This design comes from an exercise in tuning for small area, a short achievable clock period and few clock cycles on the open sky130 flow, not from production work.
Where RTL was checked, it was by simulation tests only, not by an equivalence proof against the original.
Not every run is shown, and edits may drop behaviour that the tests do not exercise.
The RTL of run 2 was laid out without a check of its function.

### flow/design.v
`timescale 1ns/100ps
`default_nettype none
module M1 (
	input logic Clock,
	input logic resetn,
	input logic [15:0] SRAM_read_data,
	input logic start,
	output logic [17:0] SRAM_address,
	output logic done,
	output logic [15:0] SRAM_write_data,
	output logic SRAM_we_n
);
localparam logic [1:0] S_IDLE = 2'd0, S_RUN = 2'd1, S_LEAD = 2'd2, S_FIN = 2'd3;
logic [1:0]  state;
logic [2:0]  ph;         
logic [7:0]  m;          
logic [2:0]  lc;         
logic        first;      
logic [15:0] y_cnt;      
logic [14:0] uv_cnt;     
logic [17:0] rgb_cnt;    
wire last_row = (uv_cnt == 15'd19200);    
wire run = (state == S_RUN);
wire t0 = run && ph == 3'd0;
wire t1 = run && ph == 3'd1;
wire t2 = run && ph == 3'd2;
wire t3 = run && ph == 3'd3;
wire t4 = run && ph == 3'd4;
wire wr_ok = (m != 8'd0) && !first;                
wire cr_u_norm = !m[0] && (m <= 8'd154);
wire cr_v_norm =  m[0] && (m <= 8'd155);
wire lead_u0 = (m == 8'd159) && !last_row;        
wire lead_v0 = (m == 8'd160) && !last_row;        
logic [7:0]  win [0:11];
logic [15:0] uw, vw, ybuf;
logic signed [9:0] uo, vo;
logic       ins;
logic       ins_u;      
logic       ins_hi;     
wire  [7:0] ins_data = ins_u ? (ins_hi ? uw[15:8] : uw[7:0]) : (ins_hi ? vw[15:8] : vw[7:0]);
wire [7:0] kk = m - 8'd1;
wire ins_hi_norm = !kk[0] && (kk < 8'd156);
always_comb begin
	ins = 1'b0; ins_u = 1'b0; ins_hi = 1'b0;
	if (state == S_LEAD) begin
		ins = 1'b1;
		ins_u = !lc[0];
		ins_hi = !(lc == 3'd4 || lc == 3'd5);
	end else if (run) begin
		if (m == 8'd160 && ph == 3'd3) begin ins = 1'b1; ins_u = 1'b1; ins_hi = 1'b1; end        
		else if (m == 8'd160 && ph == 3'd4) begin ins = 1'b1; ins_u = 1'b0; ins_hi = 1'b1; end   
		else if (ph == 3'd0) begin ins = 1'b1; ins_u = 1'b1; ins_hi = ins_hi_norm; end
		else if (ph == 3'd4) begin ins = 1'b1; ins_u = 1'b0; ins_hi = ins_hi_norm; end
	end
end
wire [8:0] s1 = win[0] + win[10];
wire [8:0] s2 = win[2] + win[8];
wire [8:0] s3 = win[4] + win[6];
wire signed [17:0] fs1 = {9'd0, s1};
wire signed [17:0] fs2 = {9'd0, s2};
wire signed [17:0] fs3 = {9'd0, s3};
wire signed [17:0] fsum = fs1 * 18'sd21 - fs2 * 18'sd52 + fs3 * 18'sd159 + 18'sd128;
wire signed [9:0] filt = fsum[17:8];
wire odd = (ph == 3'd3) || (ph == 3'd4);
wire [7:0] opy = odd ? ybuf[7:0] : ybuf[15:8];
wire signed [9:0] opu = odd ? uo : {2'b00, win[3]};
wire signed [9:0] opv = odd ? vo : {2'b00, win[4]};
wire sel_b = (ph == 3'd2) || (ph == 3'd4);
wire signed [27:0] yx = {20'd0, opy};
wire signed [27:0] ux = {{18{opu[9]}}, opu};
wire signed [27:0] vx = {{18{opv[9]}}, opv};
wire signed [27:0] yt = yx * 28'sd76284 - 28'sd1220544;
wire signed [27:0] ut = ux - 28'sd128;
wire signed [27:0] vt = vx - 28'sd128;
wire signed [27:0] rb = yt + (sel_b ? ut * 28'sd132251 : vt * 28'sd104595);
wire signed [27:0] gg = yt - ut * 28'sd25624 - vt * 28'sd53281;
function automatic [7:0] clip(input logic signed [27:0] x);
	clip = x[27] ? 8'd0 : (|x[26:24]) ? 8'd255 : x[23:16];
endfunction
wire [7:0] rb8 = clip(rb);
wire [7:0] g8  = clip(gg);
always_ff @(posedge Clock) begin
	if (ins) begin
		for (int i = 0; i < 11; i++) win[i] <= win[i+1];
		win[11] <= ins_data;
	end
	if (t0) begin
		ybuf <= SRAM_read_data;
		uo <= filt;
	end
	if (t1) vo <= filt;
	if (t3 && (cr_u_norm || lead_u0)) uw <= SRAM_read_data;
	if (t3 && (cr_v_norm || lead_v0)) vw <= SRAM_read_data;
	if (state == S_LEAD && lc == 3'd4) uw <= SRAM_read_data;    
	if (state == S_LEAD && lc == 3'd5) vw <= SRAM_read_data;    
	if (t1) SRAM_write_data <= {rb8, g8};
	if (t2) SRAM_write_data[15:8] <= rb8;
	if (t3) SRAM_write_data[7:0] <= rb8;
	if (t4) SRAM_write_data <= {g8, rb8};
end
always_ff @(posedge Clock or negedge resetn) begin
	if (!resetn) begin
		state <= S_IDLE;
		ph <= 3'd0;
		m <= 8'd0;
		lc <= 3'd0;
		first <= 1'b0;
		y_cnt <= 16'd0;
		uv_cnt <= 15'd0;
		rgb_cnt <= 18'd146944;
		SRAM_address <= 18'd0;
		SRAM_we_n <= 1'b1;
		done <= 1'b0;
	end else begin
		case (state)
		S_IDLE: begin
			done <= 1'b0;
			SRAM_we_n <= 1'b1;
			if (start) begin
				state <= S_RUN;
				ph <= 3'd0;
				m <= 8'd159;
				first <= 1'b1;
				y_cnt <= 16'd0;
				uv_cnt <= 15'd0;
				rgb_cnt <= 18'd146944;
			end
		end
		S_RUN: begin
			ph <= (ph == 3'd4) ? 3'd0 : ph + 3'd1;
			case (ph)
			3'd0: begin
				SRAM_we_n <= 1'b1;
				if (cr_u_norm || lead_u0) SRAM_address <= 18'd38400 + uv_cnt;
				else if (cr_v_norm || lead_v0) begin
					SRAM_address <= 18'd57600 + uv_cnt;
					uv_cnt <= uv_cnt + 15'd1;
				end
			end
			3'd1, 3'd3, 3'd4: begin
				if (wr_ok) begin
					SRAM_we_n <= 1'b0;
					SRAM_address <= rgb_cnt;
					rgb_cnt <= rgb_cnt + 18'd1;
				end else SRAM_we_n <= 1'b1;
			end
			3'd2: begin
				SRAM_we_n <= 1'b1;
				if (m <= 8'd159 && !first) begin
					SRAM_address <= {2'b00, y_cnt};
					y_cnt <= y_cnt + 16'd1;
				end
			end
			default: ;
			endcase
			if (ph == 3'd4) begin
				if (m == 8'd160) begin
					first <= 1'b0;
					if (last_row && !first) state <= S_FIN;
					else begin state <= S_LEAD; lc <= 3'd0; end
				end else m <= m + 8'd1;
			end
		end
		S_LEAD: begin
			lc <= lc + 3'd1;
			SRAM_we_n <= 1'b1;
			if (lc == 3'd1) SRAM_address <= 18'd38400 + uv_cnt;
			if (lc == 3'd2) begin
				SRAM_address <= 18'd57600 + uv_cnt;
				uv_cnt <= uv_cnt + 15'd1;
			end
			if (lc == 3'd7) begin
				state <= S_RUN;
				m <= 8'd0;
				ph <= 3'd0;
			end
		end
		S_FIN: begin
			SRAM_we_n <= 1'b1;
			done <= 1'b1;
			state <= S_IDLE;
		end
		endcase
	end
end
endmodule
### flow/run.sh
#!/bin/bash
# synth_recipe.tcl (not shown) runs the flow's synth.tcl, then flattens the netlist and writes it again
# the make line also repeats each setting of config.mk as NAME=value (left out here)
make -C /OpenROAD-flow-scripts/flow DESIGN_CONFIG=/design/flow/config.mk WORK_HOME=/design/flow/orfs CLKGATE_MAP_FILE= SYNTH_SCRIPT=/design/flow/synth_recipe.tcl finish
### flow/config.mk
export PLATFORM = sky130hd
export DESIGN_NAME = M1
export DESIGN_NICKNAME = M1
export VERILOG_FILES = /design/flow/design.v
export SDC_FILE = /design/flow/constraint.sdc
export NUM_CORES = 4
export LEC_CHECK = 0
export CAP_MARGIN = 20
export CORE_MARGIN = 2
export CORE_UTILIZATION = 45
export PLACE_DENSITY = 0.6
export SLEW_MARGIN = 20
### flow/constraint.sdc
create_clock -name core_clock -period 14.0 [get_ports {Clock}]
set_input_delay 2.8000 -clock core_clock [delete_from_list [all_inputs] [get_ports {Clock}]]
set_output_delay 2.8000 -clock core_clock [all_outputs]
set_load 0.01 [all_outputs]
**Run 1: cells by drive strength**

Drawn at 1.5 px/um.
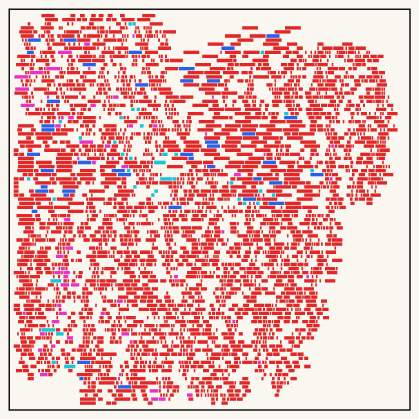
size	color	cells	share	most used
_6 and larger	blue	41	1.3%	clkbuf_16
_0 and _1 cells	red	3077	96%	ha_1
_3 and _4 cells	cyan	36	1.1%	buf_4
_2 cells	magenta	62	1.9%	clkinv_2
fin worst setup slack: 2.58 ns
count of plain and timing-repair buffers: 76

**Run 1: worst path highlighted**

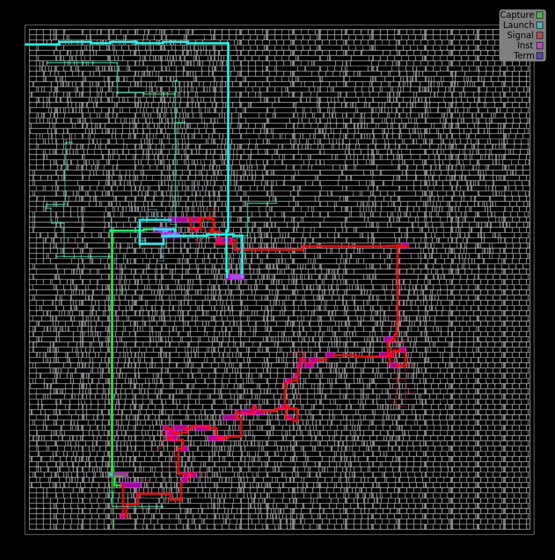
Final min period: 11.42 ns
setup_tns: 0 ns

**Run 1: I/O nets highlighted**

Drawn at 2 px/um.
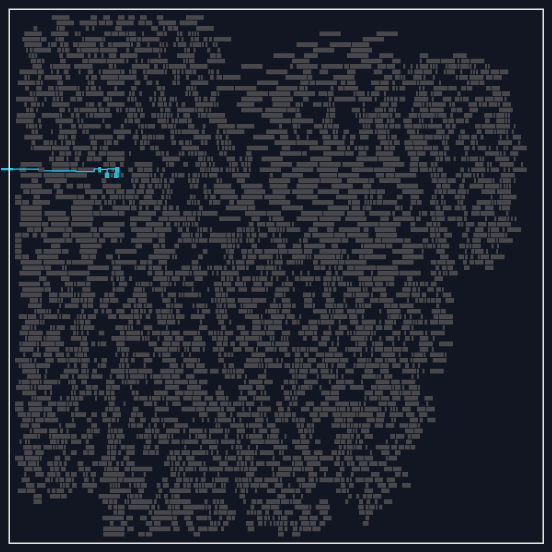
port	color	bits	direction	edge	end cells	buffers	wire
start	cyan	1	input	left	4	1	61.3 um
I/O Pins: 55
Port Buf Inserts: 54

**Run 1: M1 wires**

Drawn at 1.5 px/um. Supply wires on this layer in gray.
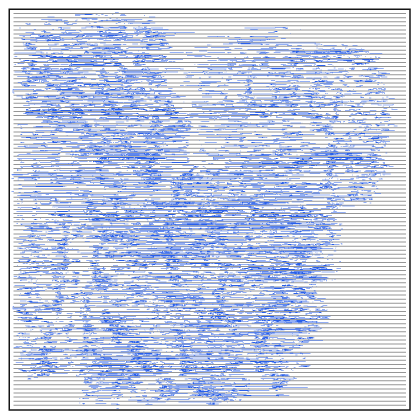
nets with wire on the layer	3879
longest straight run	67.2 um
share of all routed wire	47%

==> results.json, run 1 <==
{
  "clock-root-buffer": "clkbuf_16",
  "design.seq.count": 266,
  "inverters": 582,
  "drt-wirelength-per-cell_um": 18.0,
  "whs_endpoint": "win[8][2]",
  "antenna_left": 0,
  "clock_latency_ns": 0.58,
  "r2r-start": "ph[0]",
  "grt_pass1_vias": 22600,
  "cp_slowest_cell": "mux2i_1",
  "ctsHoldBuffers": 0,
  "status": "timing/DRC/antenna clean",
  "slew_viol_final": 0,
  "cts_resized": 0,
  "seq-cell-share_pct": 22.5,
  "cts_tree": "yes",
  "synth_fa_ha_area_share_pct": 39.0,
  "die_y_um": 266,
  "clkCellAreaFrac_pct": 3.04,
  "num_antenna_cells": 0,
  "path_buf_inv": 6,
  "synth_edf_count": 180,
  "ys_ff_latch": 266,
  "nWellTaps": 882,
  "relSlewSlack_pct": 29.8,
  "multi_input_area_um2": 21000,
  "reg.largest.list": "win (96), SRAM_address (18), rgb_cnt (18)",
  "syn_nets": 3977,
  "rsz0062_at_grt": "false",
  "cpPeakStageDelay_ns": 0.86,
  "fmax_mhz": 87.6,
  "muxShareOfSynthArea_pct": 2.11,
  "path_delay_family": "adder cells",
  "cpMostUsedCell": "ha_1",
  "top_register": "win",
  "drt-initial-drc-count": 1207,
  "worstMarginPinSlew_ns": 1.02,
  "crit_path_end": "SRAM_write_data[10]",
  "grt_pass1_wl_um": 119000,
  "drt-pass1-iter-count": 5,
  "via_per_inst": 5.38,
  "synth-main-ff-cell": "edfxtp_1",
  "skew_ns": 0.0308,
  "path_clk_slew_ns": 0.07,
  "core_um2": 68300,
  "largest_cell_class": "multi-input combinational cells",
  "drv_cap": 0,
  "r2r-end": "SRAM_write_data[10]",
  "worstSetupStartpointType": "flip-flop",
  "routed_wl_um": 73800,
  "area_growth_pct": 8.69,
  "hpwl_um": 62100,
  "dpl.cell_count": 4042,
  "fillers": 6249,
  "synth_xor_xnor_area_share_pct": 5.85,
  "path_max_fanout": 9,
  "r2r_cells": 37,
  "avgSynthCellArea_um2": 9.90,
  "synthCells": 3127,
  "yosys.cell_types.count": 91,
  "grt_max_degree": 90,
  "critical_path_class": "reg2reg",
  "worst_ep_required_time_ns": 14.29,
  "overflow": 0,
  "worstHoldStart": "win[9][2]",
  "drc_errors": 0,
  "final_cell_mix": "ha_1, inv_1, fa_1",
  "largest_reg_flops": 96,
  "cp-startpoint": "ph[0]",
  "hp-class": "reg2reg",
  "buffer_area_share_pct": 2.10,
  "multi_input_area_share_pct": 62.6,
  "synth_compound_area_share_pct": 12.6,
  "clock_path_buffers": 3,
  "numCtsBuffers": 30,
  "final_area_um2": 33600,
  "drive_above_1_share_pct": 4.32,
  "hold_violations": 0,
  "htreeDepth": 1,
  "synth_top_family_by_area": "adder cells",
  "start_util_pct": 45.3,
  "async_flop_share_pct": 32.3,
  "antenna_found_initial": 0
}
Testbench counts for the RTL of run 1, summed over its fixed seeds: cycles 780,528.
-- run 1: stage by stage --
stage / setup slack [ns] / util (%) / hold slack, ns
after detailed placement: 2.68 / 47.7 / 0.405
after global placement: 2.91 / 47.7 / 0.401
after global routing: 2.05 / 49.2 / 0.427
after CTS: 2.62 / 49.2 / 0.420
final: 2.58 / 49.2 / 0.419
after floorplan: 3.72 / - / 0.400
-- run 1: synth_stat cells, drive strengths merged (45+ instances only) --
cell    number  share of area, %
mux2i       55               1.9
nor2       147               1.8
xnor2      129               3.7
ha         607                25
xor2        76               2.2
dfrtp       79               6.4
a21oi      169               2.8
edfxtp     180                17
a21o        45               1.1
o21ai      128               2.1
nand3       50              0.82
inv        582               7.1
fa         224                14
nand2      163               2.0
-- run 1: metal layers --
layer / vias to the layer above / routed length [um] / GRT usage (%) / part of all wire (%)
met5: - / 0 / 0 / 0
li1: 10800 / - / - / -
met3: 87 / 2750 / 1.95 / 3.7
met2: 390 / 34600 / 35.2 / 47
met4: 0 / 1650 / 4.89 / 2.2
met1: 10700 / 34800 / 29.8 / 47
## Run 2: files that changed since run 1, shown whole
==> flow/design.v <==
`timescale 1ns/100ps
`default_nettype none
module M1 (
	input logic Clock,
	input logic resetn,
	input logic [15:0] SRAM_read_data,
	input logic start,
	output logic [17:0] SRAM_address,
	output logic done,
	output logic [15:0] SRAM_write_data,
	output logic SRAM_we_n
);
typedef enum logic[5:0] {
	M1_IDLE,
	leadIn_0,
	leadIn_1,
	leadIn_2,
	leadIn_3,
	leadIn_4,
	leadIn_5,
	leadIn_6,
	leadIn_7,
	leadIn_8,
	leadIn_9,
	cc_0,
	cc_1,
	cc_2,
	cc_3,
	cc_4,
	cc_5,
	leadOut_0,
	leadOut_1,
	leadOut_2,
	leadOut_3,
	leadOut_4,
	leadOut_5,
	leadOut_6,
	leadOut_7,
	leadOut_8,
	leadOut_9,
	leadOut_10,
	leadOut_11,
	leadOut_12,
	leadOut_13,
	leadOut_14,
	leadOut_15,
	leadOut_16,
	leadOut_17,
	leadOut_18,
	leadOut_19,
	leadOut_20,
	leadOut_21,
	leadOut_22,
	leadOut_23,
	leadOut_24,
	leadOut_25,
	leadOut_26,
	leadOut_27,
	leadOut_28,
	leadOut_29,
	leadOut_30,
	leadOut_31,
	leadOut_32,
	M1_finish
} M1_state_type;
M1_state_type M1_state;	
logic [7:0] u_minus_5;
logic [7:0] u_minus_3;
logic [7:0] u_minus_1;
logic [7:0] u_plus_1;
logic [7:0] u_plus_3;
logic [7:0] u_plus_5;
logic [7:0] v_minus_5;
logic [7:0] v_minus_3;
logic [7:0] v_minus_1;
logic [7:0] v_plus_1;
logic [7:0] v_plus_3;
logic [7:0] v_plus_5;
logic signed [31:0] u_odd_prime;	
logic signed [31:0] u_even_prime;	
logic signed [31:0] v_odd_prime;	
logic signed [31:0] v_even_prime;	
logic signed [31:0] R[1:0];
logic signed [31:0] G[1:0];
logic signed [31:0] B[1:0];
logic [7:0] R_write[1:0];
logic [7:0] G_write[1:0];
logic [7:0] B_write[1:0];
logic [15:0] u_buf;
logic [15:0] v_buf;
logic [15:0] y_buf;
logic signed [31:0] a00y_odd_buff;	
logic signed [31:0] Mult1_op_1;
logic signed [31:0] Mult1_op_2;
logic signed [31:0] Mult1_result;
logic signed [31:0] Mult2_op_1;
logic signed [31:0] Mult2_op_2;
logic signed [31:0] Mult2_result;
logic signed [31:0] Mult3_op_1;
logic signed [31:0] Mult3_op_2;
logic signed [31:0] Mult3_result;
logic signed [31:0] Mult4_op_1;
logic signed [31:0] Mult4_op_2;
logic signed [31:0] Mult4_result;
logic [17:0] u_address;
logic [17:0] v_address;
logic [17:0] y_address;
logic [17:0] rgb_address;
logic signed [31:0] uAC;
logic signed [31:0] vAC;
logic [31:0]cc_num;	
assign Mult1_result = Mult1_op_1*Mult1_op_2;
assign Mult2_result = Mult2_op_1*Mult2_op_2;
assign Mult3_result = Mult3_op_1*Mult3_op_2;
assign Mult4_result = Mult4_op_1*Mult4_op_2;
assign R_write[1] = (R[1][31]) ? 8'd0 : (|R[1][30:24]) ? 8'd255 : R[1][23:16];
assign R_write[0] = (R[0][31]) ? 8'd0 : (|R[0][30:24]) ? 8'd255 : R[0][23:16];
assign G_write[1] = (G[1][31]) ? 8'd0 : (|G[1][30:24]) ? 8'd255 : G[1][23:16];
assign G_write[0] = (G[0][31]) ? 8'd0 : (|G[0][30:24]) ? 8'd255 : G[0][23:16];
assign B_write[1] = (B[1][31]) ? 8'd0 : (|B[1][30:24]) ? 8'd255 : B[1][23:16];
assign B_write[0] = (B[0][31]) ? 8'd0 : (|B[0][30:24]) ? 8'd255 : B[0][23:16];
always @(posedge Clock or negedge resetn) begin
	if (~resetn)begin
		done <= 1'b0;
		u_minus_5 <= 8'd0;
		u_minus_3 <= 8'd0;
		u_minus_1 <= 8'd0;
		u_plus_1 <= 8'd0;
		u_plus_3 <= 8'd0;
		u_plus_5 <= 8'd0;
		v_minus_5 <= 8'd0;
		v_minus_3 <= 8'd0;
		v_minus_1 <= 8'd0;
		v_plus_1 <= 8'd0;
		v_plus_3 <= 8'd0;
		v_plus_5 <= 8'd0;
		u_even_prime <= 32'd0;	
		u_odd_prime <= 32'd0;	
		v_even_prime <= 32'd0;	
		v_odd_prime <= 32'd0;	
		R[0] <= 32'd0;
		R[1] <= 32'd0;
		G[0] <= 32'd0;
		G[1] <= 32'd0;
		B[0] <= 32'd0;
		B[1] <= 32'd0;
		u_buf <= 16'd0;
		v_buf <= 16'd0;
		y_buf <= 16'd0;
		a00y_odd_buff <= 32'd0;
		Mult1_op_1 <= 32'd0;
		Mult1_op_2 <= 32'd0;
		Mult2_op_1 <= 32'd0;
		Mult2_op_2 <= 32'd0;
		Mult3_op_1 <= 32'd0;
		Mult3_op_2 <= 32'd0;
		Mult4_op_1 <= 32'd0;
		Mult4_op_2 <= 32'd0;
		u_address <= 18'd38400;
		v_address <= 18'd57600;
		y_address <= 18'd0;
		rgb_address <= 18'd146944;
		uAC <= 32'd0;	
		vAC <= 32'd0; 
		cc_num <= 16'd0;	
		SRAM_we_n <= 1'b1;
		SRAM_address <= 18'd0;
		SRAM_write_data <= 16'd0;
		M1_state <= M1_IDLE;
	end 
	else begin
		case (M1_state)
			M1_IDLE: begin
				done <= 1'b0;
				if(start)begin
					M1_state <= leadIn_0;
					SRAM_we_n <= 1'b1;
					cc_num <= 2;
					u_address <= 18'd38400;
					v_address <= 18'd57600;
					y_address <= 18'd0;
					rgb_address <= 18'd146944;
				end
			end		 
			leadIn_0: begin
				SRAM_we_n <= 1'b1;
				SRAM_address <= u_address;
				u_address <= u_address + 1'd1;
				M1_state <= leadIn_1;		 
			end
			leadIn_1: begin
	           SRAM_address <= v_address;
				  v_address <= v_address + 1'd1;
				  M1_state <= leadIn_2;	
			end
			leadIn_2: begin	
				SRAM_address <= u_address;
				u_address <= u_address + 1'd1;
				M1_state <= leadIn_3;	
			end
			leadIn_3: begin
				SRAM_address <= v_address;
				v_address <= v_address + 1'd1;
				u_even_prime <= SRAM_read_data[15:8];	
				u_minus_5 <= SRAM_read_data[15:8];
				u_minus_3 <= SRAM_read_data[15:8];
				u_minus_1 <= SRAM_read_data[15:8];
				u_plus_1 <= SRAM_read_data[7:0];				  
				u_buf <= SRAM_read_data;
				M1_state <= leadIn_4;
			 end
			leadIn_4: begin
			     SRAM_address <= y_address;
				  y_address <= y_address + 1'd1;
				  v_even_prime <= SRAM_read_data[15:8];		
				  v_minus_5 <= SRAM_read_data[15:8];
				  v_minus_3 <= SRAM_read_data[15:8];
				  v_minus_1 <= SRAM_read_data[15:8];
				  v_plus_1   <= SRAM_read_data[7:0];
				  v_buf <= SRAM_read_data;
				  Mult1_op_1 <= u_minus_5;
				  Mult1_op_2 <= 21;
				  Mult2_op_1 <= u_minus_3;
				  Mult2_op_2 <= -52;
				  Mult3_op_1 <= u_minus_1;
				  Mult3_op_2 <= 159;
				  Mult4_op_1 <= u_plus_1;
				  Mult4_op_2 <= 159;
				  M1_state <= leadIn_5;
			 end
			leadIn_5: begin	
			     SRAM_address <= u_address;
				  u_address <= u_address + 1'd1;
				  uAC <= Mult1_result+Mult2_result+Mult3_result+Mult4_result;	
				  u_plus_3 <= SRAM_read_data[15:8];
         	  u_plus_5 <= SRAM_read_data[7:0];
				  u_buf <= SRAM_read_data;
				  Mult1_op_1 <= {24'd0, SRAM_read_data[15:8]};
				  Mult1_op_2 <= -52;
				  Mult2_op_1 <= {24'd0, SRAM_read_data[7:0]};
				  Mult2_op_2 <= 21;
				  Mult3_op_1 <= v_minus_5;
				  Mult3_op_2 <= 21;
				  Mult4_op_1 <= v_minus_3;
				  Mult4_op_2 <= -52;		
				  M1_state <= leadIn_6;		  
			 end
			leadIn_6: begin
			     SRAM_address <= v_address;
				  v_address <= v_address + 1'd1;
				  uAC <= (uAC+Mult1_result+Mult2_result+128)>>>8;	
				  vAC <= Mult3_result+Mult4_result;
				  v_plus_3 <= SRAM_read_data[15:8];
		        v_plus_5 <= SRAM_read_data[7:0];
				  v_buf <= SRAM_read_data;
				  Mult1_op_1 <= v_minus_1;
				  Mult1_op_2 <= 159;
				  Mult2_op_1 <= v_plus_1;
				  Mult2_op_2 <= 159;
				  Mult3_op_1 <= {24'd0, SRAM_read_data[15:8]};
				  Mult3_op_2 <= -52;
				  Mult4_op_1 <= {24'd0, SRAM_read_data[7:0]};
				  Mult4_op_2 <= 21;		
				  M1_state <= leadIn_7;
			 end
			 leadIn_7: begin
				y_buf <= SRAM_read_data;
				u_odd_prime <= uAC;
				vAC <= (vAC+Mult1_result+Mult2_result+Mult3_result+Mult4_result+128)>>>8;
				Mult1_op_1 <= {24'd0, SRAM_read_data[15:8]}-32'd16;
				Mult1_op_2 <= 76284;
				Mult2_op_1 <= v_even_prime-128;
				Mult2_op_2 <= 104595;
				Mult3_op_1 <= u_even_prime-128;
				Mult3_op_2 <= -25624;
				Mult4_op_1 <= v_even_prime-128;
				Mult4_op_2 <= -53281;					  
				M1_state <= leadIn_8;
			 end
			 leadIn_8: begin
				u_buf <= SRAM_read_data;
				v_odd_prime <= vAC;
				u_plus_3 <= u_plus_5;
				u_plus_1 <= u_plus_3;	
				u_minus_1 <= u_plus_1;
				u_minus_3 <= u_minus_1;
				u_minus_5 <= u_minus_3;
				u_plus_5 <= SRAM_read_data[15:8];
				Mult3_op_1 <= u_even_prime-128;
				Mult3_op_2 <= 132251;
				Mult4_op_1 <= y_buf[7:0]-16;
				Mult4_op_2 <= 76284;		
				R[1] <= (Mult1_result+Mult2_result);
				G[1] <= (Mult1_result+Mult3_result+Mult4_result);
				M1_state <= leadIn_9;
			 end
			 leadIn_9: begin
					SRAM_address <= y_address;
					y_address <= y_address+1'd1;
					v_buf <= SRAM_read_data;
					v_minus_5 <= v_minus_3;
					v_minus_3 <= v_minus_1;
					v_minus_1 <= v_plus_1;
					v_plus_1 <= v_plus_3;		
					v_plus_3 <= v_plus_5;
					v_plus_5 <= SRAM_read_data[15:8];
					Mult1_op_1 <= v_odd_prime-128;
					Mult1_op_2 <= 104595;
					Mult2_op_1 <= u_odd_prime-128;
					Mult2_op_2 <= -25624;
					Mult3_op_1 <= v_odd_prime-128;
					Mult3_op_2 <= -53281;
					Mult4_op_1 <= u_odd_prime-128;
					Mult4_op_2 <= 132251;	
					a00y_odd_buff <= Mult4_result;
					B[1] <= (Mult1_result+Mult3_result);
					M1_state <= cc_0;
			 end
			 cc_0:begin
				SRAM_address <= rgb_address;
				rgb_address <= rgb_address+1'd1;
				SRAM_we_n <= 1'b0;
				SRAM_write_data[15:8] <= R_write[1];
				SRAM_write_data[7:0] <= G_write[1];
				R[0] <= (a00y_odd_buff+Mult1_result);
				G[0] <= (a00y_odd_buff+Mult2_result+Mult3_result);
				B[0] <= (a00y_odd_buff+Mult4_result);
				Mult1_op_1 <= u_minus_5;
				Mult1_op_2 <= 21;
				Mult2_op_1 <= u_minus_3;
				Mult2_op_2 <= -52;
				Mult3_op_1 <= u_minus_1;
				Mult3_op_2 <= 159;
				Mult4_op_1 <= u_plus_1;
				Mult4_op_2 <= 159;
				if(cc_num%2 == 1'd1)begin
					u_buf <= SRAM_read_data;
				end
				M1_state <= cc_1;
			 end
			cc_1:begin
				SRAM_address <= rgb_address;
				rgb_address <= rgb_address+1'd1;
				SRAM_write_data[15:8] <= B_write[1];
				SRAM_write_data[7:0] <= R_write[0];
				u_even_prime <= u_minus_1;
				v_even_prime <= v_minus_1;
				uAC <= Mult1_result+Mult2_result+Mult3_result+Mult4_result;	
				Mult1_op_1 <= u_plus_3;
				Mult1_op_2 <= -52;
				Mult2_op_1 <= u_plus_5;
				Mult2_op_2 <= 21;
				Mult3_op_1 <= v_minus_5;
				Mult3_op_2 <= 21;
				Mult4_op_1 <= v_minus_3;
				Mult4_op_2 <= -52;		
				M1_state <= leadIn_6;		
				if(cc_num%2 == 1'd1)begin
					v_buf <= SRAM_read_data;
				end
				M1_state <= cc_2;
			end
			cc_2:begin
				SRAM_address <= rgb_address;
				rgb_address <= rgb_address+1'd1;
				SRAM_write_data[15:8] <= G_write[0];
				SRAM_write_data[7:0] <= B_write[0];
				y_buf <= SRAM_read_data;
				u_odd_prime <= (uAC+Mult1_result+Mult2_result+128)>>>8;
				vAC <= Mult3_result+Mult4_result;
				Mult1_op_1 <= v_minus_1;
				Mult1_op_2 <= 159;
				Mult2_op_1 <= v_plus_1;
				Mult2_op_2 <= 159;
				Mult3_op_1 <= v_plus_3;
				Mult3_op_2 <= -52;
				Mult4_op_1 <= v_plus_5;
				Mult4_op_2 <= 21;		
				M1_state <= cc_3;
			end
			 cc_3:begin
				if(cc_num%2 != 1'd1)begin
					SRAM_address <= u_address;
					u_address <= u_address+1'd1;
				end
				v_odd_prime <= (vAC+Mult1_result+Mult2_result+Mult3_result+Mult4_result+128)>>>8;
				Mult1_op_1 <= {24'd0, y_buf[15:8]}-32'd16;
				Mult1_op_2 <= 76284;
				Mult2_op_1 <= v_even_prime-128;
				Mult2_op_2 <= 104595;
				Mult3_op_1 <= u_even_prime-128;
				Mult3_op_2 <= -25624;
				Mult4_op_1 <= v_even_prime-128;
				Mult4_op_2 <= -53281;		
				SRAM_we_n <= 1'b1;
				M1_state <= cc_4;
			 end
			  cc_4:begin
				  if(cc_num%2 != 1'd1)begin
						SRAM_address <= v_address;
						v_address <= v_address+1'd1;
				  end
					u_minus_5 <= u_minus_3;
					u_minus_3 <= u_minus_1;
					u_minus_1 <= u_plus_1;
					u_plus_1 <= u_plus_3;		
					u_plus_3 <= u_plus_5;
					if(cc_num%2 == 1'd1)begin
						u_plus_5 <= u_buf[15:8];
					end 
					else begin
						u_plus_5 <= u_buf[7:0];
					end
					v_minus_5 <= v_minus_3;
					v_minus_3 <= v_minus_1;
					v_minus_1 <= v_plus_1;
					v_plus_1 <= v_plus_3;		
					v_plus_3 <= v_plus_5;
					if(cc_num%2 == 1'd1)begin
						v_plus_5 <= v_buf[15:8];
					end
					else begin
						v_plus_5 <= v_buf[7:0];
					end
					R[1] <= (Mult1_result+Mult2_result);
					G[1] <= (Mult1_result+Mult3_result+Mult4_result);
					Mult3_op_1 <= u_even_prime-128;
					Mult3_op_2 <= 132251;
					Mult4_op_1 <= {24'd0,y_buf[7:0]} - 32'd16;
					Mult4_op_2 <= 76284;	
					M1_state <= cc_5;
			  end
			 cc_5:begin
				SRAM_address <= y_address;
				y_address <= y_address+1'd1;
				Mult1_op_1 <= v_odd_prime-128;
				Mult1_op_2 <= 104595;
				Mult2_op_1 <= u_odd_prime-128;
				Mult2_op_2 <= -25624;
				Mult3_op_1 <= v_odd_prime-128;
				Mult3_op_2 <= -53281;
				Mult4_op_1 <= u_odd_prime-128;
				Mult4_op_2 <= 132251;	
				a00y_odd_buff <= Mult4_result;
				B[1] <= (Mult1_result+Mult3_result);
				cc_num <= cc_num+1'd1;
				if(cc_num == 155)begin
					M1_state <= leadOut_0;
				end
				else begin
					M1_state <= cc_0;
				end
			 end
			 leadOut_0:begin
				SRAM_address <= rgb_address;
				rgb_address <= rgb_address+1'd1;
				SRAM_we_n <= 1'b0;
				SRAM_write_data[15:8] <= R_write[1];
				SRAM_write_data[7:0] <= G_write[1];
				R[0] <= a00y_odd_buff+Mult1_result;
				G[0] <= a00y_odd_buff+Mult2_result+Mult3_result;
				B[0] <= a00y_odd_buff+Mult4_result;
				Mult1_op_1 <= u_minus_5;
				Mult1_op_2 <= 21;
				Mult2_op_1 <= u_minus_3;
				Mult2_op_2 <= -52;
				Mult3_op_1 <= u_minus_1;
				Mult3_op_2 <= 159;
				Mult4_op_1 <= u_plus_1;
				Mult4_op_2 <= 159;
				M1_state <= leadOut_1;
			 end
			 leadOut_1:begin
				SRAM_address <= rgb_address;
				rgb_address <= rgb_address+1'd1;
				SRAM_write_data[15:8] <= B_write[1];
				SRAM_write_data[7:0] <= R_write[0];
				u_even_prime <= u_minus_1;
				v_even_prime <= v_minus_1;
				uAC <= Mult1_result+Mult2_result+Mult3_result+Mult4_result;	
				Mult1_op_1 <= u_plus_3;
				Mult1_op_2 <= -52;
				Mult2_op_1 <= u_plus_5;
				Mult2_op_2 <= 21;
				Mult3_op_1 <= v_minus_5;
				Mult3_op_2 <= 21;
				Mult4_op_1 <= v_minus_3;
				Mult4_op_2 <= -52;			
				M1_state <= leadOut_2;
			 end
			 leadOut_2:begin
				SRAM_address <= rgb_address;
				rgb_address <= rgb_address+1'd1;
				SRAM_write_data[15:8] <= G_write[0];
				SRAM_write_data[7:0] <= B_write[0];
				y_buf <= SRAM_read_data;
				u_odd_prime <= (uAC+Mult1_result+Mult2_result+128)>>>8;
				vAC <= Mult3_result+Mult4_result;
				Mult1_op_1 <= v_minus_1;
				Mult1_op_2 <= 159;
				Mult2_op_1 <= v_plus_1;
				Mult2_op_2 <= 159;
				Mult3_op_1 <= v_plus_3;
				Mult3_op_2 <= -52;
				Mult4_op_1 <= v_plus_5;
				Mult4_op_2 <= 21;		
				M1_state <= leadOut_3;
			 end
			 leadOut_3:begin
				v_odd_prime <= (vAC+Mult1_result+Mult2_result+Mult3_result+Mult4_result+128)>>>8;
				Mult1_op_1 <= {24'd0, y_buf[15:8]}-32'd16;
				Mult1_op_2 <= 76284;
				Mult2_op_1 <= v_even_prime-128;
				Mult2_op_2 <= 104595;
				Mult3_op_1 <= u_even_prime-128;
				Mult3_op_2 <= -25624;
				Mult4_op_1 <= v_even_prime-128;
				Mult4_op_2 <= -53281;		
				SRAM_we_n <= 1'b1;
				M1_state <= leadOut_4;
			 end
			 leadOut_4:begin
				u_minus_5 <= u_minus_3;
				u_minus_3 <= u_minus_1;
				u_minus_1 <= u_plus_1;
				u_plus_1 <= u_plus_3;		
				u_plus_3 <= u_plus_5;
				u_plus_5 <= u_buf[7:0];
				v_minus_5 <= v_minus_3;
				v_minus_3 <= v_minus_1;
				v_minus_1 <= v_plus_1;
				v_plus_1 <= v_plus_3;		
				v_plus_3 <= v_plus_5;
				v_plus_5 <= v_buf[7:0];
				R[1] <= Mult1_result+Mult2_result;
				G[1] <= Mult1_result+Mult3_result+Mult4_result;
				Mult3_op_1 <= u_even_prime-128;
				Mult3_op_2 <= 132251;
				Mult4_op_1 <= {24'd0,y_buf[7:0]} - 32'd16;
				Mult4_op_2 <= 76284;	
				M1_state <= leadOut_5;
			 end
			 leadOut_5:begin
				SRAM_address <= y_address;
				y_address <= y_address+1'd1;
				Mult1_op_1 <= v_odd_prime-128;
				Mult1_op_2 <= 104595;
				Mult2_op_1 <= u_odd_prime-128;
				Mult2_op_2 <= -25624;
				Mult3_op_1 <= v_odd_prime-128;
				Mult3_op_2 <= -53281;
				Mult4_op_1 <= u_odd_prime-128;
				Mult4_op_2 <= 132251;	
				a00y_odd_buff <= Mult4_result;
				B[1] <= Mult1_result+Mult3_result;
				M1_state <= leadOut_6;
			 end
			 leadOut_6:begin
				SRAM_address <= rgb_address;
				rgb_address <= rgb_address+1'd1;
				SRAM_we_n <= 1'b0;
				SRAM_write_data[15:8] <= R_write[1];
				SRAM_write_data[7:0] <= G_write[1];
				R[0] <= a00y_odd_buff+Mult1_result;
				G[0] <= a00y_odd_buff+Mult2_result+Mult3_result;
				B[0] <= a00y_odd_buff+Mult4_result;
				Mult1_op_1 <= u_minus_5;
				Mult1_op_2 <= 21;
				Mult2_op_1 <= u_minus_3;
				Mult2_op_2 <= -52;
				Mult3_op_1 <= u_minus_1;
				Mult3_op_2 <= 159;
				Mult4_op_1 <= u_plus_1;
				Mult4_op_2 <= 159;
				M1_state <= leadOut_7;
			 end
			 leadOut_7:begin
				SRAM_address <= rgb_address;
				rgb_address <= rgb_address+1'd1;
				SRAM_write_data[15:8] <= B_write[1];
				SRAM_write_data[7:0] <= R_write[0];
				u_even_prime <= u_minus_1;
				v_even_prime <= v_minus_1;
				uAC <= Mult1_result+Mult2_result+Mult3_result+Mult4_result;	
				Mult1_op_1 <= u_plus_3;
				Mult1_op_2 <= -52;
				Mult2_op_1 <= u_plus_5;
				Mult2_op_2 <= 21;
				Mult3_op_1 <= v_minus_5;
				Mult3_op_2 <= 21;
				Mult4_op_1 <= v_minus_3;
				Mult4_op_2 <= -52;			
				M1_state <= leadOut_8;
			 end
			 leadOut_8:begin
				SRAM_address <= rgb_address;
				rgb_address <= rgb_address+1'd1;
				SRAM_write_data[15:8] <= G_write[0];
				SRAM_write_data[7:0] <= B_write[0];
				y_buf <= SRAM_read_data;
				u_odd_prime <= (uAC+Mult1_result+Mult2_result+128)>>>8;
				vAC <= Mult3_result+Mult4_result;
				Mult1_op_1 <= v_minus_1;
				Mult1_op_2 <= 159;
				Mult2_op_1 <= v_plus_1;
				Mult2_op_2 <= 159;
				Mult3_op_1 <= v_plus_3;
				Mult3_op_2 <= -52;
				Mult4_op_1 <= v_plus_5;
				Mult4_op_2 <= 21;		
				M1_state <= leadOut_9;
			 end
			 leadOut_9:begin
				v_odd_prime <= (vAC+Mult1_result+Mult2_result+Mult3_result+Mult4_result+128)>>>8;
				Mult1_op_1 <={24'd0, y_buf[15:8]}-32'd16;
				Mult1_op_2 <= 76284;
				Mult2_op_1 <= v_even_prime-128;
				Mult2_op_2 <= 104595;
				Mult3_op_1 <= u_even_prime-128;
				Mult3_op_2 <= -25624;
				Mult4_op_1 <= v_even_prime-128;
				Mult4_op_2 <= -53281;		
				SRAM_we_n <= 1'b1;
				M1_state <= leadOut_10;
			 end
			  leadOut_10:begin
					u_minus_5 <= u_minus_3;
					u_minus_3 <= u_minus_1;
					u_minus_1 <= u_plus_1;
					u_plus_1 <= u_plus_3;		
					u_plus_3 <= u_plus_5;
					v_minus_5 <= v_minus_3;
					v_minus_3 <= v_minus_1;
					v_minus_1 <= v_plus_1;
					v_plus_1 <= v_plus_3;		
					v_plus_3 <= v_plus_5;
					R[1] <= Mult1_result+Mult2_result;
					G[1] <= Mult1_result+Mult3_result+Mult4_result;
					Mult3_op_1 <= u_even_prime-128;
					Mult3_op_2 <= 132251;
					Mult4_op_1 <= {24'd0,y_buf[7:0]} - 32'd16;
					Mult4_op_2 <= 76284;	
					M1_state <= leadOut_11;
			  end
			 leadOut_11:begin
			   SRAM_address <= y_address;
				y_address <= y_address+1'd1;
				Mult1_op_1 <= v_odd_prime-128;
				Mult1_op_2 <= 104595;
				Mult2_op_1 <= u_odd_prime-128;
				Mult2_op_2 <= -25624;
				Mult3_op_1 <= v_odd_prime-128;
				Mult3_op_2 <= -53281;
				Mult4_op_1 <= u_odd_prime-128;
				Mult4_op_2 <= 132251;	
				a00y_odd_buff <= Mult4_result;
				B[1] <= Mult1_result+Mult3_result;
				M1_state <= leadOut_12;
			 end
			 leadOut_12:begin
				SRAM_address <= rgb_address;
				rgb_address <= rgb_address+1'd1;
				SRAM_we_n <= 1'b0;
				SRAM_write_data[15:8] <= R_write[1];
				SRAM_write_data[7:0] <= G_write[1];
				R[0] <= a00y_odd_buff+Mult1_result;
				G[0] <= a00y_odd_buff+Mult2_result+Mult3_result;
				B[0] <= a00y_odd_buff+Mult4_result;
				Mult1_op_1 <= u_minus_5;
				Mult1_op_2 <= 21;
				Mult2_op_1 <= u_minus_3;
				Mult2_op_2 <= -52;
				Mult3_op_1 <= u_minus_1;
				Mult3_op_2 <= 159;
				Mult4_op_1 <= u_plus_1;
				Mult4_op_2 <= 159;
				M1_state <= leadOut_13;
			 end
			 leadOut_13:begin
				SRAM_address <= rgb_address;
				rgb_address <= rgb_address+1'd1;
				SRAM_write_data[15:8] <= B_write[1];
				SRAM_write_data[7:0] <= R_write[0];
				u_even_prime <= u_minus_1;
				v_even_prime <= v_minus_1;
				uAC <= Mult1_result+Mult2_result+Mult3_result+Mult4_result;	
				Mult1_op_1 <= u_plus_3;
				Mult1_op_2 <= -52;
				Mult2_op_1 <= u_plus_5;
				Mult2_op_2 <= 21;
				Mult3_op_1 <= v_minus_5;
				Mult3_op_2 <= 21;
				Mult4_op_1 <= v_minus_3;
				Mult4_op_2 <= -52;			
				M1_state <= leadOut_14;
			 end
			 leadOut_14:begin
				SRAM_address <= rgb_address;
				rgb_address <= rgb_address+1'd1;
				SRAM_write_data[15:8] <= G_write[0];
				SRAM_write_data[7:0] <= B_write[0];
				y_buf <= SRAM_read_data;
				u_odd_prime <= (uAC+Mult1_result+Mult2_result+128)>>>8;
				vAC <= Mult3_result+Mult4_result;
				Mult1_op_1 <= v_minus_1;
				Mult1_op_2 <= 159;
				Mult2_op_1 <= v_plus_1;
				Mult2_op_2 <= 159;
				Mult3_op_1 <= v_plus_3;
				Mult3_op_2 <= -52;
				Mult4_op_1 <= v_plus_5;
				Mult4_op_2 <= 21;		
				M1_state <= leadOut_15;
			 end
			 leadOut_15:begin
				v_odd_prime <= (vAC+Mult1_result+Mult2_result+Mult3_result+Mult4_result+128)>>>8;
				Mult1_op_1 <={24'd0, y_buf[15:8]}-32'd16;
				Mult1_op_2 <= 76284;
				Mult2_op_1 <= v_even_prime-128;
				Mult2_op_2 <= 104595;
				Mult3_op_1 <= u_even_prime-128;
				Mult3_op_2 <= -25624;
				Mult4_op_1 <= v_even_prime-128;
				Mult4_op_2 <= -53281;		
				SRAM_we_n <= 1'b1;
				M1_state <= leadOut_16;
			 end
			 leadOut_16:begin
				u_minus_5 <= u_minus_3;
				u_minus_3 <= u_minus_1;
				u_minus_1 <= u_plus_1;
				u_plus_1 <= u_plus_3;		
				u_plus_3 <= u_plus_5;
				v_minus_5 <= v_minus_3;
				v_minus_3 <= v_minus_1;
				v_minus_1 <= v_plus_1;
				v_plus_1 <= v_plus_3;		
				v_plus_3 <= v_plus_5;
				R[1] <= Mult1_result+Mult2_result;
				G[1] <= Mult1_result+Mult3_result+Mult4_result;
				Mult3_op_1 <= u_even_prime-128;
				Mult3_op_2 <= 132251;
				Mult4_op_1 <= {24'd0,y_buf[7:0]} - 32'd16;
				Mult4_op_2 <= 76284;	
				M1_state <= leadOut_17;
			 end
			 leadOut_17:begin
				SRAM_address <= y_address;
				y_address <= y_address+1'd1;
				Mult1_op_1 <= v_odd_prime-128;
				Mult1_op_2 <= 104595;
				Mult2_op_1 <= u_odd_prime-128;
				Mult2_op_2 <= -25624;
				Mult3_op_1 <= v_odd_prime-128;
				Mult3_op_2 <= -53281;
				Mult4_op_1 <= u_odd_prime-128;
				Mult4_op_2 <= 132251;	
				a00y_odd_buff <= Mult4_result;
				B[1] <= Mult1_result+Mult3_result;
				M1_state <= leadOut_18;
			 end
			 leadOut_18:begin
				SRAM_address <= rgb_address;
				rgb_address <= rgb_address+1'd1;
				SRAM_we_n <= 1'b0;
				SRAM_write_data[15:8] <= R_write[1];
				SRAM_write_data[7:0] <= G_write[1];
				R[0] <= a00y_odd_buff+Mult1_result;
				G[0] <= a00y_odd_buff+Mult2_result+Mult3_result;
				B[0] <= a00y_odd_buff+Mult4_result;
				Mult1_op_1 <= u_minus_5;
				Mult1_op_2 <= 21;
				Mult2_op_1 <= u_minus_3;
				Mult2_op_2 <= -52;
				Mult3_op_1 <= u_minus_1;
				Mult3_op_2 <= 159;
				Mult4_op_1 <= u_plus_1;
				Mult4_op_2 <= 159;
				M1_state <= leadOut_19;
			 end
			 leadOut_19:begin
				SRAM_address <= rgb_address;
				rgb_address <= rgb_address+1'd1;
				SRAM_write_data[15:8] <= B_write[1];
				SRAM_write_data[7:0] <= R_write[0];
				u_even_prime <= u_minus_1;
				v_even_prime <= v_minus_1;
				uAC <= Mult1_result+Mult2_result+Mult3_result+Mult4_result;	
				Mult1_op_1 <= u_plus_3;
				Mult1_op_2 <= -52;
				Mult2_op_1 <= u_plus_5;
				Mult2_op_2 <= 21;
				Mult3_op_1 <= v_minus_5;
				Mult3_op_2 <= 21;
				Mult4_op_1 <= v_minus_3;
				Mult4_op_2 <= -52;			
				M1_state <= leadOut_20;
			 end
			 leadOut_20:begin
				SRAM_address <= rgb_address;
				rgb_address <= rgb_address+1'd1;
				SRAM_write_data[15:8] <= G_write[0];
				SRAM_write_data[7:0] <= B_write[0];
				y_buf <= SRAM_read_data;
				u_odd_prime <= (uAC+Mult1_result+Mult2_result+128)>>>8;
				vAC <= Mult3_result+Mult4_result;
				Mult1_op_1 <= v_minus_1;
				Mult1_op_2 <= 159;
				Mult2_op_1 <= v_plus_1;
				Mult2_op_2 <= 159;
				Mult3_op_1 <= v_plus_3;
				Mult3_op_2 <= -52;
				Mult4_op_1 <= v_plus_5;
				Mult4_op_2 <= 21;		
				M1_state <= leadOut_21;
			 end
			 leadOut_21:begin
				v_odd_prime <= (vAC+Mult1_result+Mult2_result+Mult3_result+Mult4_result+128)>>>8;
				Mult1_op_1 <= {24'd0, y_buf[15:8]}-32'd16;
				Mult1_op_2 <= 76284;
				Mult2_op_1 <= v_even_prime-128;
				Mult2_op_2 <= 104595;
				Mult3_op_1 <= u_even_prime-128;
				Mult3_op_2 <= -25624;
				Mult4_op_1 <= v_even_prime-128;
				Mult4_op_2 <= -53281;		
				SRAM_we_n <= 1'b1;
				M1_state <= leadOut_22;
			 end
			 leadOut_22:begin
				u_minus_5 <= u_minus_3;
				u_minus_3 <= u_minus_1;
				u_minus_1 <= u_plus_1;
				u_plus_1 <= u_plus_3;		
				u_plus_3 <= u_plus_5;
				v_minus_5 <= v_minus_3;
				v_minus_3 <= v_minus_1;
				v_minus_1 <= v_plus_1;
				v_plus_1 <= v_plus_3;		
				v_plus_3 <= v_plus_5;
				R[1] <= Mult1_result+Mult2_result;
				G[1] <= Mult1_result+Mult3_result+Mult4_result;
				Mult3_op_1 <= u_even_prime-128;
				Mult3_op_2 <= 132251;
				Mult4_op_1 <= {24'd0,y_buf[7:0]} - 32'd16;
				Mult4_op_2 <= 76284;	
				M1_state <= leadOut_23;
			 end
			 leadOut_23:begin
				SRAM_address <= y_address;
				y_address <= y_address+1'd1;
				Mult1_op_1 <= v_odd_prime-128;
				Mult1_op_2 <= 104595;
				Mult2_op_1 <= u_odd_prime-128;
				Mult2_op_2 <= -25624;
				Mult3_op_1 <= v_odd_prime-128;
				Mult3_op_2 <= -53281;
				Mult4_op_1 <= u_odd_prime-128;
				Mult4_op_2 <= 132251;	
				a00y_odd_buff <= Mult4_result;
				B[1] <= Mult1_result+Mult3_result;
				M1_state <= leadOut_24;
			 end
			 leadOut_24:begin
				SRAM_address <= rgb_address;
				rgb_address <= rgb_address+1'd1;
				SRAM_we_n <= 1'b0;
				SRAM_write_data[15:8] <= R_write[1];
				SRAM_write_data[7:0] <= G_write[1];
				R[0] <= a00y_odd_buff+Mult1_result;
				G[0] <= a00y_odd_buff+Mult2_result+Mult3_result;
				B[0] <= a00y_odd_buff+Mult4_result;
				Mult1_op_1 <= u_minus_5;
				Mult1_op_2 <= 21;
				Mult2_op_1 <= u_minus_3;
				Mult2_op_2 <= -52;
				Mult3_op_1 <= u_minus_1;
				Mult3_op_2 <= 159;
				Mult4_op_1 <= u_plus_1;
				Mult4_op_2 <= 159;
				M1_state <= leadOut_25;
			 end
			 leadOut_25:begin
				SRAM_address <= rgb_address;
				rgb_address <= rgb_address+1'd1;
				SRAM_write_data[15:8] <= B_write[1];
				SRAM_write_data[7:0] <= R_write[0];
				u_even_prime <= u_minus_1;
				v_even_prime <= v_minus_1;
				uAC <= Mult1_result+Mult2_result+Mult3_result+Mult4_result;	
				Mult1_op_1 <= u_plus_3;
				Mult1_op_2 <= -52;
				Mult2_op_1 <= u_plus_5;
				Mult2_op_2 <= 21;
				Mult3_op_1 <= v_minus_5;
				Mult3_op_2 <= 21;
				Mult4_op_1 <= v_minus_3;
				Mult4_op_2 <= -52;			
				M1_state <= leadOut_26;
			 end
			 leadOut_26:begin
				SRAM_address <= rgb_address;
				rgb_address <= rgb_address+1'd1;
				SRAM_write_data[15:8] <= G_write[0];
				SRAM_write_data[7:0] <= B_write[0];
				y_buf <= SRAM_read_data;
				u_odd_prime <= (uAC+Mult1_result+Mult2_result+128)>>>8;
				vAC <= Mult3_result+Mult4_result;
				Mult1_op_1 <= v_minus_1;
				Mult1_op_2 <= 159;
				Mult2_op_1 <= v_plus_1;
				Mult2_op_2 <= 159;
				Mult3_op_1 <= v_plus_3;
				Mult3_op_2 <= -52;
				Mult4_op_1 <= v_plus_5;
				Mult4_op_2 <= 21;		
				M1_state <= leadOut_27;
			 end
			 leadOut_27:begin
				v_odd_prime <= (vAC+Mult1_result+Mult2_result+Mult3_result+Mult4_result+128)>>>8;
				Mult1_op_1 <= {24'd0, y_buf[15:8]}-32'd16;
				Mult1_op_2 <= 76284;
				Mult2_op_1 <= v_even_prime-128;
				Mult2_op_2 <= 104595;
				Mult3_op_1 <= u_even_prime-128;
				Mult3_op_2 <= -25624;
				Mult4_op_1 <= v_even_prime-128;
				Mult4_op_2 <= -53281;		
				SRAM_we_n <= 1'b1;
				M1_state <= leadOut_28;
			 end
			leadOut_28:begin
				R[1] <= Mult1_result+Mult2_result;
				G[1] <= Mult1_result+Mult3_result+Mult4_result;
				Mult3_op_1 <= u_even_prime-128;
				Mult3_op_2 <= 132251;
				Mult4_op_1 <= {24'd0,y_buf[7:0]} - 32'd16;
				Mult4_op_2 <= 76284;	
				M1_state <= leadOut_29;
			 end
			 leadOut_29:begin
				Mult1_op_1 <= v_odd_prime-128;
				Mult1_op_2 <= 104595;
				Mult2_op_1 <= u_odd_prime-128;
				Mult2_op_2 <= -25624;
				Mult3_op_1 <= v_odd_prime-128;
				Mult3_op_2 <= -53281;
				Mult4_op_1 <= u_odd_prime-128;
				Mult4_op_2 <= 132251;	
				a00y_odd_buff <= Mult4_result;
				B[1] <= Mult1_result+Mult3_result;
				M1_state <= leadOut_30;
			 end
			 leadOut_30:begin
				SRAM_address <= rgb_address;
				rgb_address <= rgb_address+1'd1;
				SRAM_we_n <= 1'b0;
				SRAM_write_data[15:8] <= R_write[1];
				SRAM_write_data[7:0] <= G_write[1];
				R[0] <= a00y_odd_buff+Mult1_result;
				G[0] <= a00y_odd_buff+Mult2_result+Mult3_result;
				B[0] <= a00y_odd_buff+Mult4_result;
				M1_state <= leadOut_31;
			 end
			 leadOut_31:begin
				SRAM_address <= rgb_address;
				rgb_address <= rgb_address+1'd1;
				SRAM_write_data[15:8] <= B_write[1];
				SRAM_write_data[7:0] <= R_write[0];	
				M1_state <= leadOut_32;
			 end
			 leadOut_32:begin
				SRAM_address <= rgb_address;
				rgb_address <= rgb_address+1'd1;
				SRAM_write_data[15:8] <= G_write[0];
				SRAM_write_data[7:0] <= B_write[0];
				if(y_address >= 38400)begin
					M1_state <= M1_finish;
				end else begin
					M1_state <= leadIn_0;
					cc_num <= 2;
				end
			 end
			 M1_finish:begin
				SRAM_we_n <= 1'b1;
				done <= 1'b1;
				M1_state <= M1_IDLE;
			 end
			endcase
	end
end
endmodule
**Run 2: wiring heat map**

The die is cut into 25 by 25 equal tiles; white is low, dark blue is high, scaled to the fullest tile. Values are wire area over tile area, all layers added.
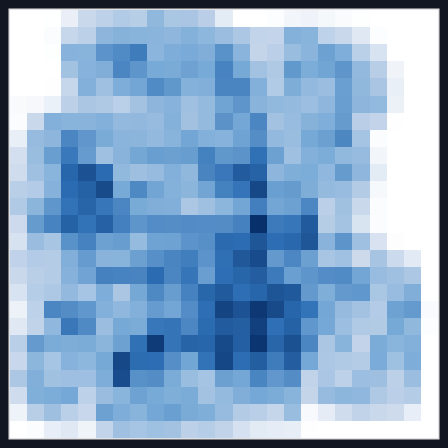
tiles over half the peak	35%
mean over tiles	0.24
fullest tile	0.59
nearly empty tiles	13%

**Run 2: M1 wires**

Drawn at 1 px/um. Supply wires on this layer in gray.
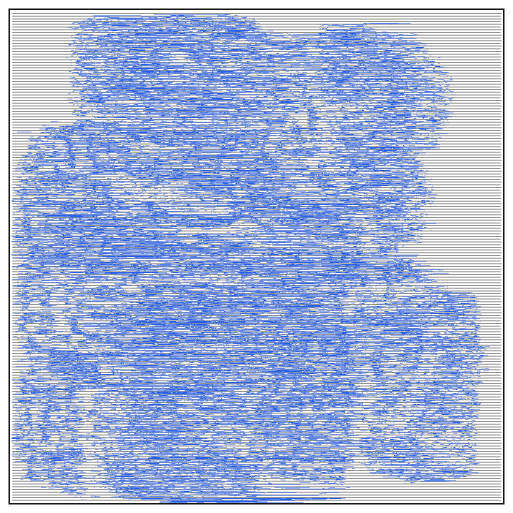
met1 GRT Util: 42.7%
Post-Route WL: 357000 um
vias: 81800

**Run 2: worst path highlighted**

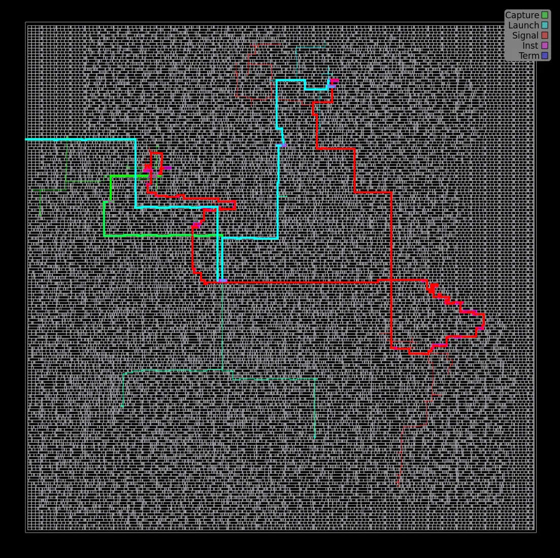
fin util: 48.5%
Non-Filler Instances: 14700
fin worst setup slack: 1.30 ns

**Run 2: I/O nets highlighted**

Drawn at 1 px/um.
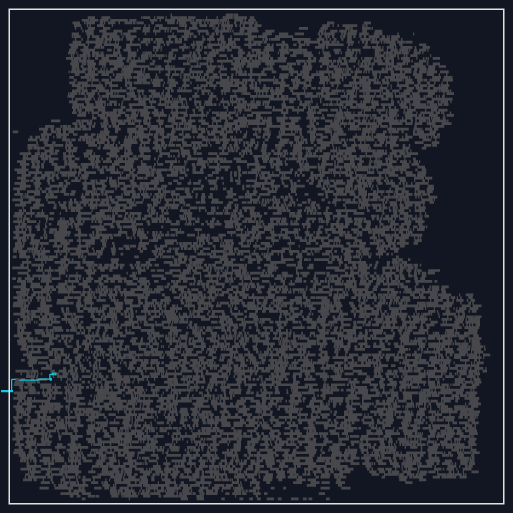
port	color	bits	direction	edge	end cells	buffers	wire
start	cyan	1	input	left	3	1	59.9 um

==> results.json, run 2 <==
{
  "status": "timing/DRC/antenna clean",
  "worstMarginPinSlew_ns": 1.32,
  "drt-initial-drc-count": 7479,
  "cp-startpoint": "Mult1_op_2[3]",
  "synth_top_cell_by_area": "fa_1",
  "synth_compound_area_share_pct": 10.5,
  "pre_cts_ws_ns": 1.39,
  "path_buf_inv": 7,
  "antenna_left": 0,
  "ys_top_cells_by_area": "fa_1, dfrtp_1, ha_1, inv_1, nand2_1",
  "synthSimpleGateAreaFrac_pct": 12.7,
  "cts_setup_buffers": 0,
  "rsz0062_at_grt": "false",
  "ys_ff_latch": 727,
  "htreeDepth": 3,
  "cts_sinks": 727,
  "rows": 179,
  "cts_tree": "yes",
  "yosys.cell_types.count": 105,
  "cp_slowest_cell": "xor2_1",
  "final_cell_mix": "inv_1, fa_1, nand2_1",
  "worstSetupStartpointType": "flip-flop",
  "worstHoldStart": "G[1][24]",
  "num-nets-final": 14200,
  "global_route.usage.met2_pct": 44.7,
  "core_um2": 238000,
  "grt_pass1_vias": 86100,
  "final_area_um2": 115000,
  "dpl-instance-area_um2": 112000,
  "cts_resized": 0,
  "slew_viol_final": 0,
  "hp-class": "reg2reg",
  "gp_congestion": 0.991,
  "via_per_inst": 5.55,
  "synth_top_area_share_pct": 32.7,
  "die_y_um": 493,
  "muxShareOfSynthArea_pct": 0.723,
  "antenna_found_initial": 16,
  "portBuffers": 54,
  "skew_ns": 0.0789,
  "grt_max_degree": 132,
  "critical_path_class": "reg2reg",
  "highest_layer": "met5",
  "numCtsBuffers": 85,
  "met1_length_um": 158000,
  "path_clk_slew_ns": 0.06,
  "ctsHoldBuffers": 0,
  "syn_nets": 14300,
  "busiest_layer": "met2",
  "use_met3_pct": 5.54,
  "grt_usage_pct": 29.8,
  "reg2reg_setup_slack_ns": 1.30,
  "relSlewSlack_pct": 11.0,
  "drv_cap": 0,
  "worstSetupEndpointType": "flip-flop",
  "start_util_pct": 45.3,
  "hold_violations": 0,
  "clock-root-buffer": "clkbuf_16",
  "yosysMostFrequentCell": "inv_1",
  "setup_viol_count_final": 0,
  "synth_edf_count": 0,
  "syn_area_um2": 108000,
  "path_max_fanout": 40,
  "drive_above_1_share_pct": 4.74,
  "synth_top_family_by_area": "adder cells",
  "worst_ep_required_time_ns": 14.53,
  "synth_fa_ha_area_share_pct": 43.8,
  "drt-pass1-iter-count": 10,
  "drt-wirelength-per-cell_um": 24.2,
  "min_period_ns": 12.70,
  "synth_xor_xnor_area_share_pct": 5.47,
  "ys_seq_area_share_pct": 16.9,
  "yosys_warnings": 7,
  "hpwl_um": 297000,
  "area_growth_pct": 7.19,
  "path_delay_family": "adder cells",
  "ios": 55,
  "clock_latency_ns": 0.74,
  "async_flop_share_pct": 100,
  "grt_pass1_wl_um": 546000,
  "die_w_um": 493,
  "fmax_mhz": 78.8,
  "clock_path_buffers": 3,
  "critical_path_arrival_ns": 13.22,
  "fin_crit_sh_pct": 90.7,
  "wl_met3_um": 27700,
  "synthCells": 11600,
  "drc_errors": 0,
  "synth-main-ff-cell": "dfrtp_1",
  "overflow": 0,
  "avgSynthCellArea_um2": 9.29,
  "cpMostUsedCell": "fa_1",
  "die-area_um2": 243000,
  "met2_length_um": 154000,
  "final_common_cell": "inv_1",
  "synth_common_cells": "inv_1, fa_1, nand2_1",
  "cpPeakStageDelay_ns": 0.97,
  "r2r-start": "Mult1_op_2[3]",
  "setup_tns_ns": 0
}
==> run 2: final timing paths <==
check,to,depth (start not counted)
max reg2reg,v_odd_prime[23],38
max,v_odd_prime[23],38
min reg2reg,G[1][24],2
max in group asynchronous,u_buf[13],3
min in group asynchronous,R[0][25],1
min,G[1][24],2
==> run 2: stage by stage <==
stage | hold WS (ns) | std cells
CTS | 0.472 | 14700
finish | 0.468 | 14700
global placement | 0.449 | 14600
detailed placement | 0.459 | 14600
floorplan | 0.438 | 11600
global route | 0.489 | 14700
==> run 2: cell type report <==
class | instances | area (um2)
antenna | 6 | 15.0
multi-input combinational | 8050 | 79200
fill | 22500 | 122000
inverter | 2373 | 8910
tap | 3167 | 3960
timing repair buffer | 253 | 2060
clock inverter | 48 | 648
clock buffer | 111 | 2400
sequential | 727 | 18200
==> run 3: too many edits to list; what changed since run 2 <==
flow/design.v: 992 -> 732 lines; modules unchanged: 0
  M1: edited, 990 -> 730 lines
**Run 3: M1 wires**

Drawn at 1.5 px/um. Supply wires on this layer in gray.
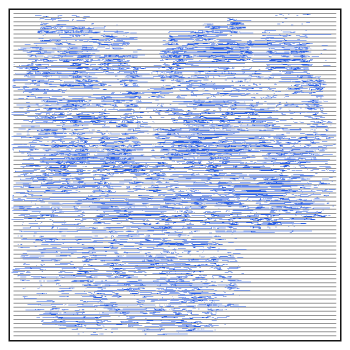
vias: 14400
met1 GRT Util: 32.3%
Post-Route WL: 53800 um

**Run 3: cells by drive strength**

Drawn at 1.5 px/um.
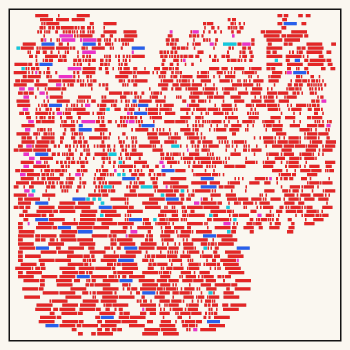
size	color	cells	share	most used
_3 and _4 cells	cyan	27	1.3%	buf_4
_0 and _1 cells	red	1927	94%	inv_1
_2 cells	magenta	60	2.9%	mux2_2
_6 and larger	blue	38	1.9%	clkbuf_16

**Run 3: I/O nets highlighted**

Drawn at 2 px/um.
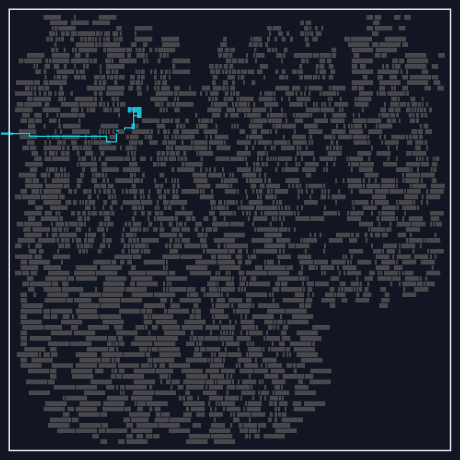
port	color	bits	direction	edge	end cells	buffers	wire
start	cyan	1	input	left	5	1	84.3 um

**Run 3: wiring heat map**

Drawn at 1.5 px/um. The die is cut into 22 by 22 equal tiles; white is low, dark blue is high, scaled to the fullest tile. Values are wire area over tile area, all layers added.
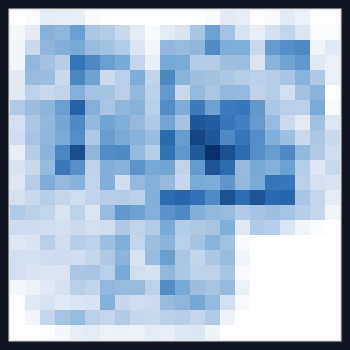
DR WL/cell: 20.2 um
all-layer global routing usage: 23.2%

==> results.json, run 3 <==
{
  "status": "timing/DRC/antenna clean",
  "via_per_inst": 5.41,
  "cts_setup_buffers": 0,
  "global_route.usage.met2_pct": 37.5,
  "r2r-start": "ph[0]",
  "path_delay_family": "adder cells",
  "reg2reg_setup_slack_ns": 5.58,
  "antenna_found_initial": 1,
  "hold_slack_ns": 0.414,
  "dpl.cell_count": 2600,
  "worstSetupEndpointType": "flip-flop",
  "gp_congestion": 0.944,
  "drv_cap": 0,
  "drt-initial-drc-count": 1050,
  "hpwl_um": 42500,
  "ys_seq_area_share_pct": 36.1,
  "highest_layer": "met4",
  "synthCells": 1968,
  "finalWorstSetupSlack_ns": 5.58,
  "dpl-instance-area_um2": 22300,
  "start_util_pct": 45.4,
  "synth-main-ff-cell": "edfxtp_1",
  "grt_max_degree": 61,
  "ys_top_cells_by_area": "edfxtp_1, fa_1, dfrtp_1, ha_1, inv_1",
  "cts_tree": "yes",
  "path_clk_slew_ns": 0.07,
  "muxShareOfSynthArea_pct": 3.69,
  "setup_viol_count_final": 0,
  "avgSynthCellArea_um2": 10.7,
  "hold_depth": 0,
  "synth_xor_xnor_area_share_pct": 3.63,
  "drc_errors": 0,
  "instances_no_fill": 2660,
  "worstSetupStartpointType": "flip-flop",
  "final_common_cell": "inv_1",
  "drive_above_1_share_pct": 6.09,
  "rows": 79,
  "critical_path_arrival_ns": 8.82,
  "yosysMostFrequentCell": "inv_1",
  "area_growth_pct": 10.9,
  "pre_cts_ws_ns": 5.56,
  "hold_violations": 0,
  "r2r-end": "SRAM_write_data[0]",
  "skew_ns": 0.0137,
  "final_cell_mix": "inv_1, fa_1, edfxtp_1",
  "critical_path_class": "reg2reg",
  "slew_viol_final": 0,
  "syn_area_um2": 21000,
  "worstHoldStart": "win[9][0]",
  "ys_ff_latch": 266,
  "relSlewSlack_pct": 26.0,
  "clock_latency_ns": 0.59,
  "setup_tns_ns": 0,
  "num-nets-final": 2391,
  "clock-root-buffer": "clkbuf_16",
  "wl_met3_um": 3150,
  "final_area_um2": 23300,
  "cts_sinks": 266,
  "clock_path_buffers": 3,
  "synth_edf_count": 180,
  "synthSimpleGateAreaFrac_pct": 10.3,
  "synth_compound_area_share_pct": 9.71,
  "hp-class": "reg2reg",
  "numCtsBuffers": 31,
  "use_met3_pct": 3.44,
  "path_buf_inv": 3,
  "die_y_um": 220,
  "cts_resized": 0,
  "syn_nets": 2332,
  "grt_pass1_wl_um": 85200,
  "cpMostUsedCell": "fa_1",
  "whs_endpoint": "win[8][0]",
  "die-area_um2": 48400
}
Testbench counts for the RTL of run 3, summed over its fixed seeds: cycles 780,528.
[run 3: worst max path at each step]
stage,cells after the start,endpoint
6_report,22,SRAM_write_data[0]
2_1_floorplan,7,win[0][0]
3_5_place_dp,21,SRAM_write_data[6]
5_1_grt,22,SRAM_write_data[10]
4_1_cts,21,SRAM_write_data[0]
3_3_place_gp,23,SRAM_write_data[6]
[run 3: cell families (layout without fill, tap and decap cells)]
kind of cell | count (synthesis) | count (layout)
and+or+nand+nor | 465 | 465
buffers and inverters | 424 | 508
adders and majority gates | 346 | 346
AOI/OAI and AO/OA | 308 | 308
DFF | 266 | 266
xor gates and xnor gates | 86 | 86
muxes | 73 | 73
other | 0 | 1
[run 3: cell type report]
cell class,instances,area [um2]
diodes,1,2.50
clock buffers,34,787
clock inverters,24,209
fillers,4243,23000
inverters,379,1420
multi-input cells,1278,11800
flip-flops and latches,266,7570
well taps,607,759
repair buffers,71,686
**Run 3: worst path highlighted**

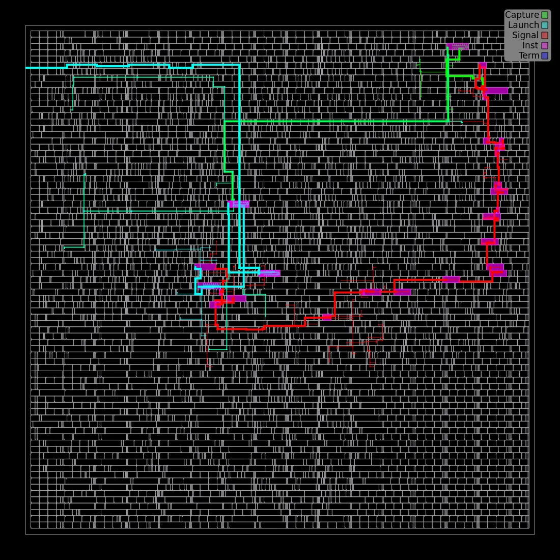

--- run 4: outline of the changes from run 3 ---
flow/design.v: 732 -> 749 lines; modules unchanged: 0
  M1: edited, 730 -> 747 lines
**Run 4: worst path highlighted**

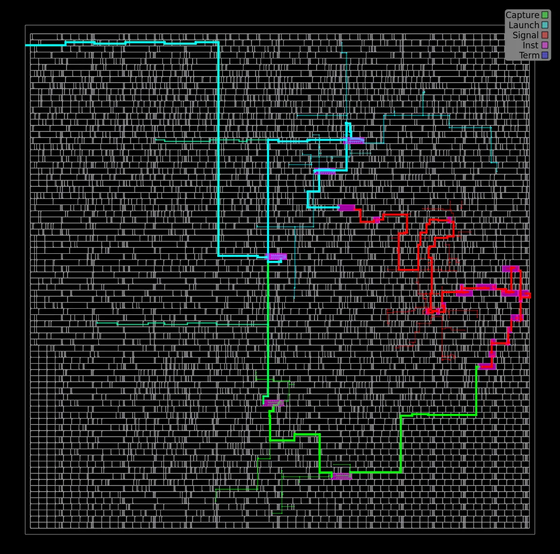
fin worst setup slack: 9.27 ns
fin util: 50.8%
Non-Filler Instances: 2660

**Run 4: M1 wires**

Drawn at 1.5 px/um. Supply wires on this layer in gray.
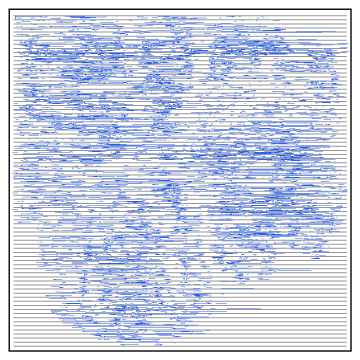
wire length on this layer	22.3 mm
share of all routed wire	44%
main direction	horizontal
longest straight run	63.0 um
nets with wire on the layer	2252
Post-Route WL: 50500 um
met1 GRT Util: 27.3%
vias: 14100

==> results.json, run 4 <==
{
  "min_period_ns": 4.73,
  "multi_input_area_um2": 11600,
  "fin_crit_sh_pct": 33.8,
  "synth_top_area_share_pct": 29.3,
  "dpl.cell_count": 2589,
  "clock_latency_ns": 0.56,
  "r2r-end": "rbc_r",
  "die-area_um2": 51500,
  "start_util_pct": 45.7,
  "crit_path_end": "rbc_r",
  "gp_congestion": 0.937,
  "dpl-instance-area_um2": 23600,
  "die_y_um": 227,
  "drc_errors": 0,
  "final_area_um2": 24900,
  "slew_viol_final": 0,
  "highest_layer": "met4",
  "async_flop_share_pct": 2.54,
  "skew_ns": 0.0287,
  "drive_above_1_share_pct": 6.86,
  "fmax_mhz": 212,
  "area_growth_pct": 11.3,
  "critical_path_class": "reg2reg",
  "critical_path_arrival_ns": 5.15,
  "core_um2": 49000,
  "drt-pass1-iter-count": 5,
  "crit_cells": 19,
  "worstSetupStartpointType": "flip-flop",
  "setup_tns_ns": 0,
  "cts_resized": 0,
  "reg2reg_setup_slack_ns": 9.27,
  "cpPeakStageDelay_ns": 0.50,
  "clock-root-buffer": "clkbuf_16",
  "path_max_fanout": 50,
  "grt_max_degree": 66,
  "cp_slowest_cell": "fa_1",
  "yosys_warnings": 2,
  "fillers": 4362,
  "relSlewSlack_pct": 27.7,
  "antenna_left": 0,
  "syn_area_um2": 22400,
  "reg.largest.list": "win (96), SRAM_address (18), rgb_cnt (18)",
  "path_clk_slew_ns": 0.06,
  "rows": 81,
  "cp-startpoint": "selb_r",
  "pre_cts_ws_ns": 9.33,
  "grt_pass1_vias": 14600,
  "ios": 55,
  "synth_edf_count": 218,
  "hold_violations": 0,
  "synth-main-ff-cell": "edfxtp_1",
  "grt_usage_pct": 20.4,
  "cts_setup_buffers": 0,
  "grt_pass1_wl_um": 80200,
  "rsz0062_at_grt": "false",
  "r2r-start": "selb_r",
  "synth_top_cell_by_area": "edfxtp_1",
  "die_w_um": 227,
  "via_per_inst": 5.30,
  "avgSynthCellArea_um2": 11.7,
  "top_register": "win",
  "ys_top_cells_by_area": "edfxtp_1, fa_1, dfxtp_1, ha_1, inv_1",
  "met2_length_um": 24300,
  "hpwl_um": 39600,
  "final_common_cell": "inv_1",
  "setup_viol_count_final": 0,
  "path_delay_family": "adder cells",
  "ctsHoldBuffers": 0,
  "cp_cell_sequence": "buf_4 > inv_1 > nand2_1 > inv_1 > a21oi_1 > fa_1 > inv_1 > fa_1 > inv_1 > fa_1 > fa_1 > inv_1 > ha_1 > a21o_1 > a21o_1 > a21oi_1 > nand2_1 > a21oi_1 > o31ai_1",
  "portBuffers": 54,
  "cts_sinks": 355,
  "use_met3_pct": 3.07,
  "antenna_found_initial": 0,
  "yosysMostFrequentCell": "inv_1",
  "largest_reg_flops": 96,
  "worstSetupEndpointType": "flip-flop",
  "syn_nets": 2302,
  "drt-initial-drc-count": 925,
  "global_route.usage.met2_pct": 33.9,
  "ys_seq_area_share_pct": 41.8,
  "r2r_cells": 19,
  "final_cell_mix": "inv_1, edfxtp_1, fa_1",
  "synth_common_cells": "inv_1, edfxtp_1, fa_1",
  "ys_ff_latch": 355,
  "clock_path_buffers": 3,
  "drt-wirelength-per-cell_um": 19.0,
  "hold_slack_ns": 0.413,
  "met1_length_um": 22300,
  "num-nets-final": 2359,
  "synthCells": 1909,
  "wl_met3_um": 2280,
  "ff_latch_area_um2": 9340,
  "status": "timing/DRC/antenna clean",
  "num_antenna_cells": 0,
  "htreeDepth": 2,
  "hp-class": "reg2reg",
  "path_buf_inv": 6,
  "drv_cap": 0,
  "cts_tree": "yes",
  "numCtsBuffers": 39,
  "cpMostUsedCell": "inv_1",
  "overflow": 0,
  "worst_ep_required_time_ns": 14.43
}
Testbench counts for the RTL of run 4, summed over its fixed seeds: cycles 779,580.
**Run 4: I/O nets highlighted**

Drawn at 2 px/um.
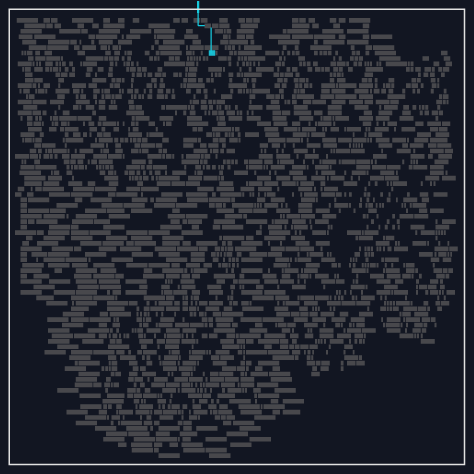
port	color	bits	direction	edge	end cells	buffers	wire
start	cyan	1	input	top	1	1	23.6 um

**Run 4: wiring heat map**

Drawn at 1.5 px/um. The die is cut into 23 by 23 equal tiles; white is low, dark blue is high, scaled to the fullest tile. Values are wire area over tile area, all layers added.
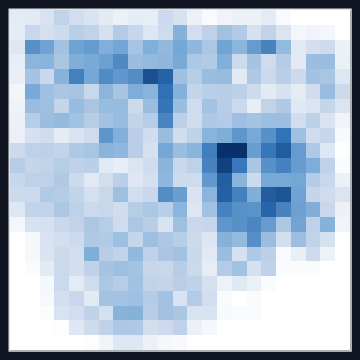
emptiest ninth of the die	bottom right
fullest tile	0.57
nearly empty tiles	13%
tiles over half the peak	12%

run 4: cell types whose count changed after synthesis, moves of 38 or more:
cell and delta:
dfrtp_1 -72, dfxtp_1 +128, edfxtp_1 +38, ha_1 +50
inv_1 -62, nand2_1 -93
run 4: worst min path at each step:
stage	cells past startpoint	startpoint	slack, ns	endpoint
global route	0	win[7][4]	0.42	win[6][4]
global placement	0	win[7][2]	0.40	win[6][2]
finish	0	win[1][7]	0.41	win[0][7]
floorplan	0	win[1][0]	0.40	win[0][0]
CTS	0	win[1][7]	0.42	win[0][7]
detailed placement	0	win[1][7]	0.40	win[0][7]
run 4: kinds of logic after synthesis:
logic type,Yosys count,synth area share [%]
AOI/OAI and AO/OA,295,8.77
xor gates and xnor gates,96,3.82
adders and majority gates,374,28.0
buffers and inverters,361,6.25
DFF,355,41.8
muxes,63,3.48
and+or+nand+nor,365,7.90
run 4: area by class of cell:
class | instances | share of cell area, %
well taps | 664 | 3.34
clock inverters | 17 | 0.624
flip-flops and latches | 355 | 37.5
clock buffers | 54 | 4.53
inverters | 316 | 4.77
repair buffers | 61 | 2.38
multi-input cells | 1193 | 46.8
## Run 5: what changed since run 4
--- a/flow/design.v
+++ b/flow/design.v
@@ -17,7 +17,6 @@
 logic [2:0]  lc;         
 logic        first;      
 logic [15:0] y_cnt;      
-logic [14:0] uv_cnt;     
 logic [17:0] rgb_cnt;    
 wire run  = (state == S_RUN);
 wire lead = (state == S_LEAD);
@@ -26,10 +25,20 @@
 wire t2 = run && ph[2];
 wire t3 = run && ph[3];
 wire t4 = run && ph[4];
-wire last_row = (uv_cnt == 15'd19200);            
+wire last_row = (y_cnt == 16'd38399) || (y_cnt == 16'd38400);
 wire wr_ok = (m != 8'd0) && !first;               
 wire cr_u = (m[0] && m <= 8'd153) || (m == 8'd158 && !last_row);
 wire cr_v = (!m[0] && m <= 8'd154 && !first) || (m == 8'd159 && !last_row);
+logic [17:0] cr_base;
+logic        cr_cin;
+always_comb begin
+	cr_cin = 1'b0;
+	if (lead) cr_base = (lc == 3'd1) ? 18'd57601 : (lc == 3'd4) ? 18'd38402 : 18'd38401;
+	else if (m == 8'd158) begin cr_base = 18'd38400; cr_cin = y_cnt[0]; end
+	else if (m == 8'd159) cr_base = 18'd57600;
+	else cr_base = cr_u ? 18'd38402 : 18'd57602;
+end
+wire [17:0] cr_addr = cr_base + {3'd0, y_cnt[15:1]} + {17'd0, cr_cin};
 logic [7:0]  win [0:11];
 logic [15:0] uw, vw, ybuf;
 logic [9:0]  uo;
@@ -674,7 +683,6 @@
 		m <= 8'd158;
 		first <= 1'b1;
 		y_cnt <= 16'd0;
-		uv_cnt <= 15'd0;
 		rgb_cnt <= 18'd146944;
 		lc <= 3'd0;
 	end else if (run) begin
@@ -686,11 +694,7 @@
 			SRAM_address <= rgb_cnt;
 			rgb_cnt <= rgb_cnt + 18'd1;
 		end
-		if (ph[2] && cr_u) SRAM_address <= 18'd38400 + {3'd0, uv_cnt};
-		if (ph[2] && cr_v) begin
-			SRAM_address <= 18'd57600 + {3'd0, uv_cnt};
-			uv_cnt <= uv_cnt + 15'd1;
-		end
+		if (ph[2] && (cr_u || cr_v)) SRAM_address <= cr_addr;
 		if (ph[4]) begin
 			if (m == 8'd160) begin
 				first <= 1'b0;
@@ -700,11 +704,7 @@
 		end
 	end else if (lead) begin
 		lc <= lc + 3'd1;
-		if (lc == 3'd0 || lc == 3'd4) SRAM_address <= 18'd38400 + {3'd0, uv_cnt};
-		if (lc == 3'd1) begin
-			SRAM_address <= 18'd57600 + {3'd0, uv_cnt};
-			uv_cnt <= uv_cnt + 15'd1;
-		end
+		if (lc == 3'd0 || lc == 3'd1 || lc == 3'd4) SRAM_address <= cr_addr;
 	end
 end
 always_ff @(posedge Clock or negedge resetn) begin
--- a/flow/config.mk
+++ b/flow/config.mk
@@ -8,5 +8,7 @@
 export CAP_MARGIN = 20
 export CORE_MARGIN = 2
 export CORE_UTILIZATION = 45
+export CTS_BUF_LIST = sky130_fd_sc_hd__clkbuf_4
+export CTS_CLUSTER_SIZE = 20
 export PLACE_DENSITY = 0.6
 export SLEW_MARGIN = 20
**Run 5: M1 wires**

Drawn at 1.5 px/um. Supply wires on this layer in gray.
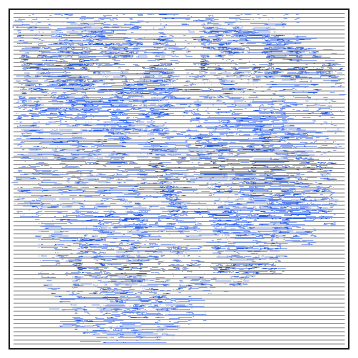
main direction	horizontal
wire length on this layer	22.0 mm
met1 GRT Util: 27.1%
Post-Route WL: 49800 um
vias: 14100

**Run 5: I/O nets highlighted**

Drawn at 2 px/um.
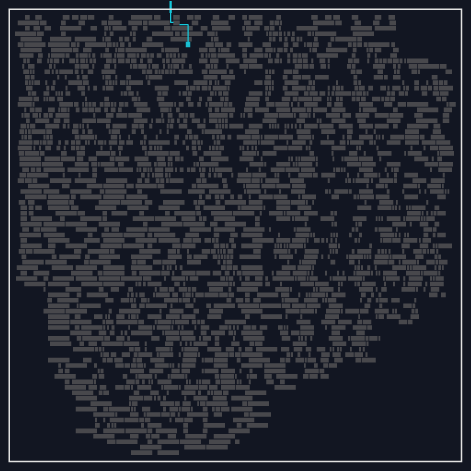
port	color	bits	direction	edge	end cells	buffers	wire
start	cyan	1	input	top	1	1	21.4 um

==> results.json, run 5 <==
{
  "drt-pass1-iter-count": 5,
  "cts_tree": "yes",
  "path_max_fanout": 45,
  "fillers": 4411,
  "yosysMostFrequentCell": "inv_1",
  "path_buf_inv": 4,
  "die_w_um": 225,
  "cts_setup_buffers": 0,
  "critical_path_class": "reg2reg",
  "final_common_cell": "inv_1",
  "cpMostUsedCell": "fa_1",
  "top_register": "win",
  "antenna_found_initial": 3,
  "slew_viol_final": 0,
  "fin_crit_sh_pct": 36.7,
  "numCtsBuffers": 90,
  "setup_tns_ns": 0,
  "synth_top_cell_by_area": "edfxtp_1",
  "overflow": 0,
  "ff_latch_area_um2": 9040,
  "clock_path_buffers": 3,
  "antenna_left": 0,
  "die_y_um": 225,
  "highest_layer": "met5",
  "skew_ns": 0.0690,
  "r2r_cells": 17,
  "drv_cap": 0,
  "r2r-start": "selb_r",
  "reg.largest.list": "win (96), SRAM_address (18), rgb_cnt (18)",
  "avgSynthCellArea_um2": 11.6,
  "synth_common_cells": "inv_1, edfxtp_1, fa_1",
  "cts_sinks": 340,
  "drc_errors": 0,
  "wl_met3_um": 2110,
  "via_per_inst": 5.20,
  "path_clk_slew_ns": 0.07,
  "syn_area_um2": 22100,
  "hpwl_um": 38600,
  "worstSetupEndpointType": "flip-flop",
  "yosys_warnings": 2,
  "setup_viol_count_final": 0,
  "portBuffers": 54,
  "hold_depth": 0,
  "ys_seq_area_share_pct": 41.0,
  "met2_length_um": 24300,
  "synth-main-ff-cell": "edfxtp_1",
  "multi_input_area_um2": 11600,
  "fmax_mhz": 195,
  "clock-root-buffer": "clkbuf_4",
  "ys_top_cells_by_area": "edfxtp_1, fa_1, dfxtp_1, ha_1, inv_1",
  "final_cell_mix": "inv_1, edfxtp_1, fa_1",
  "start_util_pct": 45.3,
  "met1_length_um": 22000,
  "die-area_um2": 50800,
  "grt_usage_pct": 20.7,
  "cpPeakStageDelay_ns": 0.66,
  "core_um2": 48600,
  "critical_path_arrival_ns": 5.85,
  "synth_edf_count": 218,
  "largest_reg_flops": 96,
  "worst_ep_required_time_ns": 14.71,
  "grt_pass1_vias": 15000,
  "ios": 55,
  "drt-wirelength-per-cell_um": 18.4,
  "async_flop_share_pct": 2.65,
  "path_delay_family": "adder cells",
  "cp_slowest_cell": "clkinv_1",
  "grt_max_degree": 66,
  "rows": 81,
  "htreeDepth": 3,
  "dpl.cell_count": 2542,
  "worstHoldStart": "win[7][5]",
  "status": "timing/DRC/antenna clean",
  "gp_congestion": 0.929,
  "syn_nets": 2301,
  "global_route.usage.met2_pct": 34.6,
  "ys_ff_latch": 340,
  "hold_violations": 0,
  "grt_pass1_wl_um": 80100,
  "r2r-end": "rbc_r",
  "hp-class": "reg2reg",
  "whs_endpoint": "win[6][5]",
  "cts_resized": 0,
  "drt-initial-drc-count": 843,
  "rsz0062_at_grt": "false",
  "synth_top_area_share_pct": 29.7
}
Testbench counts for the RTL of run 5, summed over its fixed seeds: cycles 779,580.
**Run 5: cells by drive strength**

Drawn at 1.5 px/um.
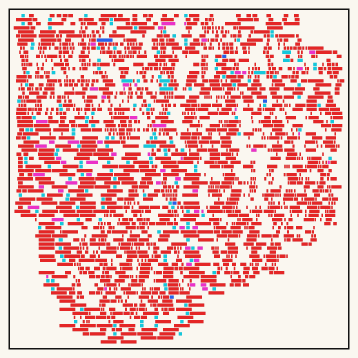
size	color	cells	share	most used
_2 cells	magenta	55	2.6%	mux2_2
_0 and _1 cells	red	1871	90%	inv_1
_6 and larger	blue	5	0.24%	inv_6
_3 and _4 cells	cyan	153	7.3%	clkbuf_4
design area: 24500 um2
area grow syn2layout: 10.9%
fin worst setup slack: 8.86 ns

**Run 5: worst path highlighted**

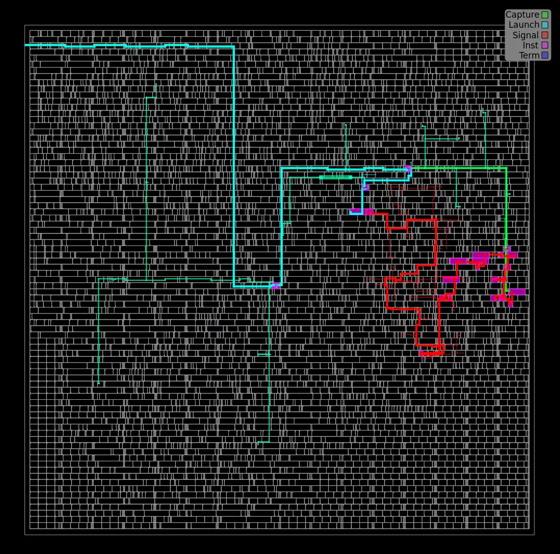
Non-Filler Instances: 2709
Final min period: 5.14 ns
fin util: 50.3%

run 5: layout make-up:
cell class	count	area share (%)
multi-input combinational	1195	47.6
sequential	340	37.0
inverter	323	4.96
clock buffer	135	4.14
tap	622	3.18
timing repair buffer	62	2.46
clock inverter	29	0.711
antenna	3	0.0307
run 5: per-stage QoR:
step	hold slack [ns]	setup slack [ns]	util, %	instance area [um2]
2_1_floorplan	0.400	9.74	-	22100
3_3_place_gp	0.402	8.94	47.8	23300
3_5_place_dp	0.405	8.91	47.8	23300
4_1_cts	0.374	8.91	50.3	24500
5_1_grt	0.379	8.44	50.3	24500
6_report	0.408	8.86	50.3	24500
run 5: cells by family after synthesis:
logic type	Yosys count	share of synthesized area (%)
simple gates	388	8.63
fa+ha+maj	379	28.8
buf+inv	368	6.33
flops	340	41.0
compound gates	290	8.85
xor+xnor	90	3.64
mux	48	2.83
run 5: worst max-delay path by stage:
stage                start     to  slack [ns]  cells after the start
detailed placement  selb_r  rbc_r        8.91                     17
floorplan           selb_r  rbc_r        9.74                     17
CTS                 selb_r  rbc_r        8.91                     17
global placement    selb_r  rbc_r        8.94                     17
global route        selb_r  rbc_r        8.44                     17
finish              selb_r  rbc_r        8.86                     17
## Run 6: what changed since run 5
--- a/flow/config.mk
+++ b/flow/config.mk
@@ -8,7 +8,5 @@
 export CAP_MARGIN = 20
 export CORE_MARGIN = 2
 export CORE_UTILIZATION = 45
-export CTS_BUF_LIST = sky130_fd_sc_hd__clkbuf_4
-export CTS_CLUSTER_SIZE = 20
 export PLACE_DENSITY = 0.6
 export SLEW_MARGIN = 20
**Run 6: cells by drive strength**

Drawn at 1.5 px/um.
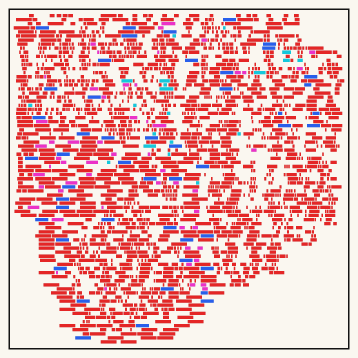
size	color	cells	share	most used
_6 and larger	blue	48	2.4%	clkbuf_16
_0 and _1 cells	red	1866	94%	inv_1
_3 and _4 cells	cyan	20	1.0%	buf_4
_2 cells	magenta	55	2.8%	mux2_2

**Run 6: worst path highlighted**

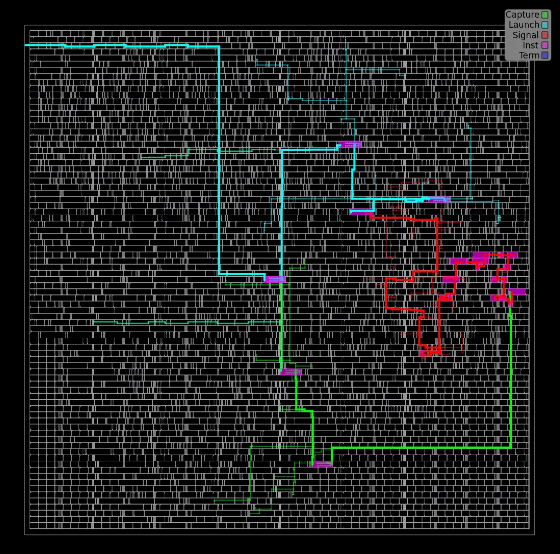
fin util: 50.4%
fin worst setup slack: 8.87 ns
Non-Filler Instances: 2611
Final min period: 5.13 ns

**Run 6: M1 wires**

Drawn at 1.5 px/um. Supply wires on this layer in gray.
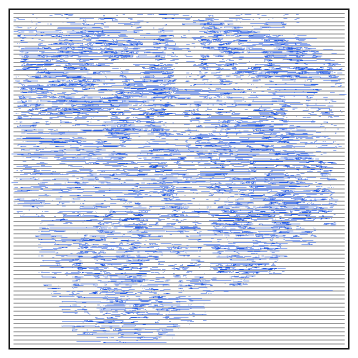
wire length on this layer	22.1 mm
main direction	horizontal
longest straight run	87.9 um
nets with wire on the layer	2270
share of all routed wire	45%

**Run 6: wiring heat map**

Drawn at 1.5 px/um. The die is cut into 23 by 23 equal tiles; white is low, dark blue is high, scaled to the fullest tile. Values are wire area over tile area, all layers added.
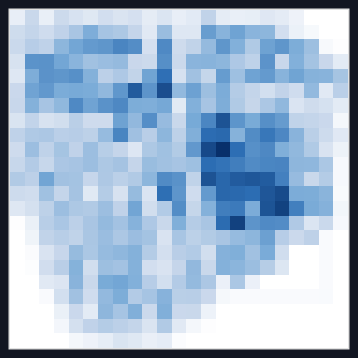
mean over tiles	0.15
nearly empty tiles	13%
tiles over half the peak	18%

==> results.json, run 6 <==
{
  "status": "timing/DRC/antenna clean",
  "cpPeakStageDelay_ns": 0.66,
  "rsz0062_at_grt": "false",
  "via_per_inst": 5.26,
  "hold_violations": 0,
  "yosys_warnings": 2,
  "cp_slowest_cell": "clkinv_1",
  "drt-pass1-iter-count": 5,
  "drc_errors": 0,
  "muxShareOfSynthArea_pct": 2.83,
  "area_growth_pct": 11.2,
  "grt_usage_pct": 20.5,
  "fmax_mhz": 195,
  "die-area_um2": 50800,
  "path_buf_inv": 4,
  "clock-root-buffer": "clkbuf_16",
  "start_util_pct": 45.3,
  "cts_sinks": 340,
  "antenna_left": 0,
  "cts_setup_buffers": 0,
  "grt_max_degree": 66,
  "cts_resized": 0,
  "path_delay_family": "adder cells",
  "vias": 13700,
  "clock_path_buffers": 3,
  "synth_top_area_share_pct": 29.7,
  "highest_layer": "met4",
  "synth_common_cells": "inv_1, edfxtp_1, fa_1",
  "numCtsBuffers": 39,
  "top_register": "win",
  "multi_input_area_um2": 11600,
  "ff_latch_area_um2": 9040,
  "slew_viol_final": 0,
  "synth_xor_xnor_area_share_pct": 3.64,
  "overflow": 0,
  "cpMostUsedCell": "fa_1",
  "cts_tree": "yes",
  "hp-class": "reg2reg",
  "worstSetupEndpointType": "flip-flop",
  "ios": 55,
  "rows": 81,
  "syn_area_um2": 22100,
  "path_max_fanout": 45,
  "gp_congestion": 0.929,
  "met2_length_um": 23900,
  "synth_top_cell_by_area": "edfxtp_1",
  "dpl.cell_count": 2542,
  "reg.largest.list": "win (96), SRAM_address (18), rgb_cnt (18)",
  "num_antenna_cells": 0,
  "async_flop_share_pct": 2.65,
  "r2r_cells": 17,
  "portBuffers": 54,
  "drt-initial-drc-count": 931,
  "largest_reg_flops": 96,
  "ys_ff_latch": 340,
  "synth_compound_area_share_pct": 8.84,
  "drt-wirelength-per-cell_um": 19.0,
  "crit_cells": 17,
  "grt_pass1_wl_um": 79300,
  "wl_met3_um": 2030,
  "setup_viol_count_final": 0,
  "synth_top_family_by_area": "adder cells",
  "synth-main-ff-cell": "edfxtp_1",
  "htreeDepth": 2,
  "drv_cap": 0,
  "setup_tns_ns": 0,
  "worst_ep_required_time_ns": 14.44,
  "yosysMostFrequentCell": "inv_1",
  "hold_slack_ns": 0.416,
  "routed_wl_um": 49500,
  "grt_pass1_vias": 14500,
  "fin_crit_sh_pct": 36.6,
  "fillers": 4319,
  "hold_depth": 0,
  "final_area_um2": 24500,
  "critical_path_class": "reg2reg"
}
==> run 6: cell counts after synthesis <==
Identical to the previous run, type by type.
==> run 6: worst paths after layout <==
path	end	from
min reg2reg	win[6][5]	win[7][5]
min	win[6][5]	win[7][5]
max in group asynchronous	ph[0]	resetn
min in group asynchronous	ph[3]	resetn
max reg2reg	rbc_r	selb_r
max	rbc_r	selb_r
==> run 6: final cells by class <==
cell class | count | area share [%]
well taps | 622 | 3.17
clock inverters | 16 | 0.571
inverters | 323 | 4.94
flip-flops and latches | 340 | 36.9
multi-input cells | 1195 | 47.4
clock buffers | 53 | 4.58
repair buffers | 62 | 2.45
==> run 6: metal layers <==
layer	GRT usage (%)	vias to the layer above
li1	-	6575
met1	27.6	6776
met2	34.3	293
met3	2.76	91
met4	6.58	0
met5	0	-
## Run 7: large edit since run 6, in outline
flow/design.v: 749 -> 751 lines; modules unchanged: 0
  M1: edited, 747 -> 749 lines
==> flow/flow/run.sh (new file) <==
#!/bin/bash
export SETUP_SLACK_MARGIN=10.0
export CTS_BUF_LIST=sky130_fd_sc_hd__clkbuf_8
export CTS_CLUSTER_SIZE=30
bash standard.sh > standard.log 2>&1
==> flow/standard.sh (new file) <==
#!/bin/bash
# synth_recipe.tcl (not shown) runs the flow's synth.tcl, then flattens the netlist and writes it again
# the make line also repeats each setting of config.mk as NAME=value (left out here)
make -C /OpenROAD-flow-scripts/flow DESIGN_CONFIG=/design/flow/config.mk WORK_HOME=/design/flow/orfs CLKGATE_MAP_FILE= SYNTH_SCRIPT=/design/flow/synth_recipe.tcl "${@:-finish}"
removed: flow/run.sh
**Run 7: wiring heat map**

Drawn at 1.5 px/um. The die is cut into 22 by 22 equal tiles; white is low, dark blue is high, scaled to the fullest tile. Values are wire area over tile area, all layers added.
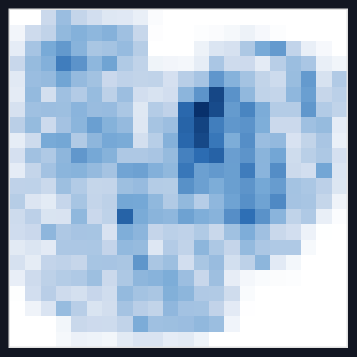
nearly empty tiles	16%
densest ninth of the die	middle
fullest tile	0.53
tiles over half the peak	14%
Post-Route WL: 49900 um
vias: 13600
all-layer global routing usage: 20.6%
DR WL/cell: 18.8 um

**Run 7: cells by drive strength**

Drawn at 1.5 px/um.
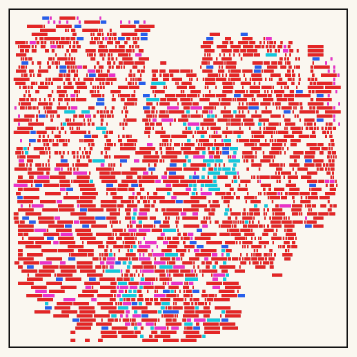
size	color	cells	share	most used
_3 and _4 cells	cyan	106	5.2%	buf_4
_2 cells	magenta	163	8.0%	buf_2
_6 and larger	blue	78	3.8%	clkbuf_8
_0 and _1 cells	red	1689	83%	inv_1

==> results.json, run 7 <==
{
  "status": "timing/DRC/antenna clean",
  "cts_tree": "yes",
  "path_buf_inv": 5,
  "synth_compound_area_share_pct": 8.04,
  "antenna_left": 0,
  "fillers": 4215,
  "rsz0062_at_grt": "true",
  "gp_congestion": 0.900,
  "grt_pass1_vias": 14600,
  "start_util_pct": 45.7,
  "largest_reg_flops": 96,
  "path_delay_family": "adder cells",
  "yosysMostFrequentCell": "inv_1",
  "cp_cell_sequence": "inv_1 > o21a_4 > inv_1 > ha_1 > inv_1 > fa_1 > fa_1 > inv_1 > fa_1 > inv_1 > ha_1 > a21o_1 > a21o_1 > a21oi_1 > nand2_1 > a41oi_1 > a21oi_1 > o31a_1",
  "synth_xor_xnor_area_share_pct": 3.85,
  "r2r_cells": 18,
  "rows": 80,
  "muxShareOfSynthArea_pct": 2.85,
  "syn_area_um2": 21900,
  "setup_tns_ns": 0,
  "whs_endpoint": "win[6][3]",
  "synth_top_cell_by_area": "edfxtp_1",
  "cpMostUsedCell": "inv_1",
  "ys_ff_latch": 343,
  "reg2reg_setup_slack_ns": 9.87,
  "cpPeakStageDelay_ns": 0.52,
  "setup_viol_count_final": 0,
  "portBuffers": 54,
  "num-nets-final": 2391,
  "reg.largest.list": "win (96), SRAM_address (18), rgb_cnt (18)",
  "cp-startpoint": "opv[7]",
  "num_antenna_cells": 0,
  "finalWorstSetupSlack_ns": 9.87,
  "slew_viol_final": 0,
  "top_register": "win",
  "grt_pass1_wl_um": 80400,
  "drv_cap": 0,
  "synthSimpleGateAreaFrac_pct": 7.51,
  "ios": 55,
  "cp_slowest_cell": "fa_1",
  "yosys_warnings": 2,
  "final_cell_mix": "inv_1, edfxtp_1, fa_1",
  "worstHoldStart": "win[7][3]",
  "clock-root-buffer": "clkbuf_8",
  "crit_cells": 18,
  "async_flop_share_pct": 2.62,
  "crit_path_end": "rbc_r",
  "r2r-end": "rbc_r",
  "via_per_inst": 5.12,
  "drc_errors": 0,
  "synth_top_area_share_pct": 30.0,
  "clock_latency_ns": 0.69,
  "hold_violations": 0,
  "ff_latch_area_um2": 9110,
  "synth_common_cells": "inv_1, fa_1, edfxtp_1",
  "htreeDepth": 2,
  "hold_depth": 0,
  "worstSetupEndpointType": "flip-flop",
  "hp-class": "reg2reg",
  "grt_max_degree": 79,
  "ctsHoldBuffers": 0,
  "worst_ep_required_time_ns": 14.58,
  "multi_input_area_um2": 11800,
  "drt-initial-drc-count": 625,
  "clock_path_buffers": 3,
  "critical_path_class": "reg2reg",
  "r2r-start": "opv[7]",
  "fin_crit_sh_pct": 29.5,
  "drt-pass1-iter-count": 5,
  "final_area_um2": 25000,
  "synth_top_family_by_area": "adder cells",
  "synth-main-ff-cell": "edfxtp_1",
  "die-area_um2": 50300,
  "area_growth_pct": 14.6,
  "numCtsBuffers": 59,
  "cts_sinks": 343,
  "path_max_fanout": 7,
  "fmax_mhz": 242,
  "pre_cts_ws_ns": 9.12,
  "overflow": 0
}
Testbench counts for the RTL of run 7, summed over its fixed seeds: cycles 779,580.
**Run 7: worst path highlighted**

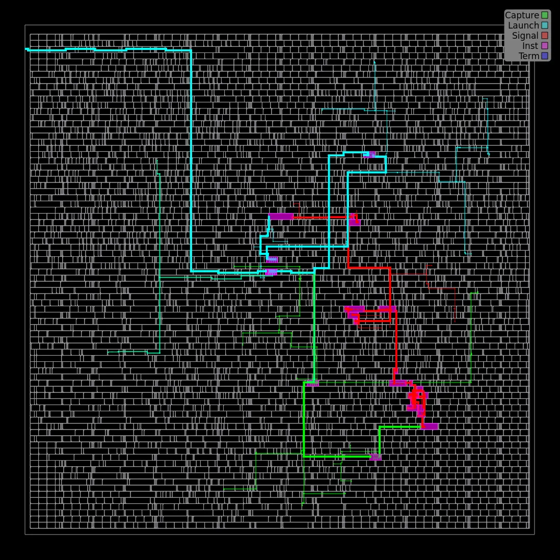
fin util: 52.3%
Non-Filler Instances: 2651
Final min period: 4.13 ns

**Run 7: M1 wires**

Drawn at 1.5 px/um. Supply wires on this layer in gray.
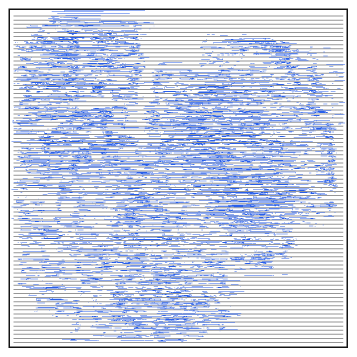
main direction	horizontal
longest straight run	58.9 um
met1 GRT Util: 27.7%

-- run 7: changes by cell type after synthesis, moves of 6 or more --
cell      change
o21ai_0       +7
or3_1         -6
nor3_1       -13
o21ai_1       -8
clkbuf_1      -6
and3_1        +8
nand3_1       +7
a211oi_1     -10
nor2_1       -26
nand2_1       -6
o32ai_1       -7
fa_1          +7
-- run 7: routing by layer --
metal  vias up  share of wire (%)  track usage [%]
met2       263                 48             34.8
met1      6727                 46             27.7
met5         -                  0                0
li1       6492                  -                -
met4         0                2.4             6.17
met3        96                3.9             3.14
-- run 7: area by class of cell --
cell class / instances / area share, %
Sequential cell: 343 / 36.4
Clock buffer: 67 / 3.68
Tap cell: 615 / 3.07
Clock inverter: 45 / 0.979
Inverter: 318 / 4.81
Timing Repair Buffer: 129 / 3.87
Multi-Input combinational cell: 1134 / 47.2
-- run 7: repair_timing --
item                                    4_1_cts  5_1_grt
pin swaps                                    21       38
endpoints found under the setup margin       55       48
gates resized for setup                     215       50
setup buffers                                42       24
-- run 7: through the flow --
step           hold slack (ns)  std cells
4_1_cts                  0.410       2627
3_3_place_gp             0.400       2473
6_report                 0.411       2651
5_1_grt                  0.419       2651
3_5_place_dp             0.405       2473
2_1_floorplan            0.400       1837
**Run 7: I/O nets highlighted**

Drawn at 2 px/um.
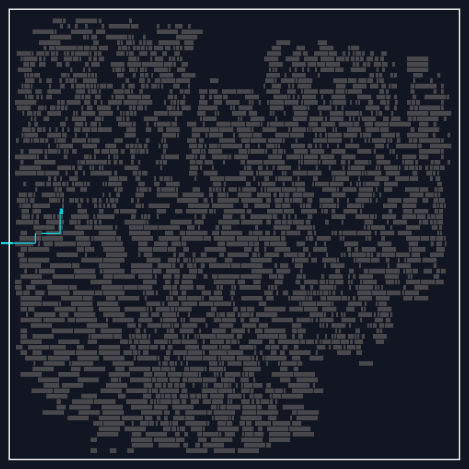

## Run 8: what changed since run 7
==> flow/run.sh (new file) <==
#!/bin/bash
# synth_recipe.tcl (not shown) runs the flow's synth.tcl, then flattens the netlist and writes it again
# the make line also repeats each setting of config.mk as NAME=value (left out here)
make -C /OpenROAD-flow-scripts/flow DESIGN_CONFIG=/design/flow/config.mk WORK_HOME=/design/flow/orfs CLKGATE_MAP_FILE= SYNTH_SCRIPT=/design/flow/synth_recipe.tcl finish
removed: flow/flow/run.sh
removed: flow/standard.sh
**Run 8: I/O nets highlighted**

Drawn at 2 px/um.
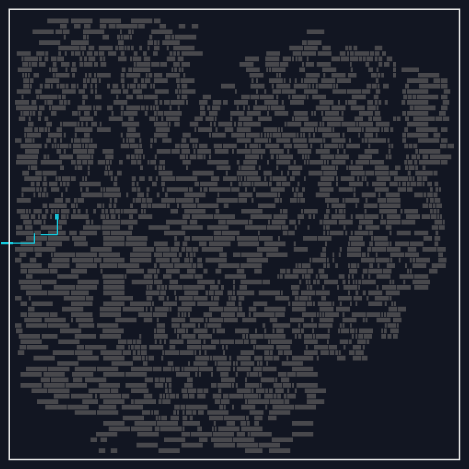
port	color	bits	direction	edge	end cells	buffers	wire
start	cyan	1	input	left	1	1	34.2 um

**Run 8: worst path highlighted**

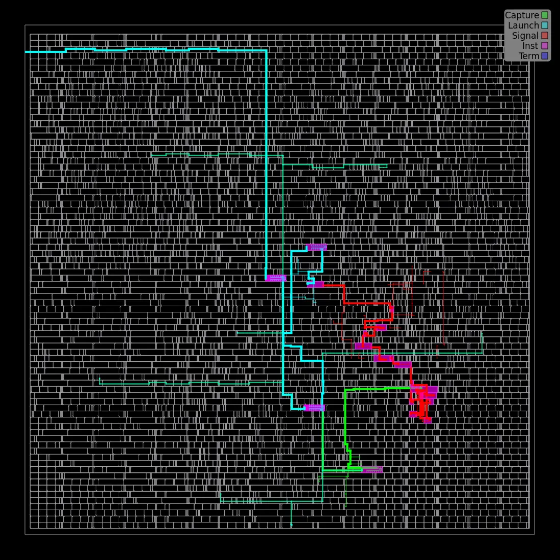
Final min period: 5.06 ns
fin util: 50.8%
Non-Filler Instances: 2545

==> results.json, run 8 <==
{
  "syn_area_um2": 21900,
  "via_per_inst": 5.23,
  "relSlewSlack_pct": 33.4,
  "hold_slack_ns": 0.415,
  "start_util_pct": 45.7,
  "grt_use_met1_pct": 26.8,
  "clock_path_buffers": 3,
  "grt_pass1_vias": 14000,
  "grt_pass1_wl_um": 77500,
  "avgSynthCellArea_um2": 11.9,
  "drc_errors": 0,
  "fin_crit_sh_pct": 36.1,
  "vias": 13300,
  "cp_cell_sequence": "clkinv_1 > ha_1 > inv_1 > fa_1 > fa_1 > inv_1 > fa_1 > inv_1 > ha_1 > a21o_1 > a21o_1 > a21oi_1 > nand2_1 > a41oi_1 > a21oi_1 > o31a_1",
  "global_route.usage.met2_pct": 32.7,
  "yosys_warnings": 2,
  "core_um2": 47800,
  "clock-root-buffer": "clkbuf_16",
  "setup_tns_ns": 0,
  "final_common_cell": "inv_1",
  "drv_cap": 0,
  "die_w_um": 224,
  "hpwl_um": 37400,
  "worstSetupStartpointType": "flip-flop",
  "syn_nets": 2243,
  "worstSetupEndpointType": "flip-flop",
  "synth_common_cells": "inv_1, fa_1, edfxtp_1",
  "worst_ep_required_time_ns": 14.47,
  "dpl.cell_count": 2473,
  "routed_wl_um": 48300,
  "top_register": "win",
  "slew_viol_final": 0,
  "pre_cts_ws_ns": 8.96,
  "synth_top_cell_by_area": "edfxtp_1",
  "hold_violations": 0,
  "yosys.cell_types.count": 77,
  "path_delay_family": "adder cells",
  "grt_max_degree": 70,
  "ctsHoldBuffers": 0,
  "path_max_fanout": 12,
  "rows": 80,
  "synth-main-ff-cell": "edfxtp_1",
  "ys_top_cells_by_area": "edfxtp_1, fa_1, dfxtp_1, ha_1, inv_1",
  "highest_layer": "met4",
  "met2_length_um": 22700,
  "cts_setup_buffers": 0,
  "rsz0062_at_grt": "false",
  "reg.largest.list": "win (96), SRAM_address (18), rgb_cnt (18)",
  "wl_met3_um": 2540,
  "cpPeakStageDelay_ns": 0.85,
  "synth_top_area_share_pct": 30.0,
  "die-area_um2": 50300,
  "num_antenna_cells": 0,
  "async_flop_share_pct": 2.62,
  "path_clk_slew_ns": 0.06,
  "critical_path_class": "reg2reg",
  "skew_ns": 0.0293,
  "htreeDepth": 2,
  "portBuffers": 54,
  "cts_tree": "yes",
  "drt-wirelength-per-cell_um": 19.0,
  "overflow": 0,
  "use_met3_pct": 4.27,
  "ys_seq_area_share_pct": 41.6,
  "worstMarginPinSlew_ns": 0.995,
  "gp_congestion": 0.893,
  "ios": 55,
  "status": "timing/DRC/antenna clean",
  "clock_latency_ns": 0.58,
  "cts_resized": 0,
  "yosysMostFrequentCell": "inv_1",
  "critical_path_arrival_ns": 5.53,
  "cts_sinks": 343,
  "path_buf_inv": 4,
  "die_y_um": 224,
  "synthCells": 1837,
  "drt-initial-drc-count": 849,
  "numCtsBuffers": 39,
  "final_cell_mix": "inv_1, fa_1, edfxtp_1",
  "antenna_found_initial": 0,
  "setup_viol_count_final": 0,
  "fmax_mhz": 198,
  "synth_edf_count": 218,
  "largest_reg_flops": 96,
  "cp_slowest_cell": "dfxtp_1",
  "ys_ff_latch": 343,
  "drt-pass1-iter-count": 5,
  "met1_length_um": 21700,
  "grt_usage_pct": 20.0,
  "hp-class": "reg2reg",
  "drive_above_1_share_pct": 6.58,
  "num-nets-final": 2305,
  "busiest_layer": "met2",
  "dpl-instance-area_um2": 23000,
  "antenna_left": 0
}
**Run 8: cells by drive strength**

Drawn at 1.5 px/um.
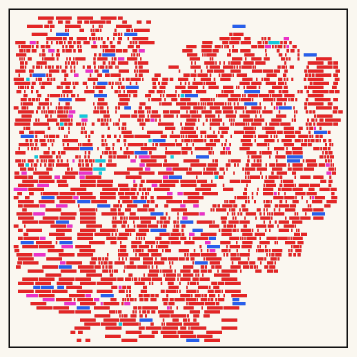
size	color	cells	share	most used
_0 and _1 cells	red	1803	93%	inv_1
_6 and larger	blue	50	2.6%	clkbuf_16
_3 and _4 cells	cyan	14	0.73%	buf_4
_2 cells	magenta	63	3.3%	mux2_2
fin worst setup slack: 8.94 ns
design area: 24300 um2
count of plain and timing-repair buffers: 63
area grow syn2layout: 11.3%

**Run 8: M1 wires**

Drawn at 1.5 px/um. Supply wires on this layer in gray.
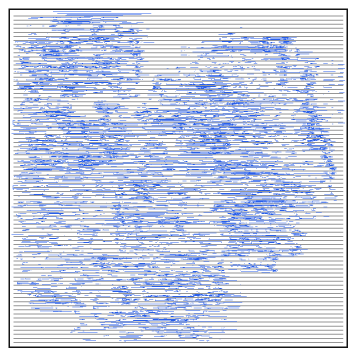
wire length on this layer	21.7 mm
nets with wire on the layer	2212

==> run 8: cell counts after synthesis <==
Identical to the previous run, type by type.
==> run 8: worst paths after layout <==
kind	cells past startpoint	startpoint	end	slack, ns
min in group asynchronous	1	resetn	ph[4]	2.52
max in group asynchronous	1	resetn	ph[0]	11.16
worst min-delay path	0	win[1][3]	win[0][3]	0.42
worst max-delay path	16	sel_a	rbc_r	8.94
worst max register to register	16	sel_a	rbc_r	8.94
worst min register to register	0	win[1][3]	win[0][3]	0.42
==> run 8: cells by family after synthesis <==
kind of cell | Yosys count | synth area share [%]
DFF | 343 | 41.6
muxes | 49 | 2.85
buffers and inverters | 360 | 6.42
and+or+nand+nor | 332 | 7.51
AOI/OAI and AO/OA | 270 | 8.04
adders and majority gates | 387 | 29.7
xor gates and xnor gates | 96 | 3.85
==> run 8: area by class of cell <==
class	instances	area [um2]
clock buffer	59	1110
clock inverter	13	171
fill	4213	23500
inverter	318	1190
multi-input combinational	1134	11400
sequential	343	9100
tap	615	769
timing repair buffer	63	608
## Run 9: what changed since run 8
--- a/flow/design.v
+++ b/flow/design.v
@@ -647,11 +647,11 @@
 		for (int i = 0; i < 11; i++) win[i] <= win[i+1];
 		win[11] <= ins_data;
 	end
-	if (t3) ybuf <= SRAM_read_data;
+	if (t3) ybuf <= SRAM_read_data;             
+	if (t3) opy <= SRAM_read_data[15:8];        
 	fla_r <= fl_a[17:8]; flb_r <= fl_b[17:8]; flc_r <= fl_lo[8];
 	if (t4) uo <= filt;
 	if (t4) begin
-		opy <= ybuf[15:8];
 		opu <= {2'b00, win[4]};    
 		opv <= {2'b00, win[5]};
 	end
==> flow/flow/run.sh (new file) <==
#!/bin/bash
export SETUP_SLACK_MARGIN=10.0
export CTS_CLUSTER_SIZE=30
export CTS_CLUSTER_DIAMETER=200
bash standard.sh > standard.log 2>&1
==> flow/standard.sh (new file) <==
#!/bin/bash
# synth_recipe.tcl (not shown) runs the flow's synth.tcl, then flattens the netlist and writes it again
# the make line also repeats each setting of config.mk as NAME=value (left out here)
make -C /OpenROAD-flow-scripts/flow DESIGN_CONFIG=/design/flow/config.mk WORK_HOME=/design/flow/orfs CLKGATE_MAP_FILE= SYNTH_SCRIPT=/design/flow/synth_recipe.tcl "${@:-finish}"
removed: flow/run.sh
==> results.json, run 9 <==
{
  "status": "timing/DRC/antenna clean",
  "crit_path_end": "flb_r[3]",
  "synth-main-ff-cell": "edfxtp_1",
  "grt_usage_pct": 19.8,
  "area_growth_pct": 11.7,
  "path_delay_family": "adder cells",
  "yosys_warnings": 2,
  "via_per_inst": 5.19,
  "largest_cell_class": "multi-input combinational cells",
  "synthCells": 1839,
  "drt-initial-drc-count": 885,
  "worstSetupStartpointType": "flip-flop",
  "final_area_um2": 24100,
  "dpl-instance-area_um2": 22800,
  "final_cell_mix": "inv_1, edfxtp_1, fa_1",
  "ff_latch_area_um2": 8870,
  "antenna_found_initial": 1,
  "clock_path_buffers": 3,
  "cts_setup_buffers": 25,
  "nMultiInputCombCells": 1139,
  "hold_violations": 0,
  "rows": 80,
  "path_clk_slew_ns": 0.12,
  "cts_sinks": 335,
  "cpMostUsedCell": "fa_2",
  "seq-cell-share_pct": 36.8,
  "critical_path_arrival_ns": 4.51,
  "clkbuf_count": 23,
  "synth_top_area_share_pct": 29.3,
  "antenna_left": 0,
  "path_buf_inv": 2,
  "clkCellAreaFrac_pct": 1.83,
  "path_max_fanout": 4,
  "buffers": 141,
  "hold_slack_ns": 0.403,
  "numCtsBuffers": 15,
  "worst_ep_required_time_ns": 14.42,
  "gp_congestion": 0.905,
  "skew_ns": 0.0410,
  "reg2reg_setup_slack_ns": 9.92,
  "num_antenna_cells": 0,
  "start_util_pct": 45.3,
  "yosysMostFrequentCell": "inv_1",
  "multi_input_area_share_pct": 48.6,
  "synth_top_cell_by_area": "edfxtp_1",
  "buffer_area_share_pct": 4.42,
  "die_y_um": 223,
  "setup_viol_count_final": 0,
  "ctsHoldBuffers": 0,
  "die-area_um2": 49700,
  "multi_input_area_um2": 11700,
  "overflow": 0,
  "avgSynthCellArea_um2": 11.7,
  "r2r-start": "win[0][1]",
  "yosys.cell_types.count": 76,
  "cp-startpoint": "win[0][1]",
  "clock_latency_ns": 0.54,
  "setup_tns_ns": 0,
  "rsz0062_at_grt": "true",
  "worstHoldStart": "win[11][7]",
  "synth_edf_count": 210,
  "worstSetupEndpointType": "flip-flop",
  "fillers": 4176,
  "synth_common_cells": "inv_1, fa_1, edfxtp_1",
  "cts_tree": "yes",
  "dpl.cell_count": 2474,
  "nWellTaps": 615,
  "drv_cap": 0,
  "largest_reg_flops": 96,
  "die_w_um": 223,
  "ys_top_cells_by_area": "edfxtp_1, fa_1, dfxtp_1, ha_1, inv_1",
  "hp-class": "reg2reg",
  "ys_seq_area_share_pct": 41.1,
  "reg.largest.list": "win (96), SRAM_address (18), rgb_cnt (18)",
  "hold_depth": 0,
  "ios": 55,
  "drt-pass1-iter-count": 5,
  "instances_no_fill": 2579,
  "design.seq.count": 335,
  "pre_cts_ws_ns": 9.46,
  "cts_resized": 159,
  "worstMarginPinSlew_ns": 1.00,
  "fin_crit_sh_pct": 29.2,
  "grt_pass1_vias": 13800,
  "inverters": 323,
  "whs_endpoint": "win[10][7]",
  "final_util_pct": 50.7,
  "min_period_ns": 4.08,
  "drc_errors": 0,
  "ys_ff_latch": 335,
  "relSlewSlack_pct": 32.9,
  "slew_viol_final": 0,
  "num-nets-final": 2361,
  "crit_cells": 14,
  "finalWorstSetupSlack_ns": 9.92,
  "r2r-end": "flb_r[3]",
  "drive_above_1_share_pct": 14.4,
  "critical_path_class": "reg2reg",
  "async_flop_share_pct": 2.69,
  "r2r_cells": 14,
  "hpwl_um": 37800,
  "core_um2": 47500,
  "syn_nets": 2245,
  "cp_slowest_cell": "fa_1",
  "final_common_cell": "inv_1",
  "grt_max_degree": 64,
  "htreeDepth": 1,
  "syn_area_um2": 21600,
  "clock-root-buffer": "clkbuf_16",
  "top_register": "win",
  "cpPeakStageDelay_ns": 0.47,
  "grt_pass1_wl_um": 76400,
  "fmax_mhz": 245,
  "portBuffers": 54,
  "cp_cell_sequence": "ha_1 > a21o_1 > a21oi_2 > o21ai_2 > a2111oi_4 > nor3b_2 > xor2_2 > fa_1 > fa_2 > inv_2 > fa_2 > fa_2 > inv_2 > fa_1"
}
Testbench counts for the RTL of run 9, summed over its fixed seeds: cycles 779,580.
[run 9: cell count changes after synthesis, moves of 6 or more]
cell and delta:
a211oi_2 -6, clkbuf_1 +9, edfxtp_1 -8, nor2_1 +14
o21ai_0 +6, o22ai_1 -6
[run 9: kinds of logic after synthesis]
| family | after synthesis | share of synthesized area, % |
|---|---|---|
| adders and majority gates | 387 | 30.1 |
| buffers and inverters | 365 | 6.45 |
| and+or+nand+nor | 346 | 7.67 |
| DFF | 335 | 41.1 |
| AOI/OAI and AO/OA | 264 | 7.92 |
| xor gates and xnor gates | 89 | 3.68 |
| muxes | 53 | 3.08 |
[run 9: routing by layer]
metal / up-vias / global-route usage (%) / routed length [um]
li1: 6372 / - / -
met1: 6734 / 27.8 / 22500
met2: 241 / 33.1 / 23300
met3: 43 / 2.86 / 2160
met4: 0 / 3.75 / 765
met5: - / 0 / 0
**Run 9: wiring heat map**

Drawn at 1.5 px/um. The die is cut into 22 by 22 equal tiles; white is low, dark blue is high, scaled to the fullest tile. Values are wire area over tile area, all layers added.
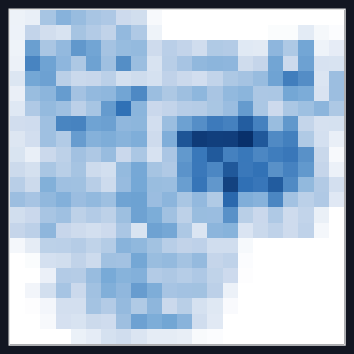
tiles over half the peak	17%
mean over tiles	0.15
fullest tile	0.51
emptiest ninth of the die	bottom right
nearly empty tiles	18%
vias: 13400
DR WL/cell: 18.9 um
Post-Route WL: 48700 um

**Run 9: I/O nets highlighted**

Drawn at 2 px/um.
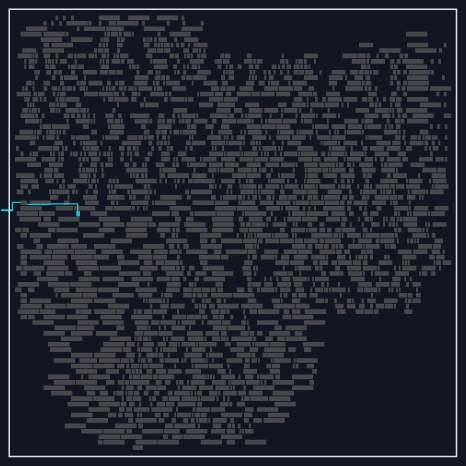
port	color	bits	direction	edge	end cells	buffers	wire
start	cyan	1	input	left	1	1	39.1 um

**Run 9: cells by drive strength**

Drawn at 1.5 px/um.
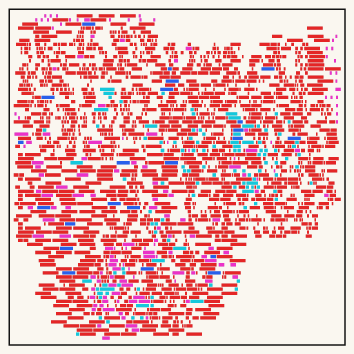
size	color	cells	share	most used
_2 cells	magenta	149	7.6%	mux2_2
_3 and _4 cells	cyan	111	5.7%	buf_4
_0 and _1 cells	red	1682	86%	inv_1
_6 and larger	blue	22	1.1%	clkbuf_16

**Run 9: M1 wires**

Drawn at 1.5 px/um. Supply wires on this layer in gray.
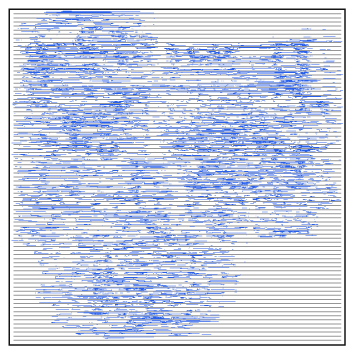
met1 GRT Util: 27.8%

## Run 10: what changed since run 9
==> flow/flow/run.sh (replaced) <==
#!/bin/bash
export SETUP_SLACK_MARGIN=10.0
export CTS_CLUSTER_SIZE=25
export CTS_CLUSTER_DIAMETER=300
export SYNTH_ARGS=-noabc
bash standard.sh > standard.log 2>&1
**Run 10: I/O nets highlighted**

Drawn at 2 px/um.
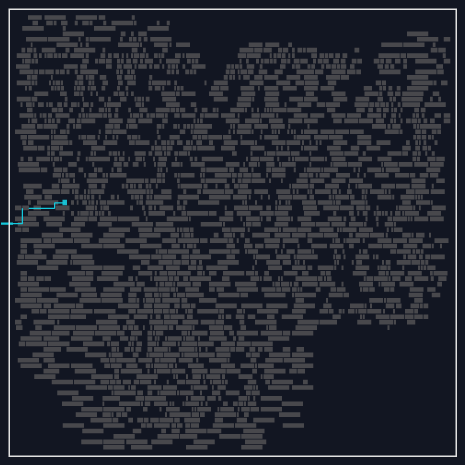
port	color	bits	direction	edge	end cells	buffers	wire
start	cyan	1	input	left	1	1	34.4 um

**Run 10: cells by drive strength**

Drawn at 1.5 px/um.
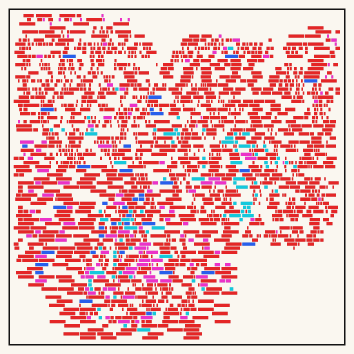
size	color	cells	share	most used
_3 and _4 cells	cyan	88	4.6%	buf_4
_6 and larger	blue	35	1.8%	clkbuf_16
_0 and _1 cells	red	1650	87%	inv_1
_2 cells	magenta	130	6.8%	mux2_2
count of plain and timing-repair buffers: 135
design area: 24100 um2

**Run 10: M1 wires**

Drawn at 1.5 px/um. Supply wires on this layer in gray.
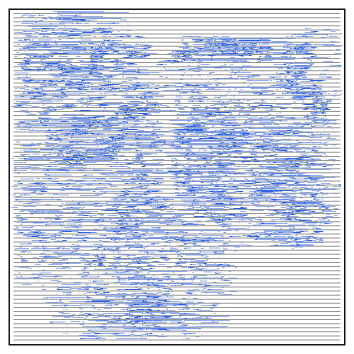
vias: 13400
Post-Route WL: 48500 um
met1 GRT Util: 28.5%

**Run 10: worst path highlighted**

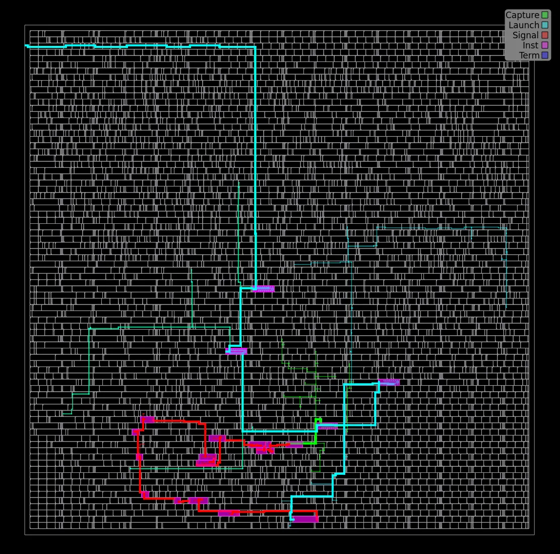
Final min period: 4.21 ns
fin util: 50.9%

==> results.json, run 10 <==
{
  "status": "timing/DRC/antenna clean",
  "cts_tree": "yes",
  "synth_top_cell_by_area": "edfxtp_1",
  "reg.largest.list": "win (96), SRAM_address (18), rgb_cnt (18)",
  "overflow": 0,
  "rows": 80,
  "synth-main-ff-cell": "edfxtp_1",
  "synth_compound_area_share_pct": 8.98,
  "antenna_found_initial": 2,
  "cp_slowest_cell": "fa_1",
  "drt-wirelength-per-cell_um": 19.3,
  "synth_fa_ha_area_share_pct": 30.7,
  "hold_depth": 0,
  "area_growth_pct": 12.2,
  "dpl.cell_count": 2417,
  "avgSynthCellArea_um2": 12.1,
  "path_max_fanout": 2,
  "crit_path_end": "flc_r",
  "cts_sinks": 335,
  "htreeDepth": 1,
  "die_w_um": 223,
  "clock_latency_ns": 0.55,
  "syn_nets": 2193,
  "cts_resized": 107,
  "cp_cell_sequence": "ha_4 > fa_2 > a21o_1 > a21oi_2 > o21bai_1 > a21oi_2 > xnor2_2 > fa_1 > fa_2 > fa_1 > fa_1 > ha_1 > a21oi_1 > o21ai_1",
  "hpwl_um": 37300,
  "worstSetupEndpointType": "flip-flop",
  "async_flop_share_pct": 2.69,
  "cp-startpoint": "win[0][0]",
  "hold_violations": 0,
  "synth_common_cells": "inv_1, fa_1, edfxtp_1",
  "synth_top_family_by_area": "adder cells",
  "setup_viol_count_final": 0,
  "pre_cts_ws_ns": 9.31,
  "clock-root-buffer": "clkbuf_16",
  "worstMarginPinSlew_ns": 0.933,
  "drt-pass1-iter-count": 5,
  "fmax_mhz": 238,
  "top_register": "win",
  "grt_pass1_wl_um": 77600,
  "die-area_um2": 49600,
  "setup_tns_ns": 0,
  "relSlewSlack_pct": 37.7,
  "drive_above_1_share_pct": 13.3,
  "critical_path_class": "reg2reg",
  "r2r_cells": 14,
  "worstSetupStartpointType": "flip-flop",
  "fin_crit_sh_pct": 30.1,
  "finalWorstSetupSlack_ns": 9.79,
  "syn_area_um2": 21500,
  "ios": 55,
  "grt_max_degree": 74,
  "ys_ff_latch": 335,
  "num-nets-final": 2304,
  "synthCells": 1781,
  "hold_slack_ns": 0.408,
  "yosysMostFrequentCell": "inv_1",
  "ys_top_cells_by_area": "edfxtp_1, fa_1, dfxtp_1, ha_1, inv_1",
  "clock_path_buffers": 3,
  "ctsHoldBuffers": 0,
  "yosys_warnings": 2,
  "final_common_cell": "inv_1",
  "via_per_inst": 5.34,
  "path_clk_slew_ns": 0.12,
  "drc_errors": 0,
  "synth_top_area_share_pct": 29.3,
  "fillers": 4181,
  "muxShareOfSynthArea_pct": 3.17,
  "cts_setup_buffers": 45,
  "synth_edf_count": 210,
  "final_cell_mix": "inv_1, edfxtp_1, fa_1",
  "drv_cap": 0,
  "die_y_um": 223,
  "critical_path_arrival_ns": 4.63,
  "yosys.cell_types.count": 77,
  "ys_seq_area_share_pct": 41.1,
  "drt-initial-drc-count": 807,
  "worst_ep_required_time_ns": 14.42,
  "synthSimpleGateAreaFrac_pct": 7.29,
  "core_um2": 47400,
  "portBuffers": 54,
  "grt_pass1_vias": 14000,
  "largest_reg_flops": 96,
  "skew_ns": 0.0288,
  "cpMostUsedCell": "fa_1",
  "r2r-end": "flc_r",
  "cpPeakStageDelay_ns": 0.52,
  "antenna_left": 0,
  "reg2reg_setup_slack_ns": 9.79,
  "slew_viol_final": 0,
  "instances_no_fill": 2519,
  "gp_congestion": 0.909,
  "dpl-instance-area_um2": 22900,
  "numCtsBuffers": 17,
  "worstHoldStart": "win[9][5]",
  "r2r-start": "win[0][0]",
  "hp-class": "reg2reg",
  "start_util_pct": 45.4,
  "grt_usage_pct": 20.0,
  "synth_xor_xnor_area_share_pct": 3.34,
  "rsz0062_at_grt": "true",
  "whs_endpoint": "win[8][5]"
}
run 10: cell count changes after synthesis, moves of 7 or more:
cell	previous run	this run
a211oi_1	6	19
nor3_1	21	33
a21o_1	21	37
inv_1	320	257
o32ai_1	0	8
nor2b_1	18	11
nor2_1	105	80
clkbuf_1	30	23
nand2_1	90	70
o21bai_1	9	20
and3_1	18	8
run 10: layer usage:
metal  part of all wire (%)  vias to the layer above  track usage [%]
met4                    2.3                        0             5.00
met3                    4.1                       65             2.08
met5                      0                        -                0
li1                       -                     6322                -
met2                     47                      294             33.1
met1                     46                     6766             28.5
run 10: area by class of cell:
| class | instances | area, um2 | area share, % |
|---|---|---|---|
| Inverter | 259 | 972 | 4.03 |
| Timing Repair Buffer | 135 | 1130 | 4.70 |
| Clock buffer | 28 | 467 | 1.93 |
| Sequential cell | 335 | 8870 | 36.7 |
| Tap cell | 615 | 769 | 3.19 |
| Clock inverter | 2 | 25.0 | 0.104 |
| Antenna cell | 1 | 2.50 | 0.0104 |
| Multi-Input combinational cell | 1144 | 11900 | 49.3 |
run 10: worst max-delay path: cells and delay by family (launching register included):
family          cells  cell delay, ns
compound gates      6            0.82
flops               1            0.47
fa+ha+maj           7            2.66
xor+xnor            1            0.13

-- what the ideal ports hide --
In the flow no input, the clock included, has a driving cell. The finished layouts below were timed again as built, in two steps. Step 1, drivers: a clkbuf_16 drives Clock and a buf_2 each remaining input, both assumed. Step 2, shift: input delay + t, output delay - t, t = (earliest + latest rising clock arrival at the registers) / 2. This alone moves slack from input paths to output paths. Three values: ideal, step 1, step 2; two values: the first two.
run | shift t [ns] | setup WS [ns] | worst setup path at the end | clock arrival spread, ns
run 1 | 0.623 | 2.581 / 2.581 / 2.581 | register to register | 0.031 / 0.032
run 2 | 0.773 | 1.303 / 1.303 / 1.303 | register to register | 0.081 / 0.081
run 3 | 0.631 | 5.577 / 5.577 / 5.577 | register to register | 0.014 / 0.014
run 4 | 0.599 | 9.275 / 9.275 / 9.275 | register to register | 0.029 / 0.029
run 5 | 0.851 | 8.862 / 8.862 / 8.862 | register to register | 0.073 / 0.073
run 6 | 0.595 | 8.873 / 8.873 / 8.873 | register to register | 0.023 / 0.024
run 7 | 0.730 | 9.869 / 9.853 / 9.617 | input to register | 0.031 / 0.030
run 8 | 0.619 | 8.943 / 8.943 / 8.943 | register to register | 0.030 / 0.030
run 9 | 0.571 | 9.916 / 9.916 / 9.571 | input to register | 0.044 / 0.044
run 10 | 0.581 | 9.790 / 9.790 / 9.638 | input to register | 0.038 / 0.039
After both steps setup and hold are still met in every run listed. The setup slack of run 9, which loses most, moves by 0.000 ns with the drivers and by -0.345 ns with both steps.
